Context: an optimization exercise on an open-source flow, tuned for small area and a short achievable clock period. The choices shown serve that exercise and are no tape-out recipe. The RTL was checked by simulation tests, not by an equivalence proof against the original design. The series may have gaps, and a smaller design here may also do less where the tests do not look.

run_1/met2.png
Cells faint in the background.
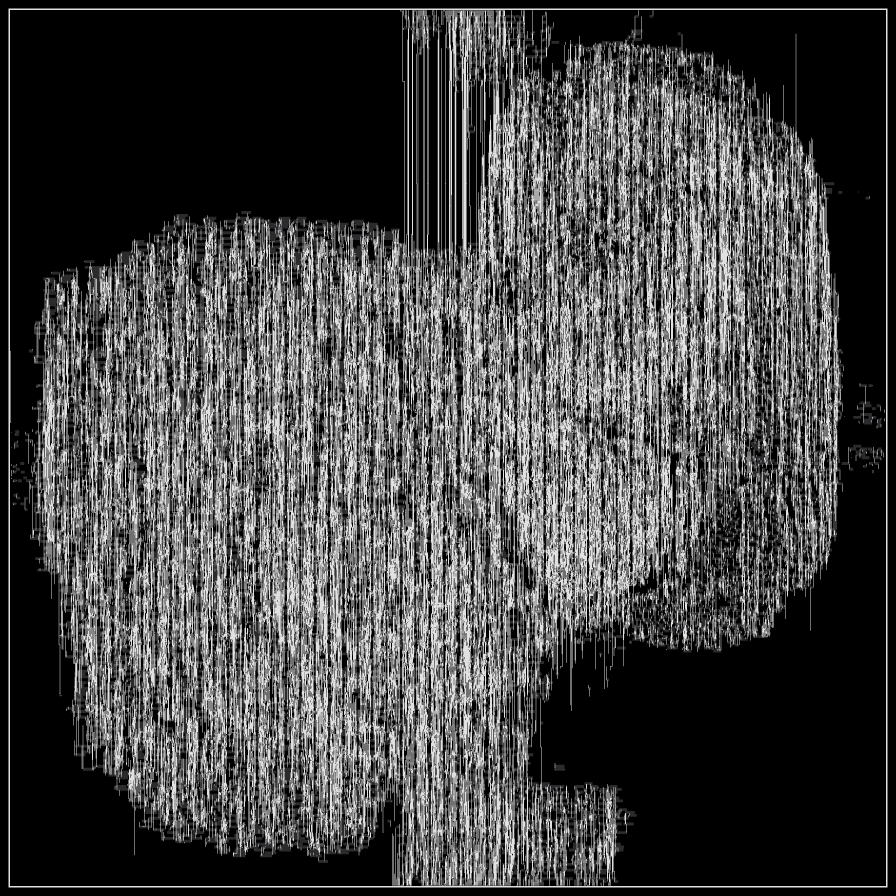
run_1/pdn.png
Bar = 200 um. Pins as bars on the die edge.
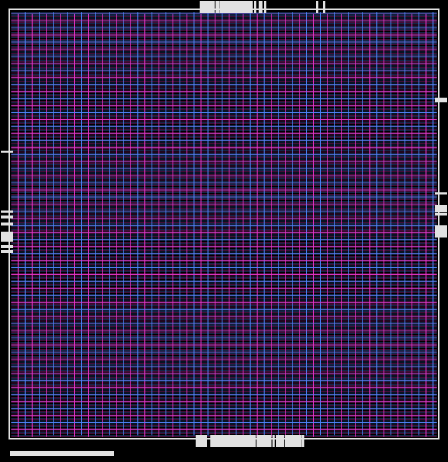
run_1/final_congestion.png
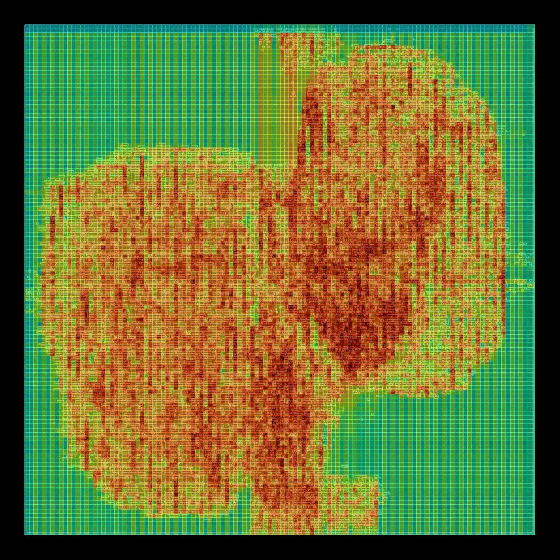
File: design.v
`timescale 1ns/10ps
module D_FF (q, d, reset, clk);
output reg q;
input d, reset, clk;
always_ff @(posedge clk)
if (reset)
q <= 0;  
else
q <= d;  
endmodule 
`timescale 1ns/10ps
module mux2to1 (data1, data2, readreg, dataout);
	input logic data1, data2;
	input logic readreg;
	output dataout;
	logic notreadreg;
	logic a, b;
	not (notreadreg, readreg);
	and (a, notreadreg, data1);
	and (b, readreg, data2);
	or (dataout, a, b);
endmodule  
`timescale 1ns/10ps
module mux4to1 (A, B, C, D, select, out);
	input logic A, B, C, D;
	input logic [1:0] select;
	output logic out;
	logic out1, out2;
	mux2to1 mux1 (A, B, select[0], out1);
	mux2to1 mux2 (C, D, select[0], out2);
	mux2to1 mux3 (out1, out2, select[1], out);
endmodule 
`timescale 1ns/10ps
module mux8to1 (data0, data1, data2, data3, data4, data5,
					 data6, data7, select, out);
	input logic data0, data1, data2, data3, data4, data5, data6, data7;
	input logic [2:0] select;
	output logic out;
	logic data10, data11, data12, data13;
	logic data20, data21;
	mux2to1 mux10 (data0, data1, select[0], data10);
	mux2to1 mux11 (data2, data3, select[0], data11);
	mux2to1 mux12 (data4, data5, select[0], data12);
	mux2to1 mux13 (data6, data7, select[0], data13);
	mux2to1 mux20 (data10, data11, select[1], data20);
	mux2to1 mux21 (data12, data13, select[1], data21);
	mux2to1 mux3 (data20, data21, select[2], out);
endmodule
`timescale 1ns/10ps
module mux32to1 (datain, dataout, regselect);
	input logic [31:0] datain;
	input logic [4:0] regselect;
	output logic dataout;
	logic [15:0] data1;
	logic [7:0] data2;
	logic [3:0] data3;
	logic [1:0] data4;
	genvar i;
	genvar j;
	generate
		for(i=0; i<32; i=i+2) begin : eachMux1
			mux2to1 mux2a (datain[i], datain[i+1], regselect[0], data1[i/2]);
		end
	endgenerate
	generate
		for(i=0; i<16; i=i+2) begin : eachMux2
			mux2to1 mux2b (data1[i], data1[i+1], regselect[1], data2[i/2]);
		end
	endgenerate
	generate
		for(i=0; i<8; i=i+2) begin : eachMux3
			mux2to1 mux2c (data2[i], data2[i+1], regselect[2], data3[i/2]);
		end
	endgenerate
	generate
		for(i=0; i<4; i=i+2) begin : eachMux4
			mux2to1 mux2d (data3[i], data3[i+1], regselect[3], data4[i/2]);
		end
	endgenerate
	mux2to1 mux2e (data4[0], data4[1], regselect[4], dataout);
endmodule  
`timescale 1ns/10ps
module decoder2to4 (regwrite, wraddr, wren);
	input logic regwrite;
	input logic [1:0] wraddr;
	output logic [3:0] wren;
	logic [1:0] nwa;
	not (nwa[0], wraddr[0]);
	not (nwa[1], wraddr[1]);
	and (wren[0], nwa[1], nwa[0], regwrite);
	and (wren[1], nwa[1], wraddr[0], regwrite);
	and (wren[2], wraddr[1], nwa[0], regwrite);
	and (wren[3], wraddr[1], wraddr[0], regwrite);
endmodule  
`timescale 1ns/10ps
module decoder3to8 (regwrite, wraddr, wren);
	input logic regwrite;
	input logic [2:0] wraddr;
	output logic [7:0] wren;
	logic [2:0] nwa;
	not (nwa[0], wraddr[0]);
	not (nwa[1], wraddr[1]);
	not (nwa[2], wraddr[2]);
	and (wren[0], nwa[2], nwa[1], nwa[0], regwrite);
	and (wren[1], nwa[2], nwa[1], wraddr[0], regwrite);
	and (wren[2], nwa[2], wraddr[1], nwa[0], regwrite);
	and (wren[3], nwa[2], wraddr[1], wraddr[0], regwrite);
	and (wren[4], wraddr[2], nwa[1], nwa[0], regwrite);
	and (wren[5], wraddr[2], nwa[1], wraddr[0], regwrite);
	and (wren[6], wraddr[2], wraddr[1], nwa[0], regwrite);
	and (wren[7], wraddr[2], wraddr[1], wraddr[0], regwrite);
endmodule  
`timescale 1ns/10ps
module Decoder (regwrite, wraddr, wren);
	input logic regwrite;
	input logic [4:0] wraddr;
	output logic [31:0] wren;
	logic [3:0] enables;
	decoder2to4 dec1 (regwrite, wraddr[4:3], enables);
	decoder3to8 findec1 (enables[0], wraddr[2:0], wren[7:0]);
	decoder3to8 findec2 (enables[1], wraddr[2:0], wren[15:8]);
	decoder3to8 findec3 (enables[2], wraddr[2:0], wren[23:16]);
	decoder3to8 findec4 (enables[3], wraddr[2:0], wren[31:24]);
endmodule  
`timescale 1ns/10ps
module Reg (clk, wren, datain, dataout);
	input logic clk;
	input logic wren;
	input logic [63:0] datain;
	output logic [63:0] dataout;
	logic nwr;
	logic [63:0] datanew, dataold, datafinal;
	not (nwr, wren);
	genvar i;
	generate 
		for(i=0; i<64; i++) begin : eachdata
			and (datanew[i], datain[i], wren);
			and (dataold[i], dataout[i], nwr);
			or (datafinal[i], datanew[i], dataold[i]);
			D_FF dff_thing (dataout[i], datafinal[i], 1'b0, clk);
		end
	endgenerate
endmodule  
`timescale 1ns/10ps
module regfile (clk, RegWrite, WriteRegister, WriteData, ReadRegister1, 
					  ReadRegister2, ReadData1, ReadData2);
	input logic clk, RegWrite;
	input logic [4:0] WriteRegister, ReadRegister1, ReadRegister2;
	input logic [63:0] WriteData;
	output logic [63:0] ReadData1, ReadData2;
	logic [31:0] WriteEnable;
	logic [31:0][63:0] DataOut;
	logic [63:0][31:0] DataBit;
	logic [63:0] ArrayData1, ArrayData2;
	Decoder decoder (RegWrite, WriteRegister, WriteEnable);
	genvar i;
	genvar l;
	generate 
		for(i=0; i<31; i++) begin : eachRegister
			Reg reg1 (clk, WriteEnable[i], WriteData, DataOut[i]);
		end
	endgenerate
	Reg reg31 (clk, 1, 64'b0, DataOut[31]);
	genvar r;
	genvar m;
	generate
		for(r=0; r<32; r++) begin : eachSwitch
			for(m=0; m<64; m++) begin :eachLoad
				assign DataBit[m][r] = DataOut[r][m];
			end
		end
	endgenerate
	genvar j;
	genvar k;
	generate
		for(j=0; j<64; j++) begin : eachMux
			mux32to1 mux1 (DataBit[j], ArrayData1[j], ReadRegister1);
			mux32to1 mux2 (DataBit[j], ArrayData2[j], ReadRegister2);
		end
	endgenerate
	assign ReadData1 = (RegWrite && (WriteRegister != 5'd31) && (WriteRegister == ReadRegister1)) ? WriteData : ArrayData1;
	assign ReadData2 = (RegWrite && (WriteRegister != 5'd31) && (WriteRegister == ReadRegister2)) ? WriteData : ArrayData2;
endmodule  
`timescale 1ns/10ps
module fullAdder (a, b, cin, cout, sum);
	input logic a, b, cin;
	output logic cout, sum;
	logic acin;
	logic bcin;
	logic ab;
	and (acin, a, cin);
	and (bcin, b, cin);
	and (ab, a, b);
	or (cout, acin, bcin, ab);
	xor (sum, a, b, cin);
endmodule 
`timescale 1ns/10ps
module overflow (cin, cout, isOverflow);
	input logic cin, cout;
	output logic isOverflow;
	xor (isOverflow, cin, cout);
endmodule 
`timescale 1ns/10ps
module addOperation (a, b, sum, overflow, cout);
	input logic [63:0] a, b;
	output logic [63:0] sum;
	output logic overflow;
	output logic cout;
	logic [63:0] currCout;
	fullAdder add0 (a[0], b[0], 0, currCout[0], sum[0]);
	genvar i;
	generate
		for(i=1; i<64; i=i+1) begin : addEachBit
			fullAdder add1 (a[i], b[i], currCout[i-1], currCout[i], sum[i]);
		end
	endgenerate
	overflow msbOverflow (currCout[62], currCout[63], overflow);
	or (cout, currCout[63], 1'b0);
endmodule
`timescale 1ns/10ps
module subOperation (a, b, sum, overflow, cout);
	input logic [63:0] a, b;
	output logic [63:0] sum;
	output logic overflow;
	output logic cout;
	logic [63:0] currCout;
	logic [63:0] bInverted;
	genvar j;
	generate 
		for(j=0; j<64; j++) begin : eachInvert
			not (bInverted[j], b[j]);
		end
	endgenerate
	fullAdder add0 (a[0], bInverted[0], 1, currCout[0], sum[0]);
	genvar i;
	generate
		for(i=1; i<64; i=i+1) begin : addEachBit
			fullAdder add1 (a[i], bInverted[i], currCout[i-1], currCout[i], sum[i]);
		end
	endgenerate
	overflow msbOverflow (currCout[62], currCout[63], overflow);
	or (cout, currCout[63], 1'b0);
endmodule 
`timescale 1ns/10ps
module andOperation (a, b, result);
	input logic [63:0] a, b;
	output logic [63:0] result;
	genvar i;
	generate
		for (i=0; i<64; i++) begin : andOp
			and (result[i], a[i], b[i]);
		end
	endgenerate
endmodule
`timescale 1ns/10ps
module orOperation (a, b, result);
	input logic [63:0] a, b;
	output logic [63:0] result;
	genvar i;
	generate
		for (i=0; i<64; i++) begin : orOp
			or (result[i], a[i], b[i]);
		end
	endgenerate
endmodule
`timescale 1ns/10ps
module xorOperation (a, b, result);
	input logic [63:0] a, b;
	output logic [63:0] result;
	genvar i;
	generate
		for (i=0; i<64; i++) begin : xorOp
			xor (result[i], a[i], b[i]);
		end
	endgenerate
endmodule 
`timescale 1ns/10ps
module zero (data, isZero);
	input logic [63:0] data;
	output logic isZero;
	logic [31:0] data1;
	logic [15:0] data2;
	logic [7:0] data3;
	logic [3:0] data4;
	logic [1:0] data5;
	logic isNotZero;
	genvar i;
	generate
		for(i=0; i<63; i=i+2) begin : eachOr1
			or (data1[i/2], data[i], data[i+1]);
		end
	endgenerate
	generate
		for(i=0; i<31; i=i+2) begin : eachOr2
			or (data2[i/2], data1[i], data1[i+1]);
		end
	endgenerate
	generate
		for(i=0; i<15; i=i+2) begin : eachOr3
			or (data3[i/2], data2[i], data2[i+1]);
		end
	endgenerate
	generate
		for(i=0; i<7; i=i+2) begin : eachOr4
			or (data4[i/2], data3[i], data3[i+1]);
		end
	endgenerate
	generate
		for(i=0; i<3; i=i+2) begin : eachOr5
			or (data5[i/2], data4[i], data4[i+1]);
		end
	endgenerate
	or (isNotZero, data5[0], data5[1]);
	not (isZero, isNotZero);
endmodule 
`timescale 1ns/10ps
module alu(A, B, cntrl, result, negative, zero, overflow, carry_out);
	input logic [63:0] A, B;
	input logic [2:0] cntrl;
	output logic [63:0] result;
	output logic negative, zero, overflow, carry_out;
	logic [63:0] addresult;
	logic [63:0] subresult;
	logic [63:0] andresult;
	logic [63:0] orresult;
	logic [63:0] xorresult;
	logic [63:0] bresult;
	logic addover, subover;
	logic addcout, subcout;
	logic x1, x2;
	addOperation add (A, B, addresult, addover, addcout);
	subOperation sub (A, B, subresult, subover, subcout);
	andOperation aNd (A, B, andresult);
	orOperation oR (A, B, orresult);
	xorOperation xOr (A, B, xorresult);
	genvar j;
	generate
		for(j=0; j<64; j++) begin : eachBuf
			buf (bresult[j], B[j]);
		end
	endgenerate
	genvar i;
	generate
		for(i=0; i<64; i++) begin : eachComp
			mux8to1 mux1 (bresult[i], x1, addresult[i], subresult[i], 
							  andresult[i], orresult[i], xorresult[i], x2, 
							  cntrl, result[i]);
		end
	endgenerate
	zero z1 (result, zero);
	assign negative = result[63];
	mux2to1 mux2 (addover, subover, cntrl[0], overflow);
	mux2to1 mux3 (addcout, subcout, cntrl[0], carry_out);
endmodule 
`timescale 1ns/10ps
module mult (
	input logic		[63:0]	A, B,
	input logic					doSigned,				 
	output logic	[63:0]	mult_low, mult_high 
	);
	logic signed	[63:0]	signedA, signedB;
	logic signed	[127:0]	signedResult;
	logic				[127:0]	unsignedResult;
	always_comb begin
		signedA = A;
		signedB = B;
		signedResult = signedA * signedB;
	end
	always_comb
		unsignedResult = A * B;
	always_comb
		if (doSigned)
			{mult_high, mult_low} = signedResult;
		else
			{mult_high, mult_low} = unsignedResult;
endmodule
`timescale 1ns/10ps
module shifter(
	input logic		[63:0]	value,
	input logic					direction,  
	input	logic		[5:0]		distance,
	output logic	[63:0]	result
	);
	always_comb begin
		if (direction == 0)
			result = value << distance;
		else
			result = value >> distance;
	end
endmodule
`timescale 1ns/10ps
module control (clk, instruction, Reg2Loc, ALUSrc, MemtoRegMem, RegWriteWr, MemWriteMem, BrTaken, UncondBr, ValSelect, ALUOpEx, ShiftSelectEx, WhichtoRegMem, DirectionEx, negative, overflow, zero, carryout, cbzZ);
	input logic clk;
	input logic [31:0] instruction;
	logic [31:0] instructionS;
	input logic negative, overflow, zero, carryout, cbzZ;
	output logic  BrTaken, UncondBr;
	output logic Reg2Loc, ValSelect, ALUSrc;
	logic MemToReg, RegWrite, MemWrite, ShiftSelect, WhichToReg, Direction;
	logic [3:0] ALUOp;
	logic newNegative, newOverflow, newZero, newCarryout;
	logic CondDelay, CondDelayD;
	logic [1:0] zeroD;
	logic [20:16] zeroRm;
	logic [5:0] shamt;
	logic [4:0] codeLT;	
	logic [5:0] opcodeB;
	logic [7:0] opcodeCB;
	logic [9:0] opcodeI;
	logic [10:0] opcodeR;
	logic [10:0] opcodeD;
	logic [10:0] opcodeRS;
	logic [5:0] shamtS;
	assign opcodeRS = instructionS[31:21];
	assign shamtS = instructionS[15:10]; 
	assign zeroD = instruction[11:10];  
	assign zeroRm = instruction[20:16];  
	assign shamt = instruction[15:10];  
	assign codeLT = instruction[4:0]; 
	assign opcodeB = instruction[31:26];
	assign opcodeCB = instruction[31:24];
	assign opcodeI = instruction[31:22];
	assign opcodeR = instruction[31:21];
	assign opcodeD = instruction[31:21];
	always_comb begin
		CondDelay = 1'b0;
		Reg2Loc = 1'b0;
		ALUSrc = 1'b0;
		MemToReg = 1'b0;
		RegWrite = 1'b0;
		MemWrite = 1'b0;
		BrTaken = 1'b0;
		UncondBr = 1'b0;
		ValSelect = 1'b0;
		ShiftSelect = 1'b0;
		WhichToReg = 1'b0;
		Direction = 1'b0;
		ALUOp = 3'b000;
		if (opcodeI == 10'b1001000100) begin
			ALUSrc = 1;
			MemToReg = 0;
			RegWrite = 1; 
			MemWrite = 0;
			BrTaken = 0;
			ValSelect = 1;
			WhichToReg = 0;
			ALUOp = 3'b010;
		end
		else if ((opcodeR == 11'b10101011000) && (shamt == 6'b000000)) begin
			CondDelay = 1;
			Reg2Loc = 1;
			ALUSrc = 0;
			MemToReg = 0;
			RegWrite = 1;
			MemWrite = 0;
			BrTaken = 0;
			WhichToReg = 0;
			ALUOp = 3'b010;
		end
		else if (opcodeB == 6'b000101) begin
			RegWrite = 0;
			MemWrite = 0;
			BrTaken = 1;
			UncondBr = 1;
			ALUOp = 3'b000;
		end
		else if ((opcodeCB == 8'b01010100) && (codeLT == 5'b01011)) begin
			Reg2Loc = 0;
			ALUSrc = 0;
			RegWrite = 0;
			MemWrite = 0;
			BrTaken = CondDelayD ? (negative != overflow) : (newNegative != newOverflow);
			UncondBr = 0;
			ALUOp = 3'b000;
		end
		else if (opcodeCB == 8'b10110100) begin
			Reg2Loc = 0;
			ALUSrc = 0;
			RegWrite = 0;
			MemWrite = 0;
			BrTaken = cbzZ;
			UncondBr = 0;
			ALUOp = 3'b000;
		end
		else if ((opcodeD == 11'b11111000010) && (zeroD == 2'b00)) begin
			ALUSrc = 1;
			MemToReg = 1;
			RegWrite = 1;
			MemWrite = 0;
			BrTaken = 0;
			ValSelect = 0;
			WhichToReg = 0;
			ALUOp = 3'b010;
		end
		else if ((opcodeR == 11'b11010011011) && (zeroRm == 5'b00000)) begin
			RegWrite = 1;
			MemWrite = 0;
			BrTaken = 0;
			ShiftSelect = 1;
			WhichToReg = 1;
			Direction = 0;
			ALUOp = 3'b000;
		end
		else if ((opcodeR == 11'b11010011010) && (zeroRm == 5'b00000)) begin
			RegWrite = 1;
			MemWrite = 0;
			BrTaken = 0;
			ShiftSelect = 1;
			WhichToReg = 1;
			Direction = 1;
			ALUOp = 3'b000;
		end
		else if ((opcodeR == 11'b10011011000) && (shamt == 6'h1F)) begin
			Reg2Loc = 1;
			RegWrite = 1;
			MemWrite = 0;
			BrTaken = 0;
			ShiftSelect = 0;
			WhichToReg = 1;
			ALUOp = 3'b000;
		end
		else if ((opcodeD == 11'b11111000000) && (zeroD == 2'b00)) begin
			Reg2Loc = 0;
			ALUSrc = 1;
			MemToReg = 1;
			RegWrite = 0;
			MemWrite = 1;
			BrTaken = 0;
			ValSelect = 0;
			WhichToReg = 0;
			ALUOp = 3'b010;
		end
		else if ((opcodeR == 11'b11101011000) && (shamt == 6'b000000)) begin
			CondDelay = 1;
			Reg2Loc = 1;
			ALUSrc = 0;
			MemToReg = 0;
			RegWrite = 1;
			MemWrite = 0;
			BrTaken = 0;
			WhichToReg = 0;
			ALUOp = 3'b011;
		end
		else begin
			CondDelay = 1'b0;
			Reg2Loc = 1'b0;
			ALUSrc = 1'b0;
			MemToReg = 1'b0;
			RegWrite = 1'b0;
			MemWrite = 1'b0;
			BrTaken = 1'b0;
			UncondBr = 1'b0;
			ValSelect = 1'b0;
		   ShiftSelect = 1'b0;
			WhichToReg = 1'b0;
			Direction = 1'b0;
			ALUOp = 3'b000;
		end
	end
	always_ff @(posedge clk) begin
		instructionS <= instruction;
	end
	always_ff @(posedge clk) begin
		CondDelayD <= CondDelay;
	end
	always_ff @(posedge clk) begin
		if (((opcodeRS == 11'b10101011000) || (opcodeRS == 11'b11101011000)) && (shamtS == 6'b000000)) begin
			newNegative <= negative;
			newOverflow <= overflow;
			newZero <= zero;
			newCarryout <= carryout;
		end
		else begin
			newNegative <= newNegative;
			newOverflow <= newOverflow;
			newZero <= newZero;
			newCarryout <= newCarryout;
		end
	end
	logic MemtoRegEx, RegWriteEx, MemWriteEx,
	WhichtoRegEx;
	output logic [3:0] ALUOpEx;
	output logic DirectionEx, ShiftSelectEx;
	always_ff @(posedge clk) begin
		MemtoRegEx <= MemToReg;
		RegWriteEx <= RegWrite;
		MemWriteEx <= MemWrite;
		ALUOpEx <= ALUOp;
		ShiftSelectEx <= ShiftSelect;
		WhichtoRegEx <= WhichToReg;
		DirectionEx <= Direction;
	end
	output logic MemtoRegMem, MemWriteMem, WhichtoRegMem;
	logic RegWriteMem;
	always_ff @(posedge clk) begin
		MemtoRegMem <= MemtoRegEx;
		RegWriteMem <= RegWriteEx;
		MemWriteMem <= MemWriteEx;
		WhichtoRegMem <= WhichtoRegEx;
	end
	output logic RegWriteWr;
	always_ff @(posedge clk) begin
		RegWriteWr <= RegWriteMem;
	end
endmodule
`timescale 1ns/10ps
module forwarding_unit (clk, instruction, Rd, Rm, Rn, Rdrf, Rmrf, Rnrf, RdE, RmE, RnE, 
							   WARrn, WARrm);
	input logic clk;
	input logic [31:0] instruction;						
	input logic [4:0] Rd, Rm, Rn, Rdrf, Rmrf, Rnrf, RdE, RmE, RnE;
	output logic [1:0] WARrm, WARrn;
	logic [31:0] instructionE;
	always_ff @(posedge clk) begin
		instructionE <= instruction;
	end
	logic [1:0] zeroD;
	logic [20:16] zeroRm;
	logic [5:0] shamt;
	logic [4:0] codeLT;	
	logic [5:0] opcodeB;
	logic [7:0] opcodeCB;
	logic [9:0] opcodeI;
	logic [10:0] opcodeR;
	logic [10:0] opcodeD;
	logic [1:0] zeroDE;
	logic [20:16] zeroRmE;
	logic [5:0] shamtE;
	logic [4:0] codeLTE;	
	logic [5:0] opcodeBE;
	logic [7:0] opcodeCBE;
	logic [9:0] opcodeIE;
	logic [10:0] opcodeRE;
	logic [10:0] opcodeDE; 
	assign zeroD = instruction[11:10];  
	assign zeroRm = instruction[20:16];  
	assign shamt = instruction[15:10];  
	assign codeLT = instruction[4:0]; 
	assign opcodeB = instruction[31:26];
	assign opcodeCB = instruction[31:24];
	assign opcodeI = instruction[31:22];
	assign opcodeR = instruction[31:21];
	assign opcodeD = instruction[31:21];
	assign zeroDE = instructionE[11:10];  
	assign zeroRmE = instructionE[20:16];  
	assign shamtE = instructionE[15:10];  
	assign codeLTE = instructionE[4:0]; 
	assign opcodeBE = instructionE[31:26];
	assign opcodeCBE = instructionE[31:24];
	assign opcodeIE = instructionE[31:22];
	assign opcodeRE = instructionE[31:21];
	assign opcodeDE = instructionE[31:21];
	always_comb begin
		if (opcodeI == 10'b1001000100) begin
			if ((Rdrf == 5'b11111 && Rn == 5'b11111) || (RdE == 5'b11111 && Rn == 5'b11111))
				WARrn = 2'b00;
			else if ((opcodeDE == 11'b11111000000) && (zeroDE == 2'b00)) begin
				if (RdE == Rn)
					WARrn = 2'b10;
				else 
					WARrn = 2'b00;
			end
			else begin
				if (Rdrf == Rn) begin
					if ((opcodeRE == 11'b11010011011) && (zeroRmE == 5'b00000) ||
						(opcodeRE == 11'b11010011010) && (zeroRmE == 5'b00000) || 
						(opcodeRE == 11'b10011011000) && (shamtE == 6'h1F)) 
						WARrn = 2'b11;
					else
						WARrn = 2'b01;
				end
				else if (RdE == Rn)
					WARrn = 2'b10;
				else
					WARrn = 2'b00;
			end
			if ((Rdrf == 5'b11111 && Rm == 5'b11111) || (RdE == 5'b11111 && Rm == 5'b11111))
				WARrm = 2'b00;
			else if ((opcodeDE == 11'b11111000000) && (zeroDE == 2'b00)) begin
				if (RdE == Rm)
					WARrm = 2'b10;
				else 
					WARrm = 2'b00;
			end
			else begin
				if (Rdrf == Rm) begin
					if ((opcodeRE == 11'b11010011011) && (zeroRmE == 5'b00000) ||
						(opcodeRE == 11'b11010011010) && (zeroRmE == 5'b00000) || 
						(opcodeRE == 11'b10011011000) && (shamtE == 6'h1F)) 
						WARrm = 2'b11;
					else
						WARrm = 2'b01;
				end
				else if (RdE == Rm)
					WARrm = 2'b10;
				else
					WARrm = 2'b00;
			end
		end
		else if ((opcodeR == 11'b10101011000) && (shamt == 6'b000000)) begin
			if ((Rdrf == 5'b11111 && Rn == 5'b11111) || (RdE == 5'b11111 && Rn == 5'b11111))
				WARrn = 2'b00;
			else if ((opcodeDE == 11'b11111000000) && (zeroDE == 2'b00)) begin
				if (RdE == Rn)
					WARrn = 2'b10;
				else 
					WARrn = 2'b00;
			end
			else begin
				if (Rdrf == Rn) begin
					if ((opcodeRE == 11'b11010011011) && (zeroRmE == 5'b00000) ||
						(opcodeRE == 11'b11010011010) && (zeroRmE == 5'b00000) || 
						(opcodeRE == 11'b10011011000) && (shamtE == 6'h1F)) 
						WARrn = 2'b11;
					else
						WARrn = 2'b01;
				end
				else if (RdE == Rn)
					WARrn = 2'b10;
				else
					WARrn = 2'b00;
			end
			if ((Rdrf == 5'b11111 && Rm == 5'b11111) || (RdE == 5'b11111 && Rm == 5'b11111))
				WARrm = 2'b00;
			else if ((opcodeDE == 11'b11111000000) && (zeroDE == 2'b00)) begin
				if (RdE == Rm)
					WARrm = 2'b10;
				else 
					WARrm = 2'b00;
			end
			else begin
				if (Rdrf == Rm) begin
					if ((opcodeRE == 11'b11010011011) && (zeroRmE == 5'b00000) ||
						(opcodeRE == 11'b11010011010) && (zeroRmE == 5'b00000) || 
						(opcodeRE == 11'b10011011000) && (shamtE == 6'h1F)) 
						WARrm = 2'b11;
					else
						WARrm = 2'b01;
				end
				else if (RdE == Rm)
					WARrm = 2'b10;
				else
					WARrm = 2'b00;
			end
		end
		else if (opcodeB == 6'b000101) begin
			WARrn = 2'b00;
			WARrm = 2'b00;
		end
		else if ((opcodeCB == 8'b01010100) && (codeLT == 5'b01011)) begin
			WARrn = 2'b00;
			WARrm = 2'b00;
		end
		else if (opcodeCB == 8'b10110100) begin
			WARrn = 2'b00;
			if ((Rdrf == 5'b11111) && (Rd == 5'b11111))
				WARrm = 2'b00;
			else if (Rdrf == Rd) begin
				   if ((opcodeRE == 11'b11010011011) && (zeroRmE == 5'b00000) ||
						(opcodeRE == 11'b11010011010) && (zeroRmE == 5'b00000) || 
						(opcodeRE == 11'b10011011000) && (shamtE == 6'h1F)) 
						WARrm = 2'b11;
					else
						WARrm = 2'b01;
			end
			else if (RdE == Rd)
				WARrm = 2'b10;
			else
				WARrm = 2'b00;
		end
		else if ((opcodeD == 11'b11111000010) && (zeroD == 2'b00)) begin
			if ((Rdrf == 5'b11111 && Rn == 5'b11111) || (RdE == 5'b11111 && Rn == 5'b11111))
				WARrn = 2'b00;
			else if ((opcodeDE == 11'b11111000000) && (zeroDE == 2'b00)) begin
				if (RdE == Rn)
					WARrn = 2'b10;
				else 
					WARrn = 2'b00;
			end
			else begin
				if (Rdrf == Rn) begin
					if ((opcodeRE == 11'b11010011011) && (zeroRmE == 5'b00000) ||
						(opcodeRE == 11'b11010011010) && (zeroRmE == 5'b00000) || 
						(opcodeRE == 11'b10011011000) && (shamtE == 6'h1F)) 
						WARrn = 2'b11;
					else
						WARrn = 2'b01;
				end
				else if (RdE == Rn)
					WARrn = 2'b10;
				else
					WARrn = 2'b00;
			end
			if ((Rdrf == 5'b11111 && Rd == 5'b11111) || (RdE == 5'b11111 && Rd == 5'b11111))
				WARrm = 2'b00;
			else if ((opcodeDE == 11'b11111000000) && (zeroDE == 2'b00)) begin
				if (RdE == Rd)
					WARrm = 2'b10;
				else 
					WARrm = 2'b00;
			end
			else begin
				if (Rdrf == Rd) begin
					if ((opcodeRE == 11'b11010011011) && (zeroRmE == 5'b00000) ||
						(opcodeRE == 11'b11010011010) && (zeroRmE == 5'b00000) || 
						(opcodeRE == 11'b10011011000) && (shamtE == 6'h1F)) 
						WARrm = 2'b11;
					else
						WARrm = 2'b01;
				end
				else if (RdE == Rd)
					WARrm = 2'b10;
				else
					WARrm = 2'b00;
			end
		end
		else if ((opcodeR == 11'b11010011011) && (zeroRm == 5'b00000)) begin
			if ((Rdrf == 5'b11111 && Rn == 5'b11111) || (RdE == 5'b11111 && Rn == 5'b11111))
				WARrn = 2'b00;
			else if ((opcodeDE == 11'b11111000000) && (zeroDE == 2'b00)) begin
				if (RdE == Rn)
					WARrn = 2'b10;
				else 
					WARrn = 2'b00;
			end
			else begin
				if (Rdrf == Rn) begin
					if ((opcodeRE == 11'b11010011011) && (zeroRmE == 5'b00000) ||
						(opcodeRE == 11'b11010011010) && (zeroRmE == 5'b00000) || 
						(opcodeRE == 11'b10011011000) && (shamtE == 6'h1F)) 
						WARrn = 2'b11;
					else
						WARrn = 2'b01;
				end
				else if (RdE == Rn)
					WARrn = 2'b10;
				else
					WARrn = 2'b00;
			end
			if ((Rdrf == 5'b11111 && Rm == 5'b11111) || (RdE == 5'b11111 && Rm == 5'b11111))
				WARrm = 2'b00;
			else if ((opcodeDE == 11'b11111000000) && (zeroDE == 2'b00)) begin
				if (RdE == Rm)
					WARrm = 2'b10;
				else 
					WARrm = 2'b00;
			end
			else begin
				if (Rdrf == Rm) begin
					if ((opcodeRE == 11'b11010011011) && (zeroRmE == 5'b00000) ||
						(opcodeRE == 11'b11010011010) && (zeroRmE == 5'b00000) || 
						(opcodeRE == 11'b10011011000) && (shamtE == 6'h1F)) 
						WARrm = 2'b11;
					else
						WARrm = 2'b01;
				end
				else if (RdE == Rm)
					WARrm = 2'b10;
				else
					WARrm = 2'b00;
			end
		end
		else if ((opcodeR == 11'b11010011010) && (zeroRm == 5'b00000)) begin
			if ((Rdrf == 5'b11111 && Rn == 5'b11111) || (RdE == 5'b11111 && Rn == 5'b11111))
				WARrn = 2'b00;
			else if ((opcodeDE == 11'b11111000000) && (zeroDE == 2'b00)) begin
				if (RdE == Rn)
					WARrn = 2'b10;
				else 
					WARrn = 2'b00;
			end
			else begin
				if (Rdrf == Rn) begin
					if ((opcodeRE == 11'b11010011011) && (zeroRmE == 5'b00000) ||
						(opcodeRE == 11'b11010011010) && (zeroRmE == 5'b00000) || 
						(opcodeRE == 11'b10011011000) && (shamtE == 6'h1F)) 
						WARrn = 2'b11;
					else
						WARrn = 2'b01;
				end
				else if (RdE == Rn)
					WARrn = 2'b10;
				else
					WARrn = 2'b00;
			end
			if ((Rdrf == 5'b11111 && Rm == 5'b11111) || (RdE == 5'b11111 && Rm == 5'b11111))
				WARrm = 2'b00;
			else if ((opcodeDE == 11'b11111000000) && (zeroDE == 2'b00)) begin
				if (RdE == Rm)
					WARrm = 2'b10;
				else 
					WARrm = 2'b00;
			end
			else begin
				if (Rdrf == Rm) begin
					if ((opcodeRE == 11'b11010011011) && (zeroRmE == 5'b00000) ||
						(opcodeRE == 11'b11010011010) && (zeroRmE == 5'b00000) || 
						(opcodeRE == 11'b10011011000) && (shamtE == 6'h1F)) 
						WARrm = 2'b11;
					else
						WARrm = 2'b01;
				end
				else if (RdE == Rm)
					WARrm = 2'b10;
				else
					WARrm = 2'b00;
			end
		end
		else if ((opcodeR == 11'b10011011000) && (shamt == 6'h1F)) begin
			if ((Rdrf == 5'b11111 && Rn == 5'b11111) || (RdE == 5'b11111 && Rn == 5'b11111))
				WARrn = 2'b00;
			else if ((opcodeDE == 11'b11111000000) && (zeroDE == 2'b00)) begin
				if (RdE == Rn)
					WARrn = 2'b10;
				else 
					WARrn = 2'b00;
			end
			else begin
				if (Rdrf == Rn) begin
					if ((opcodeRE == 11'b11010011011) && (zeroRmE == 5'b00000) ||
						(opcodeRE == 11'b11010011010) && (zeroRmE == 5'b00000) || 
						(opcodeRE == 11'b10011011000) && (shamtE == 6'h1F)) 
						WARrn = 2'b11;
					else
						WARrn = 2'b01;
				end
				else if (RdE == Rn)
					WARrn = 2'b10;
				else
					WARrn = 2'b00;
			end
			if ((Rdrf == 5'b11111 && Rm == 5'b11111) || (RdE == 5'b11111 && Rm == 5'b11111))
				WARrm = 2'b00;
			else if ((opcodeDE == 11'b11111000000) && (zeroDE == 2'b00)) begin
				if (RdE == Rm)
					WARrm = 2'b10;
				else 
					WARrm = 2'b00;
			end
			else begin
				if (Rdrf == Rm) begin
					if ((opcodeRE == 11'b11010011011) && (zeroRmE == 5'b00000) ||
						(opcodeRE == 11'b11010011010) && (zeroRmE == 5'b00000) || 
						(opcodeRE == 11'b10011011000) && (shamtE == 6'h1F)) 
						WARrm = 2'b11;
					else
						WARrm = 2'b01;
				end
				else if (RdE == Rm)
					WARrm = 2'b10;
				else
					WARrm = 2'b00;
			end
		end
		else if ((opcodeD == 11'b11111000000) && (zeroD == 2'b00)) begin
			if ((Rdrf == 5'b11111 && Rn == 5'b11111) || (RdE == 5'b11111 && Rn == 5'b11111))
				WARrn = 2'b00;
			else if ((opcodeDE == 11'b11111000000) && (zeroDE == 2'b00)) begin
				if (RdE == Rn)
					WARrn = 2'b10;
				else 
					WARrn = 2'b00;
			end
			else begin
				if (Rdrf == Rn) begin
					if ((opcodeRE == 11'b11010011011) && (zeroRmE == 5'b00000) ||
						(opcodeRE == 11'b11010011010) && (zeroRmE == 5'b00000) || 
						(opcodeRE == 11'b10011011000) && (shamtE == 6'h1F)) 
						WARrn = 2'b11;
					else
						WARrn = 2'b01;
				end
				else if (RdE == Rn)
					WARrn = 2'b10;
				else
					WARrn = 2'b00;
			end
			if ((Rdrf == 5'b11111 && Rd == 5'b11111) || (RdE == 5'b11111 && Rd == 5'b11111))
				WARrm = 2'b00;
			else if ((opcodeDE == 11'b11111000000) && (zeroDE == 2'b00)) begin
				if (RdE == Rd)
					WARrm = 2'b10;
				else 
					WARrm = 2'b00;
			end
			else begin
				if (Rdrf == Rd) begin
					if ((opcodeRE == 11'b11010011011) && (zeroRmE == 5'b00000) ||
						(opcodeRE == 11'b11010011010) && (zeroRmE == 5'b00000) || 
						(opcodeRE == 11'b10011011000) && (shamtE == 6'h1F)) 
						WARrm = 2'b11;
					else
						WARrm = 2'b01;
				end
				else if (RdE == Rd)
					WARrm = 2'b10;
				else
					WARrm = 2'b00;
			end
		end
		else if ((opcodeR == 11'b11101011000) && (shamt == 6'b000000)) begin
			if ((Rdrf == 5'b11111 && Rn == 5'b11111) || (RdE == 5'b11111 && Rn == 5'b11111))
				WARrn = 2'b00;
			else if ((opcodeDE == 11'b11111000000) && (zeroDE == 2'b00)) begin
				if (RdE == Rn)
					WARrn = 2'b10;
				else 
					WARrn = 2'b00;
			end
			else begin
				if (Rdrf == Rn) begin
					if ((opcodeRE == 11'b11010011011) && (zeroRmE == 5'b00000) ||
						(opcodeRE == 11'b11010011010) && (zeroRmE == 5'b00000) || 
						(opcodeRE == 11'b10011011000) && (shamtE == 6'h1F)) 
						WARrn = 2'b11;
					else
						WARrn = 2'b01;
				end
				else if (RdE == Rn)
					WARrn = 2'b10;
				else
					WARrn = 2'b00;
			end
			if ((Rdrf == 5'b11111 && Rm == 5'b11111) || (RdE == 5'b11111 && Rm == 5'b11111))
				WARrm = 2'b00;
			else if ((opcodeDE == 11'b11111000000) && (zeroDE == 2'b00)) begin
				if (RdE == Rm)
					WARrm = 2'b10;
				else 
					WARrm = 2'b00;
			end
			else begin
				if (Rdrf == Rm) begin
					if ((opcodeRE == 11'b11010011011) && (zeroRmE == 5'b00000) ||
						(opcodeRE == 11'b11010011010) && (zeroRmE == 5'b00000) || 
						(opcodeRE == 11'b10011011000) && (shamtE == 6'h1F)) 
						WARrm = 2'b11;
					else
						WARrm = 2'b01;
				end
				else if (RdE == Rm)
					WARrm = 2'b10;
				else
					WARrm = 2'b00;
			end
		end
		else begin
			WARrn = 2'b00;
			WARrm = 2'b00;
		end
	end
endmodule
`timescale 1ns/10ps
module cpu (clk, reset, imem_addr, imem_rdata, dmem_addr, dmem_we, dmem_wdata, dmem_rdata);
	input logic clk, reset;
	output logic [63:0] imem_addr;
	input logic [31:0] imem_rdata;
	output logic [63:0] dmem_addr;
	output logic dmem_we;
	output logic [63:0] dmem_wdata;
	input logic [63:0] dmem_rdata;
	logic RegWrite;
	logic [4:0] WriteRegister, ReadRegister1, ReadRegister2;
	logic [63:0] WriteData, ReadData1, ReadData2;
	logic [63:0] A, B;
	logic [2:0] ALUOp;
	logic [63:0] result;
	logic negative, zero, overflow, carry_out;
	logic MemWrite;
	logic [63:0] read_data;
	logic [31:0] instruction;
	logic [63:0] PC, PC1, PC2, PC3;
	logic [63:0] PCBr;
	logic dontcare1, dontcare2, dontcare3, dontcare4;
	logic [18:0] CondAddr19;
	logic [25:0] BrAddr26; 
	logic [63:0] SE19, SE26;
	logic [63:0] CondOut;
	logic [63:0] ReadData2rf;
	logic [63:0] ReadData1rf;
	logic UncondBr;
	logic BrTaken;
	logic [63:0] BranchAdd;
	logic [63:0] mulLowE;
	logic [63:0] shiftResultE;
	logic [63:0] resultE;
	logic [63:0] ReadData2E;
	logic [31:0] instructionFF;
	logic [63:0] Aout;
	logic [63:0] Bout;
	logic [63:0] Brf;
	logic [63:0] Arf;
	logic [63:0] Amul;
	logic [63:0] Bmul;
	logic [63:0] mulSelectOut;
	logic [63:0] WriteDataMem;
	logic [1:0] WARrm, WARrn;
	addOperation add (PC, 64'd4, PC1, dontcare1, dontcare2);
	assign SE19 = { {45{CondAddr19[18]}}, CondAddr19 };
	assign SE26 = { {38{BrAddr26[25]}}, BrAddr26 };
	genvar i1;
	generate
		for (i1=0; i1<64; i1++) begin : eachCondmux
			mux2to1 mux2 (SE19[i1], SE26[i1], UncondBr, CondOut[i1]);
		end
	endgenerate
	shifter sh1 (CondOut, 1'b0, 6'd2, BranchAdd);
	genvar i18;
	generate 
		for (i18=0; i18<64; i18++) begin : eachPCbranch
			D_FF PCFF (PCBr[i18], PC[i18], reset, clk);
		end
	endgenerate
	addOperation add1 (PCBr, BranchAdd, PC2, dontcare3, dontcare4);
	genvar i2;
	generate
		for (i2=0; i2<64; i2++) begin : eachBranchmux
			mux2to1 mux3 (PC1[i2], PC2[i2], BrTaken, PC3[i2]);
		end
	endgenerate
	genvar i3;
	generate
		for (i3=0; i3<64; i3++) begin : eachDff
			D_FF flipflop (PC[i3], PC3[i3], reset, clk);
		end
	endgenerate
	assign imem_addr = PC;
	assign instruction = imem_rdata;
	genvar i10;
	generate
		for (i10=0; i10<32; i10++) begin : eachInstruction
			D_FF dffI (instructionFF[i10], instruction[i10], reset, clk);
		end
	endgenerate
	logic [4:0] Rd, Rm, Rn;
	logic [4:0] RdMem;
	logic Reg2Loc;
	genvar i4;
	generate
		for (i4=0; i4<5; i4++) begin : eachAddr
			mux2to1 mux4 (Rd[i4], Rm[i4], Reg2Loc, ReadRegister2[i4]);
		end
	endgenerate
	assign WriteRegister = Rd;
	assign ReadRegister1 = Rn;
	regfile register (clk, RegWrite, RdMem, WriteDataMem, ReadRegister1, 
					  ReadRegister2, ReadData1, ReadData2);
	genvar i17;
	generate
		for (i17=0; i17<64; i17++) begin : eachRFforward
			mux4to1 mux17A (ReadData1[i17], result[i17], WriteData[i17], mulSelectOut[i17], WARrn, A[i17]);
			mux4to1 mux17B (ReadData2[i17], result[i17], WriteData[i17], mulSelectOut[i17], WARrm, B[i17]);
		end
	endgenerate
	logic cbzZ;
	zero cbzflag (B, cbzZ);
	logic [8:0] DAddr9;
	logic [11:0] Imm12;
	logic [63:0] SE9;
	logic [63:0] ZE12;
	assign SE9 = { {55{DAddr9[8]}}, DAddr9 };
	assign ZE12 = { 52'b0, Imm12};
	logic [63:0] immediate_val;
	logic ValSelect;
	genvar i5;
	generate
		for (i5=0; i5<64; i5++) begin : eachImmediate
			mux2to1 mux5 (SE9[i5], ZE12[i5], ValSelect, immediate_val[i5]);
		end
	endgenerate
	logic ALUSrc;
	genvar i6;
	generate
		for (i6=0; i6<64; i6++) begin : eachImmselect
			mux2to1 mux6 (B[i6], immediate_val[i6], ALUSrc, Bout[i6]);
		end
	endgenerate
	assign Aout = A;
	genvar i11;
	generate 
		for (i11=0; i11<64; i11++) begin : eachRegisterfetch
			D_FF dffR1 (Brf[i11], Bout[i11], reset, clk);
			D_FF dffR2 (Arf[i11], Aout[i11], reset, clk);
			D_FF dffR3 (ReadData2rf[i11], B[i11], reset, clk);
			D_FF dffR4 (ReadData1rf[i11], A[i11], reset, clk);
		end
	endgenerate
	logic [4:0] Rdrf;
	logic [4:0] Rmrf;
	logic [4:0] Rnrf;
	genvar i12;
	generate
		for (i12=0; i12<5; i12++) begin : eachRdrf
			D_FF dffRd1 (Rdrf[i12], Rd[i12], reset, clk);
			D_FF dffRm1 (Rmrf[i12], Rm[i12], reset, clk);
			D_FF dffRn1 (Rnrf[i12], Rn[i12], reset, clk);
		end
	endgenerate
	alu alu1 (Arf, Brf, ALUOp, result, negative, zero, overflow, carry_out);
	logic [63:0] mulLow, mulHigh;
	mult multiply (ReadData1rf, ReadData2rf, 0, mulLow, mulHigh);
	logic direction;
	logic [5:0] distance;
	logic [63:0] shiftResult;
	logic [5:0] distanceEx;
	genvar i19;
	generate
		for (i19=0; i19<6; i19++) begin : eachDistance
			D_FF disFF (distanceEx[i19], distance[i19], reset, clk);
		end
	endgenerate
	shifter shift (ReadData1rf, direction, distanceEx, shiftResult);
	logic ShiftSelect;
   genvar i7;
	generate 
		for (i7=0; i7<64; i7++) begin : eachMulshift
			mux2to1 mux7 (mulLow[i7], shiftResult[i7], ShiftSelect, mulSelectOut[i7]);
		end
	endgenerate
	logic [63:0] mulSelectOutE;
	genvar i13;
	generate 
		for (i13=0; i13<64; i13++) begin : eachExecute
			D_FF dffE1 (mulSelectOutE[i13], mulSelectOut[i13], reset, clk);
			D_FF dffE3 (resultE[i13], result[i13], reset, clk);
			D_FF dffE4 (ReadData2E[i13], ReadData2rf[i13], reset, clk);
		end
	endgenerate
	logic [4:0] RdE;
	logic [4:0] RmE;
	logic [4:0] RnE;
	genvar i14;
	generate 
		for (i14=0; i14<5; i14++) begin : eachRdExecute
			D_FF dffRdE (RdE[i14], Rdrf[i14], reset, clk);
			D_FF dffRmE (RmE[i14], Rmrf[i14], reset, clk);
			D_FF dffRnE (RnE[i14], Rnrf[i14], reset, clk);
		end
	endgenerate
	logic MemtoReg;
	logic [63:0] memOrALU;
	genvar i8;
	generate
		for (i8=0; i8<64; i8++) begin : eachMem
			mux2to1 mux8 (resultE[i8], read_data[i8], MemtoReg, memOrALU[i8]);
		end
	endgenerate
	logic WhichToReg;
	genvar i9;
	generate
		for (i9=0; i9<64; i9++) begin : eachALUshift
			mux2to1 mux9 (memOrALU[i9], mulSelectOutE[i9], WhichToReg, WriteData[i9]);
		end
	endgenerate
	genvar i15;
	generate
		for (i15=0; i15<64; i15++) begin : eachMemory
			D_FF dffM1 (WriteDataMem[i15], WriteData[i15], reset, clk);
		end
	endgenerate
	genvar i16;
	generate
		for (i16=0; i16<5; i16++) begin : eachRdMem 
			D_FF dffrdm (RdMem[i16], RdE[i16], reset, clk);
		end
	endgenerate
	logic negativeF, overflowF, zeroF, carry_outF;
	assign dmem_addr = resultE;
	assign dmem_we = MemWrite;
	assign dmem_wdata = ReadData2E;
	assign read_data = dmem_rdata;
	control ctrl (clk, instructionFF, Reg2Loc, ALUSrc, MemtoReg, RegWrite, MemWrite, BrTaken, 
					  UncondBr, ValSelect, ALUOp, ShiftSelect, WhichToReg, direction, 
					  negative, overflow, zero, carry_out, cbzZ);
	forwarding_unit fwd (clk, instructionFF, Rd, Rm, Rn, Rdrf, Rmrf, Rnrf, RdE, RmE, RnE, 
						  WARrn, WARrm);
	assign CondAddr19 = instructionFF[23:5];
	assign BrAddr26 = instructionFF[25:0];
	assign Rn = instructionFF[9:5];
	assign Rd = instructionFF[4:0];
	assign Rm = instructionFF[20:16];
	assign Imm12 = instructionFF[21:10];
	assign DAddr9 = instructionFF[20:12];
	assign distance = instructionFF[15:10];
endmodule 
File: run.sh
#!/bin/bash
# synth_recipe.tcl (not shown) runs the flow's synth.tcl, then flattens the netlist and writes it again
# the make line also repeats each setting of config.mk as NAME=value (left out here)
make -C /OpenROAD-flow-scripts/flow DESIGN_CONFIG=/design/flow/config.mk WORK_HOME=/design/flow/orfs CLKGATE_MAP_FILE= SYNTH_SCRIPT=/design/flow/synth_recipe.tcl finish
File: config.mk
export PLATFORM = sky130hd
export DESIGN_NAME = cpu
export DESIGN_NICKNAME = cpu
export VERILOG_FILES = /design/flow/design.v
export SDC_FILE = /design/flow/constraint.sdc
export NUM_CORES = 4
export LEC_CHECK = 0
export CAP_MARGIN = 20
export CORE_MARGIN = 2
export CORE_UTILIZATION = 30
export PLACE_DENSITY = 0.5
export SLEW_MARGIN = 20
File: constraint.sdc
create_clock -name core_clock -period 32.0 [get_ports {clk}]
set_input_delay 6.4000 -clock core_clock [delete_from_list [all_inputs] [get_ports {clk}]]
set_output_delay 6.4000 -clock core_clock [all_outputs]
set_load 0.01 [all_outputs]
==> metrics.cfg, run 1 <==
[die]
io_pins=291
core_area_sq_mm=0.6726
fp-row-count=301
well_tap_count=8938
fp.dieArea_sq_mm=0.6825

[layout]
multi_input_area_sq_mm=0.1166
signal_buffers=899
seq_cells=2651
nNonClkInverters=1822
nClkBuffers=397
buffer_area_share_pct=3.555
seq_area_share_pct=32.39
antenna_cells=57

[global_route]
grt_pass1_vias=152786
grt_util_met1_pct=32.65

[hold_path]
worstHoldPathType=flop to flop

[yosys]
synth_top_family_by_area=adder cells
synthFlopType=edfxtp_1
synth_mux_area_share_pct=11.87
synth_seq_cells=2651
synthAdderAreaFrac_pct=22.22
synthTopCellsByArea=edfxtp_1 29%, fa_1 20%, mux4_2 7.7%, dfxtp_1 6.6%, and2_1 6.3%
synth_compound_area_share_pct=6.873

[status]
status=no timing/DRC/antenna violations

[detailed_routing]
routed_via_density=5.591
drt_iter0_drc=20845
drc_errors=0

[clocking]
cts_tree=done
clkSinkCount=2651
cts_resized=22
postCtsSetupRepairBufs=2
numCtsBuffers=308

[setup_path]
start_kind=flop
cpMostUsedCell=fa_1
end_kind=flop
r2r_cells=78

[timing]
setup_viol_count_final=0
setup_slack_ns=0.9106
setup_tns_ns=0
holdWs_ns=0.3380
finalCritPeriodShare_pct=97.15
rsz0062_at_grt=false
finalClockSkew_ns=0.09313
fmax_mhz=32.17

[placement]
placed_cells=26780
place_ws_ns=-0.7555

[run]
max_cap_violations=0

-- met2.png (at the start) --
- main direction: vertical
- nets with wire on the layer: 17,162
- share of all routed wire: 45%
- wire length on this layer: 403 mm
- longest straight run: 259 um
Vias: 153,235
met2 usage: 40.23%
drt total wl: 898.8 mm

-- pdn.png (at the start) --
- magenta: VSS
- blue: VDD
- rows: 301
- signal pins: 291
- met5 straps: 60
- met4 straps: 60
- met1 rails: 302

-- final_congestion.png (at the start) --
grt peak-use layer: met2
met3 Usage GRT: 6.587%
GR Util All Layers: 25.79%

## Run 2: files that changed since run 1, shown whole
==> design.v <==
`timescale 1ns/10ps
module cpu (clk, reset, imem_addr, imem_rdata, dmem_addr, dmem_we, dmem_wdata, dmem_rdata);
	input  logic        clk, reset;
	output logic [63:0] imem_addr;
	input  logic [31:0] imem_rdata;
	output logic [63:0] dmem_addr;
	output logic        dmem_we;
	output logic [63:0] dmem_wdata;
	input  logic [63:0] dmem_rdata;
	logic [63:0] PC, PCBr;
	logic [31:0] IR;
	logic [63:0] Arf, Brf, RD2rf;
	logic [4:0]  Rdrf;
	logic [5:0]  distE;
	logic [63:0] resultE, mulE, RD2E;
	logic [4:0]  RdE;
	logic E_memtoreg, E_regwrite, E_memwrite, E_alu, E_sub, E_shift, E_wtr, E_dir, E_cond;
	logic M_memtoreg, M_regwrite, M_memwrite, M_wtr;
	logic flagLT;
	logic [63:0] rf [0:30];
	wire [4:0]  Rd = IR[4:0];
	wire [4:0]  Rn = IR[9:5];
	wire [4:0]  Rm = IR[20:16];
	wire [10:0] op = IR[31:21];
	wire d_addi = (IR[31:22] == 10'b1001000100);
	wire d_adds = (op == 11'b10101011000) && (IR[15:10] == 6'd0);
	wire d_subs = (op == 11'b11101011000) && (IR[15:10] == 6'd0);
	wire d_b    = (IR[31:26] == 6'b000101);
	wire d_blt  = (IR[31:24] == 8'b01010100) && (IR[4:0] == 5'b01011);
	wire d_cbz  = (IR[31:24] == 8'b10110100);
	wire d_ldur = (op == 11'b11111000010) && (IR[11:10] == 2'b00);
	wire d_stur = (op == 11'b11111000000) && (IR[11:10] == 2'b00);
	wire d_lsl  = (op == 11'b11010011011) && (IR[20:16] == 5'd0);
	wire d_lsr  = (op == 11'b11010011010) && (IR[20:16] == 5'd0);
	wire d_mul  = (op == 11'b10011011000) && (IR[15:10] == 6'h1F);
	wire Reg2Loc  = d_adds | d_subs | d_mul;
	wire ALUSrc   = d_addi | d_ldur | d_stur;
	wire d_normal = d_addi | d_adds | d_subs | d_ldur | d_stur | d_lsl | d_lsr | d_mul;
	wire [4:0]  RR2 = Reg2Loc ? Rm : Rd;
	wire [63:0] RD1 = (Rn  == 5'd31) ? 64'd0 : rf[Rn];
	wire [63:0] RD2 = (RR2 == 5'd31) ? 64'd0 : rf[RR2];
	wire [4:0] Q = (d_ldur | d_stur) ? Rd : Rm;
	logic [1:0] selA, selB;
	always_comb begin
		selA = 2'd0;
		selB = 2'd0;
		if (d_normal) begin
			if (Rn == 5'd31)           selA = 2'd0;
			else if (E_memwrite)       selA = (RdE == Rn) ? 2'd2 : 2'd0;
			else if (Rdrf == Rn)       selA = E_wtr ? 2'd3 : 2'd1;
			else if (RdE == Rn)        selA = 2'd2;
			if (Q == 5'd31)            selB = 2'd0;
			else if (E_memwrite)       selB = (RdE == Q) ? 2'd2 : 2'd0;
			else if (Rdrf == Q)        selB = E_wtr ? 2'd3 : 2'd1;
			else if (RdE == Q)         selB = 2'd2;
		end else if (d_cbz) begin
			if (Rdrf == 5'd31 && Rd == 5'd31) selB = 2'd0;
			else if (Rdrf == Rd)       selB = E_wtr ? 2'd3 : 2'd1;
			else if (RdE == Rd)        selB = 2'd2;
		end
	end
	logic [63:0] result, mulSel, WriteData;
	logic [63:0] A, B;
	always_comb begin
		case (selA)
			2'd0: A = RD1;
			2'd1: A = result;
			2'd2: A = WriteData;
			default: A = mulSel;
		endcase
		case (selB)
			2'd0: B = RD2;
			2'd1: B = result;
			2'd2: B = WriteData;
			default: B = mulSel;
		endcase
	end
	wire cbzZ = (B == 64'd0);
	wire [63:0] imm  = d_addi ? {52'd0, IR[21:10]} : {{55{IR[20]}}, IR[20:12]};
	wire [63:0] Bout = ALUSrc ? imm : B;
	wire [63:0] bb = E_sub ? ~Brf : Brf;
	wire [64:0] sum = {1'b0, Arf} + {1'b0, bb} + {64'd0, E_sub};
	assign result = E_alu ? sum[63:0] : Brf;
	wire ltE = Arf[63] ^ bb[63] ^ sum[64];
	wire ltNow = E_cond ? ltE : flagLT;
	wire [63:0] mulRes   = Arf * RD2rf;
	wire [63:0] shiftRes = E_dir ? (Arf >> distE) : (Arf << distE);
	assign mulSel = E_shift ? shiftRes : mulRes;
	assign WriteData = M_wtr ? mulE : (M_memtoreg ? dmem_rdata : resultE);
	assign dmem_addr  = resultE;
	assign dmem_we    = M_memwrite;
	assign dmem_wdata = RD2E;
	assign imem_addr  = PC;
	wire BrTaken = d_b | (d_blt & ltNow) | (d_cbz & cbzZ);
	wire [63:0] off = d_b ? {{38{IR[25]}}, IR[25:0]} : {{45{IR[23]}}, IR[23:5]};
	wire [63:0] target = PCBr + {off[61:0], 2'b00};
	wire [63:0] PCnext = BrTaken ? target : (PC + 64'd4);
	always_ff @(posedge clk) begin
		if (reset) begin
			PC <= 64'd0; PCBr <= 64'd0; IR <= 32'd0;
			Arf <= 64'd0; Brf <= 64'd0; RD2rf <= 64'd0; Rdrf <= 5'd0; distE <= 6'd0;
			resultE <= 64'd0; mulE <= 64'd0; RD2E <= 64'd0; RdE <= 5'd0;
		end else begin
			PC <= PCnext; PCBr <= PC; IR <= imem_rdata;
			Arf <= A; Brf <= Bout; RD2rf <= B; Rdrf <= Rd; distE <= IR[15:10];
			resultE <= result; mulE <= mulSel; RD2E <= RD2rf; RdE <= Rdrf;
		end
	end
	always_ff @(posedge clk) begin
		E_memtoreg <= d_ldur | d_stur;
		E_regwrite <= d_addi | d_adds | d_subs | d_ldur | d_lsl | d_lsr | d_mul;
		E_memwrite <= d_stur;
		E_alu      <= d_addi | d_adds | d_subs | d_ldur | d_stur;
		E_sub      <= d_subs;
		E_shift    <= d_lsl | d_lsr;
		E_wtr      <= d_lsl | d_lsr | d_mul;
		E_dir      <= d_lsr;
		E_cond     <= d_adds | d_subs;
		M_memtoreg <= E_memtoreg;
		M_regwrite <= E_regwrite;
		M_memwrite <= E_memwrite;
		M_wtr      <= E_wtr;
		flagLT     <= ltNow;
	end
	wire [4:0]  wa = reset ? 5'd0  : RdE;
	wire [63:0] wd = reset ? 64'd0 : WriteData;
	always_ff @(posedge clk) begin
		if (M_regwrite && wa != 5'd31)
			rf[wa] <= wd;
	end
endmodule
run_2/pdn.png
Bar = 200 um. Pins as bars on the die edge.
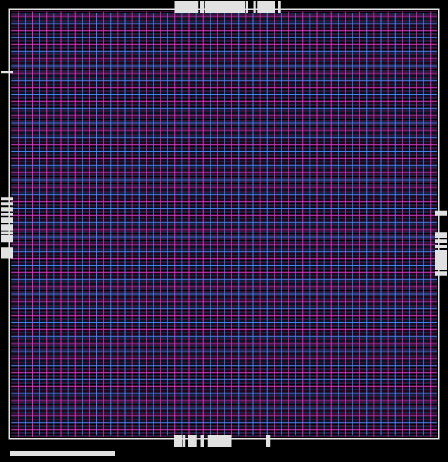
- magenta: VSS
- blue: VDD
- met1 rails: 299
- met4 straps: 59

==> metrics.cfg, run 2 <==
[status]
status=no timing/DRC/antenna violations  ; unchanged

[detailed_routing]
routed_via_density=5.635  ; was 5.591

[yosys]
synthAdderAreaFrac_pct=21.27  ; was 22.22%
synth_top_family_by_area=adder cells  ; unchanged
synth_seq_cells=2558  ; was 2,651
synth_compound_area_share_pct=8.146  ; was 6.873%
synth_mux_area_share_pct=12.31  ; was 11.87%

[timing]
finalClockSkew_ns=0.1085  ; was 0.09313 ns
setup_viol_count_final=0  ; unchanged
rsz0062_at_grt=false  ; unchanged
finalCritPeriodShare_pct=44.31  ; was 97.15%
fmax_mhz=70.52  ; was 32.17 MHz
setup_slack_ns=17.82  ; was 0.9106 ns
setup_tns_ns=0  ; unchanged

[die]
fp-row-count=298  ; was 301
io_pins=291  ; unchanged

[clocking]
numCtsBuffers=312  ; was 308
clkSinkCount=2558  ; was 2,651

[placement]
place_ws_ns=18.05  ; was -0.7555 ns

[layout]
seq_area_share_pct=32.01  ; was 32.39%
multi_input_area_sq_mm=0.1149  ; was 0.1166 sq mm
signal_buffers=888  ; was 899

[run]
max_cap_violations=0  ; unchanged

[setup_path]
r2r_cells=35  ; was 78
end_kind=flop  ; unchanged

[global_route]
grt_pass1_vias=154572  ; was 152,786

[hold_path]
worstHoldPathType=flop to flop  ; unchanged

run_2/final_congestion.png
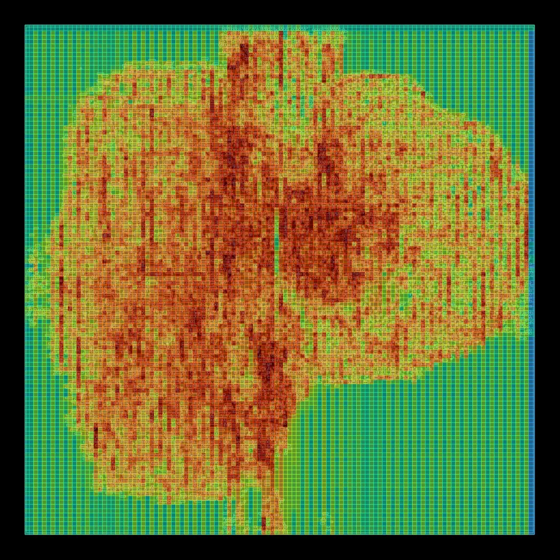
met1 Use GR: 32.63%
met2 usage: 40.44%
WL/cell: 32.33 um
GR Util All Layers: 26.00%
Util after Layout: 33.80%

==> run 3: too many edits to list; what changed since run 2 <==
design.v: 131 -> 5446 lines; modules unchanged: 0
  rf_aoi3: new, 3 lines
  rf_nand2: new, 3 lines
  rf_nand3: new, 3 lines
  rf_nand4: new, 3 lines
  rf_or3: new, 3 lines
  rf_bit: new, 12 lines
  regfile: new, 12 lines
  cpa64: new, 22 lines
  zprefix: new, 16 lines
  mbsel: new, 3 lines
  mbxn: new, 3 lines
  mfa: new, 4 lines
  mult: new, 5160 lines
  booth_enc: new, 12 lines
  cpu: edited, 130 -> 182 lines
==> module regfile as of run 3 <==
module regfile (rf, sel, q);
	input  logic [30:0][63:0] rf;
	input  logic [30:0] sel;
	output logic [63:0] q;
	for (genvar b = 0; b < 64; b++) begin : bits
		logic [30:0] d;
		for (genvar r = 0; r < 31; r++) begin : regs
			assign d[r] = rf[r][b];
		end
		rf_bit u (d, sel, q[b]);
	end
endmodule
==> module cpa64 as of run 3 <==
module cpa64 (a, b, s);
	input  logic [63:0] a, b;
	output logic [63:0] s;
	logic [63:0] G, T, Gn, Tn, h;
	always_comb begin
		G = a & b;
		T = a | b;
		h = T & ~G;
		for (int l = 0; l < 6; l++) begin
			Gn = G;
			Tn = T;
			for (int i = 0; i < 64; i++)
				if ((i >> l) & 1) begin
					Gn[i] = G[i] | (T[i] & G[((i >> l) << l) - 1]);
					Tn[i] = T[i] & T[((i >> l) << l) - 1];
				end
			G = Gn;
			T = Tn;
		end
		s = h ^ {G[62:0], 1'b0};
	end
endmodule
==> module rf_nand3 as of run 3 <==
module rf_nand3 (input logic a, b, c, output logic y);
	assign y = ~(a & b & c);
endmodule
==> module rf_or3 as of run 3 <==
module rf_or3 (input logic a, b, c, output logic y);
	assign y = a | b | c;
endmodule
==> module rf_nand2 as of run 3 <==
module rf_nand2 (input logic a, b, output logic y);
	assign y = ~(a & b);
endmodule
==> module mbsel as of run 3 <==
module mbsel (input logic one, two, aj, ajm, output logic y);
  assign y = (one & aj) | (two & ajm);
endmodule
==> module cpu as of run 3 <==
module cpu (clk, reset, imem_addr, imem_rdata, dmem_addr, dmem_we, dmem_wdata, dmem_rdata);
	input  logic        clk, reset;
	output logic [63:0] imem_addr;
	input  logic [31:0] imem_rdata;
	output logic [63:0] dmem_addr;
	output logic        dmem_we;
	output logic [63:0] dmem_wdata;
	input  logic [63:0] dmem_rdata;
	function automatic logic [63:0] rev64(input logic [63:0] x);
		for (int k = 0; k < 64; k++) rev64[k] = x[63-k];
	endfunction
	logic [63:0] PC, PCBr;
	logic [31:0] IR;
	logic [63:0] Arf, RD2rf;
	logic [31:0] bOne, bTwo, bNeg;    
	logic [11:0] immE;
	logic [4:0]  Rdrf;
	logic [63:0] XE, RD2E;
	logic        zXE;
	logic [4:0]  RdE;
	logic E_memtoreg, E_regwrite, E_memwrite, E_alu, E_sub, E_wtr, E_dir, E_cond, E_alusrc, E_valsel;
	logic M_memtoreg, M_regwrite, M_memwrite;
	logic flagLT;
	logic [30:0][63:0] rf;
	wire [4:0]  Rd = IR[4:0];
	wire [4:0]  Rn = IR[9:5];
	wire [4:0]  Rm = IR[20:16];
	wire [10:0] op = IR[31:21];
	wire d_addi = (IR[31:22] == 10'b1001000100);
	wire d_adds = (op == 11'b10101011000) && (IR[15:10] == 6'd0);
	wire d_subs = (op == 11'b11101011000) && (IR[15:10] == 6'd0);
	wire d_b    = (IR[31:26] == 6'b000101);
	wire d_blt  = (IR[31:24] == 8'b01010100) && (IR[4:0] == 5'b01011);
	wire d_cbz  = (IR[31:24] == 8'b10110100);
	wire d_ldur = (op == 11'b11111000010) && (IR[11:10] == 2'b00);
	wire d_stur = (op == 11'b11111000000) && (IR[11:10] == 2'b00);
	wire d_lsl  = (op == 11'b11010011011) && (IR[20:16] == 5'd0);
	wire d_lsr  = (op == 11'b11010011010) && (IR[20:16] == 5'd0);
	wire d_mul  = (op == 11'b10011011000) && (IR[15:10] == 6'h1F);
	wire Reg2Loc  = d_adds | d_subs | d_mul;
	wire ALUSrc   = d_addi | d_ldur | d_stur;
	wire d_normal = d_addi | d_adds | d_subs | d_ldur | d_stur | d_lsl | d_lsr | d_mul;
	wire [31:0] iw = imem_rdata;
	wire f_r2loc = ((iw[31:21] == 11'b10101011000) && (iw[15:10] == 6'd0))     
	             | ((iw[31:21] == 11'b11101011000) && (iw[15:10] == 6'd0))     
	             | ((iw[31:21] == 11'b10011011000) && (iw[15:10] == 6'h1F));   
	wire [4:0] f_rr1 = iw[9:5];
	wire [4:0] f_rr2 = f_r2loc ? iw[20:16] : iw[4:0];
	logic [30:0] sel1, sel2;
	always_ff @(posedge clk)
		for (int r = 0; r < 31; r++) begin
			sel1[r] <= reset ? (r == 0) : (f_rr1 == 5'(r));
			sel2[r] <= reset ? (r == 0) : (f_rr2 == 5'(r));
		end
	logic [63:0] RD1, RD2;
	regfile rd1 (rf, sel1, RD1);
	regfile rd2 (rf, sel2, RD2);
	wire [4:0] Q = (d_ldur | d_stur) ? Rd : Rm;
	logic [1:0] selA, selB;
	always_comb begin
		selA = 2'd0;
		selB = 2'd0;
		if (d_normal) begin
			if (Rn == 5'd31)           selA = 2'd0;
			else if (E_memwrite)       selA = (RdE == Rn) ? 2'd2 : 2'd0;
			else if (Rdrf == Rn)       selA = E_wtr ? 2'd3 : 2'd1;
			else if (RdE == Rn)        selA = 2'd2;
			if (Q == 5'd31)            selB = 2'd0;
			else if (E_memwrite)       selB = (RdE == Q) ? 2'd2 : 2'd0;
			else if (Rdrf == Q)        selB = E_wtr ? 2'd3 : 2'd1;
			else if (RdE == Q)         selB = 2'd2;
		end else if (d_cbz) begin
			if (Rdrf == 5'd31 && Rd == 5'd31) selB = 2'd0;
			else if (Rdrf == Rd)       selB = E_wtr ? 2'd3 : 2'd1;
			else if (RdE == Rd)        selB = 2'd2;
		end
	end
	logic [63:0] result, prod, mulSel, WriteData;
	logic zResult, zMul, zWD;
	logic [63:0] Aoth, Both, B;
	logic cbzZoth, cbzZ;
	always_comb begin
		case (selA)
			2'd0: Aoth = RD1;
			2'd1: Aoth = result;
			default: Aoth = WriteData;
		endcase
		case (selB)
			2'd0: begin Both = RD2;       cbzZoth = (RD2 == 64'd0); end
			2'd1: begin Both = result;    cbzZoth = zResult; end
			default: begin Both = WriteData; cbzZoth = zWD; end
		endcase
	end
	assign B    = (selB == 2'd3) ? mulSel : Both;
	assign cbzZ = (selB == 2'd3) ? zMul : cbzZoth;
	wire [63:0] Bop = E_alusrc ? (E_valsel ? {52'd0, immE} : {{55{immE[10]}}, immE[10:2]}) : RD2rf;
	wire [63:0] bb = E_sub ? ~Bop : Bop;
	wire [64:0] sum = {1'b0, Arf} + {1'b0, bb} + {64'd0, E_sub};
	assign result = E_alu ? sum[63:0] : Bop;
	assign zResult = (result == 64'd0);
	wire ltE = Arf[63] ^ bb[63] ^ sum[64];
	wire ltNow = E_cond ? ltE : flagLT;
	logic [63:0] r0, r1;
	mult mul (Arf, bOne, bTwo, bNeg, r0, r1);
	cpa64 cpa (r0, r1, prod);
	logic [64:0] za, zb;
	logic [63:0] bbits;
	always_comb
		for (int i = 0; i < 32; i++) begin
			bbits[2*i]   = bOne[i];
			bbits[2*i+1] = bNeg[i];
		end
	zprefix zpa (Arf, za);
	zprefix zpb (bbits, zb);
	always_comb begin
		zMul = 1'b0;
		for (int k = 0; k <= 64; k++)
			zMul = zMul | (za[k] & zb[64-k]);
	end
	assign mulSel = E_dir ? rev64(prod) : prod;
	wire [63:0] Anext = (selA == 2'd3) ? ((E_dir ^ d_lsr) ? rev64(prod) : prod)
	                                   : (d_lsr ? rev64(Aoth) : Aoth);
	wire d_shift = d_lsl | d_lsr;
	logic [95:0] digOth, digMul;
	booth_enc encO (d_shift ? (64'd1 << IR[15:10]) : Both, digOth[31:0], digOth[63:32], digOth[95:64]);
	booth_enc encM (mulSel, digMul[31:0], digMul[63:32], digMul[95:64]);
	wire [95:0] digNext = (selB == 2'd3 && !d_shift) ? digMul : digOth;
	wire [63:0] XEnext = E_wtr ? mulSel : result;
	wire zXEnext = E_wtr ? zMul : zResult;
	assign WriteData = M_memtoreg ? dmem_rdata : XE;
	assign zWD = M_memtoreg ? (dmem_rdata == 64'd0) : zXE;
	assign dmem_addr  = XE;
	assign dmem_we    = M_memwrite;
	assign dmem_wdata = RD2E;
	assign imem_addr  = PC;
	wire BrTaken = d_b | (d_blt & ltNow) | (d_cbz & cbzZ);
	wire [63:0] off = d_b ? {{38{IR[25]}}, IR[25:0]} : {{45{IR[23]}}, IR[23:5]};
	wire [63:0] target = PCBr + {off[61:0], 2'b00};
	wire [63:0] PCnext = BrTaken ? target : (PC + 64'd4);
	always_ff @(posedge clk) begin
		if (reset) begin
			PC <= 64'd0; IR <= 32'd0;
			Arf <= 64'd0; RD2rf <= 64'd0; bOne <= 32'd0; bTwo <= 32'd0; bNeg <= 32'd0; immE <= 12'd0; Rdrf <= 5'd0;
			XE <= 64'd0; zXE <= 1'b1; RD2E <= 64'd0; RdE <= 5'd0;
		end else begin
			PC <= PCnext; IR <= imem_rdata;
			Arf <= Anext;
			RD2rf <= B;
			{bNeg, bTwo, bOne} <= digNext;
			immE <= IR[21:10]; Rdrf <= Rd;
			XE <= XEnext; zXE <= zXEnext; RD2E <= RD2rf; RdE <= Rdrf;
		end
	end
	always_ff @(posedge clk) PCBr <= PC;
	always_ff @(posedge clk) begin
		E_memtoreg <= d_ldur | d_stur;
		E_regwrite <= d_addi | d_adds | d_subs | d_ldur | d_lsl | d_lsr | d_mul;
		E_memwrite <= d_stur;
		E_alu      <= d_addi | d_adds | d_subs | d_ldur | d_stur;
		E_alusrc   <= ALUSrc;
		E_valsel   <= d_addi;
		E_sub      <= d_subs;
		E_wtr      <= d_lsl | d_lsr | d_mul;
		E_dir      <= d_lsr;
		E_cond     <= d_adds | d_subs;
		M_memtoreg <= E_memtoreg;
		M_regwrite <= E_regwrite;
		M_memwrite <= E_memwrite;
		flagLT     <= ltNow;
	end
	logic [30:0] weOH;
	always_ff @(posedge clk)
		for (int r = 0; r < 31; r++)
			weOH[r] <= E_regwrite && ((reset ? 5'd0 : Rdrf) == 5'(r));
	always_ff @(posedge clk) begin
		if (reset ? M_regwrite : weOH[0])
			rf[0] <= reset ? 64'd0 : WriteData;
		for (int r = 1; r < 31; r++)
			if (weOH[r] && !reset)
				rf[r] <= WriteData;
	end
endmodule
==> module mbxn as of run 3 <==
module mbxn (input logic y, neg, output logic p);
  assign p = y ^ neg;
endmodule
==> module booth_enc as of run 3 <==
module booth_enc (x, one, two, neg);
	input  logic [63:0] x;
	output logic [31:0] one, two, neg;
	for (genvar i = 0; i < 32; i++) begin : dig
		wire b1 = x[2*i+1];
		wire b0 = x[2*i];
		wire bm = (i == 0) ? 1'b0 : x[2*i-1];
		assign one[i] = b0 ^ bm;
		assign two[i] = (b1 & ~b0 & ~bm) | (~b1 & b0 & bm);
		assign neg[i] = b1;
	end
endmodule
==> module mfa as of run 3 <==
module mfa (input logic a, b, c, output logic s, co);
  assign s = a ^ b ^ c;
  assign co = (a & b) | (a & c) | (b & c);
endmodule
==> module rf_bit as of run 3 <==
module rf_bit (input logic [30:0] d, input logic [30:0] s, output logic y);
	logic [10:0] g;
	logic n0, n1, n2;
	for (genvar k = 0; k < 10; k++) begin : grp
		rf_aoi3 u (d[3*k], d[3*k+1], d[3*k+2], s[3*k], s[3*k+1], s[3*k+2], g[k]);
	end
	rf_nand2 u10 (d[30], s[30], g[10]);
	rf_nand4 m0 (g[0], g[1], g[2], g[3], n0);
	rf_nand4 m1 (g[4], g[5], g[6], g[7], n1);
	rf_nand3 m2 (g[8], g[9], g[10], n2);
	rf_or3 o (n0, n1, n2, y);
endmodule
==> module zprefix as of run 3 <==
module zprefix (x, z);
	input  logic [63:0] x;
	output logic [64:0] z;
	logic [63:0] O, On;
	always_comb begin
		O = x;
		for (int l = 0; l < 6; l++) begin
			On = O;
			for (int i = 0; i < 64; i++)
				if ((i >> l) & 1)
					On[i] = O[i] | O[((i >> l) << l) - 1];
			O = On;
		end
		z = {~O, 1'b1};
	end
endmodule
==> module rf_nand4 as of run 3 <==
module rf_nand4 (input logic a, b, c, d, output logic y);
	assign y = ~(a & b & c & d);
endmodule
==> module rf_aoi3 as of run 3 <==
module rf_aoi3 (input logic a0, a1, a2, s0, s1, s2, output logic y);
	assign y = ~((a0 & s0) | (a1 & s1) | (a2 & s2));
endmodule
==> flow/run.sh (new file) <==
#!/bin/bash
# The standard layout (standard.sh, with its synthesis unchanged),
# with these changes to how it is made:
# - the timing repair steps aim for a setup slack margin well above zero,
#   so that the layout is optimised for a shorter period than the clock's;
# - the port buffers are plain buffers (buf_2) rather than the flow's pick;
# - the dmem_rdata pins are placed as one group (flow/pins.tcl).
# The clock, the constraints and the design are the design's. Each ORFS
# step keeps its own log under orfs/logs/; make's output is in
# standard_flow.log.
set -euo pipefail
bash standard.sh \
  SETUP_SLACK_MARGIN=24 \
  TNS_END_PERCENT=10 \
  "BUFFER_PORTS_ARGS=-buffer_cell sky130_fd_sc_hd__buf_2" \
  "PRE_IO_PLACEMENT_TCL=$(pwd)/flow/pins.tcl" \
  finish > standard_flow.log 2>&1
==> flow/pins.tcl (new file) <==
# Keep the 64 load-data input pins together on the die's edge, so that the
# logic that reads all of them at once (the zero test for CBZ) stays short.
set_io_pin_constraint -group -pin_names [get_ports {dmem_rdata*}]
==> standard.sh (new file) <==
#!/bin/bash
# synth_recipe.tcl (not shown) runs the flow's synth.tcl, then flattens the netlist and writes it again
# the make line also repeats each setting of config.mk as NAME=value (left out here)
make -C /OpenROAD-flow-scripts/flow DESIGN_CONFIG=/design/flow/config.mk WORK_HOME=/design/flow/orfs CLKGATE_MAP_FILE= SYNTH_SCRIPT=/design/flow/synth_recipe.tcl "${@:-finish}"
--- a/config.mk
+++ b/config.mk
@@ -6,7 +6,10 @@
 export NUM_CORES = 4
 export LEC_CHECK = 0
-export CAP_MARGIN = 20
+export CAP_MARGIN = 35
 export CORE_MARGIN = 2
-export CORE_UTILIZATION = 30
+export CORE_UTILIZATION = 35
+export CTS_BUF_LIST = sky130_fd_sc_hd__clkbuf_8
 export PLACE_DENSITY = 0.5
-export SLEW_MARGIN = 20
+export SLEW_MARGIN = 25
+export SYNTH_HIERARCHICAL = 1
+export SYNTH_MINIMUM_KEEP_SIZE = 0
removed: run.sh
run_3/pdn.png
Bar = 200 um. Pins as bars on the die edge.
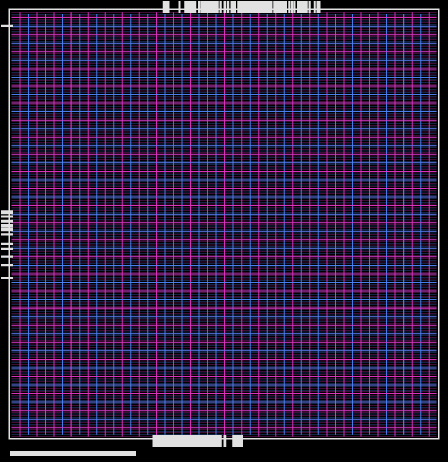
- blue: VDD
- magenta: VSS
- signal pins: 291
- met4 straps: 49
- rows: 248
- met5 straps: 49
- met1 rails: 249
Core ar.: 0.4564 sq mm
Die Ht: 681.2 um

==> metrics.cfg, run 3 <==
[layout]
seq_area_share_pct=37.58  ; was 32.01%
final_util_pct=42.59  ; was 33.80%
buffer_area_share_pct=8.300  ; was 3.432%
signal_buffers=1376  ; was 888
multi_input_area_sq_mm=0.08783  ; was 0.1149 sq mm
nNonClkInverters=310  ; was 1,996

[die]
well_tap_count=6125  ; was 8,700
fp.dieArea_sq_mm=0.4641  ; was 0.6670 sq mm

[clocking]
clkSinkCount=2626  ; was 2,558
cts_resized=1035  ; was 0
numCtsBuffers=423  ; was 312
cts_tree=done  ; unchanged
postCtsSetupRepairBufs=317  ; was 0

[setup_path]
start_kind=flop  ; unchanged
cpMostUsedCell=fa_1  ; unchanged
r2r_cells=31  ; was 35
end_kind=flop  ; unchanged

[timing]
finalCritPeriodShare_pct=26.94  ; was 44.31%
setup_tns_ns=0  ; unchanged
setup_slack_ns=23.38  ; was 17.82 ns
setup_viol_count_final=0  ; unchanged
finalClockSkew_ns=0.1366  ; was 0.1085 ns
fmax_mhz=116.0  ; was 70.52 MHz

[yosys]
synthFlopType=edfxtp_1  ; unchanged
synthAdderAreaFrac_pct=13.63  ; was 21.27%
synthTopCellsByArea=edfxtp_1 37%, fa_1 12%, a222oi_1 8.3%, dfxtp_1 8.0%, xor2_1 6.7%  ; was edfxtp_1 30%, fa_1 19%, mux4_2 8.0%, dfxtp_1 5.8%, nand2_1 5.4%
synth_seq_cells=2626  ; was 2,558
synth_top_family_by_area=compound AO/OA/AOI/OAI gates  ; was adder cells

[global_route]
met3_usage_pct=16.87  ; was 6.549%
globalRouteMet2Util_pct=55.57  ; was 40.44%
busiest_layer=met2  ; unchanged
grt_pass1_vias=139021  ; was 154,572
grtUsageTotal_pct=38.48  ; was 26.00%
grt_util_met1_pct=42.96  ; was 32.63%

[placement]
place_ws_ns=20.73  ; was 18.05 ns
placed_cells=19704  ; was 26,897

[detailed_routing]
routed_via_density=6.936  ; was 5.635
drt_iter0_drc=29837  ; was 19,023
drc_errors=0  ; unchanged
wl_per_cell_um=43.84  ; was 32.33 um

[hold_path]
worstHoldPathType=flop to flop  ; unchanged

[run]
max_cap_violations=0  ; unchanged

[status]
status=no timing/DRC/antenna violations  ; unchanged

run_3/met2.png
Cells faint in the background.
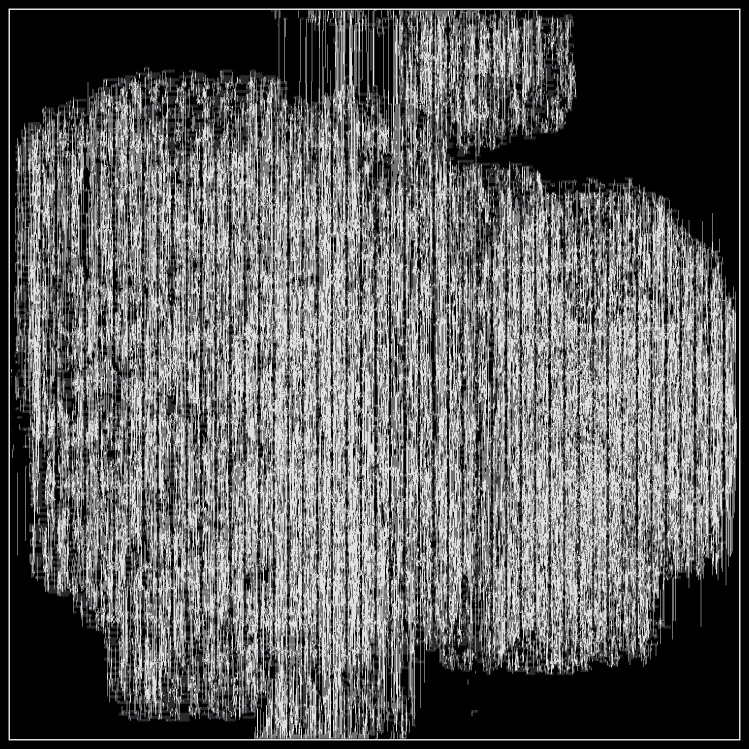
- main direction: vertical
- wire length on this layer: 388 mm
- share of all routed wire: 42%

## Run 4: what changed since run 3
==> run.sh (new file) <==
#!/bin/bash
# synth_recipe.tcl (not shown) runs the flow's synth.tcl, then flattens the netlist and writes it again
# the make line also repeats each setting of config.mk as NAME=value (left out here)
make -C /OpenROAD-flow-scripts/flow DESIGN_CONFIG=/design/flow/config.mk WORK_HOME=/design/flow/orfs CLKGATE_MAP_FILE= SYNTH_SCRIPT=/design/flow/synth_recipe.tcl finish
--- a/config.mk
+++ b/config.mk
@@ -7,9 +7,9 @@
 export LEC_CHECK = 0
 export CAP_MARGIN = 35
 export CORE_MARGIN = 2
-export CORE_UTILIZATION = 35
-export CTS_BUF_LIST = sky130_fd_sc_hd__clkbuf_8
+export CORE_UTILIZATION = 30
 export PLACE_DENSITY = 0.5
+export SETUP_SLACK_MARGIN = 5
 export SLEW_MARGIN = 25
 export SYNTH_HIERARCHICAL = 1
 export SYNTH_MINIMUM_KEEP_SIZE = 0
removed: flow/run.sh
removed: flow/pins.tcl
removed: standard.sh
run_4/pdn.png
Bar = 200 um. Pins as bars on the die edge.
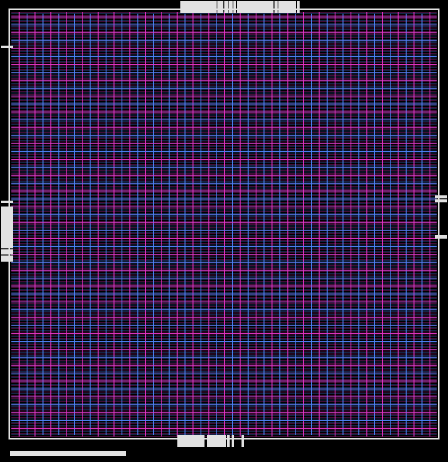
- magenta: VSS
- blue: VDD
- signal pins: 291
- met5 straps: 53
Core ar.: 0.5328 sq mm

==> metrics.cfg, run 4 <==
[global_route]
grt_pass1_vias=132546  ; was 139,021
met3_usage_pct=9.083  ; was 16.87%
busiest_layer=met2  ; unchanged
globalRouteMet2Util_pct=44.55  ; was 55.57%

[detailed_routing]
drc_errors=0  ; unchanged
drt_iter0_drc=25714  ; was 29,837

[yosys]
synth_top_family_by_area=compound AO/OA/AOI/OAI gates  ; unchanged
synth_compound_area_share_pct=19.23  ; unchanged

[status]
status=no timing/DRC/antenna violations  ; unchanged

[timing]
rsz0062_at_grt=false  ; was true
setup_slack_ns=21.26  ; was 23.38 ns
setup_tns_ns=0  ; unchanged

[die]
well_tap_count=7020  ; was 6,125

[clocking]
numCtsBuffers=281  ; was 423
cts_resized=0  ; was 1,035

[placement]
placed_cells=20569  ; was 19,704

[layout]
multi_input_area_sq_mm=0.08476  ; was 0.08783 sq mm
seq_area_share_pct=39.50  ; was 37.58%
final_util_pct=34.60  ; was 42.59%
buffer_area_share_pct=4.048  ; was 8.300%

[setup_path]
cpMostUsedCell=fa_1  ; unchanged

run_4/registers.png
Bar = 200 um.
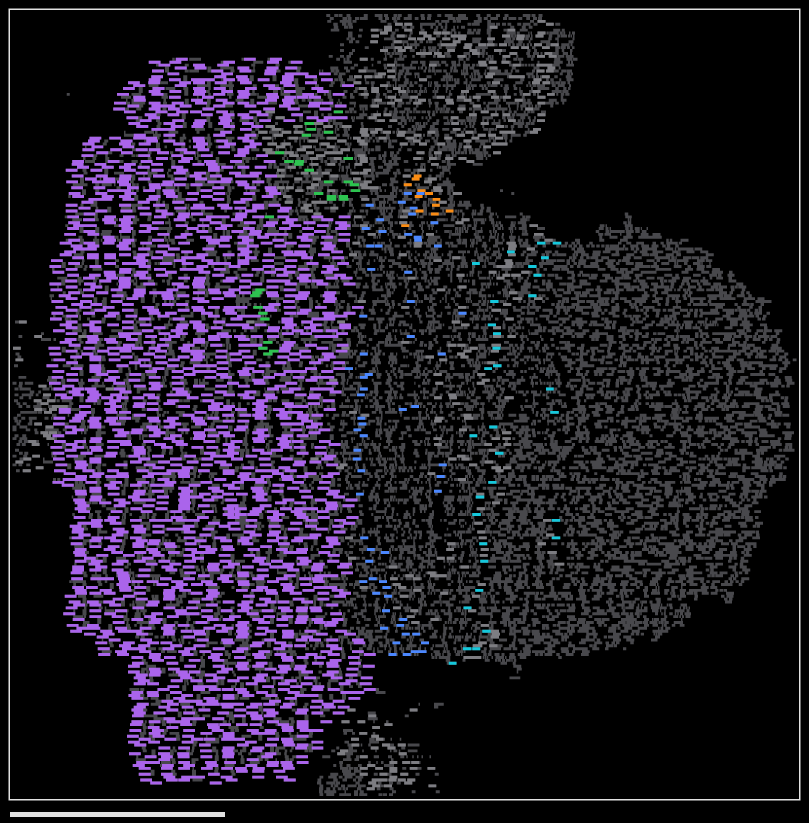
- blue: RD2rf (flops 64)
- cyan: bTwo (flops 32)
- orange: immE (flops 12; where top middle)
- green: sel2 (flops 31)
- purple: rf (flops 1,984)
- not coloured: 503

-- what the ideal ports hide --
In the flow no input, the clock included, has a driving cell. The finished layouts below were timed again as built, in two steps.
Step 1 sets driving cells, clkbuf_16 on the clock port and buf_2 on the other inputs (assumed; they add their load-dependent delay and slew).
Step 2 adds t to the input delays and takes it off the output delays; t is the mean of the earliest and latest rising clock arrival at the registers after step 1. Input paths then give back, and output paths get back, about the clock's delay inside the block.
Three values: no drivers, after step 1, after step 2; two values: the first two.
run | t (ns) | slack for setup (ns) | clock arrival spread, ns | worst register clock-pin slew, ns
run 1 | 1.089 | 0.911 / 0.911 / 0.911 | 0.135 / 0.134 | 0.07 / 0.07
run 2 | 1.105 | 17.820 / 17.820 / 17.281 | 0.109 / 0.109 | 0.07 / 0.07
run 3 | 1.276 | 23.379 / 23.357 / 22.248 | 0.142 / 0.143 | 0.08 / 0.08
run 4 | 1.014 | 21.262 / 21.262 / 20.907 | 0.109 / 0.109 | 0.08 / 0.08
After both steps setup and hold are still met in every run listed. For run 3, which loses most, drivers alone change the setup slack by -0.022 ns; drivers and shift together by -1.131 ns.
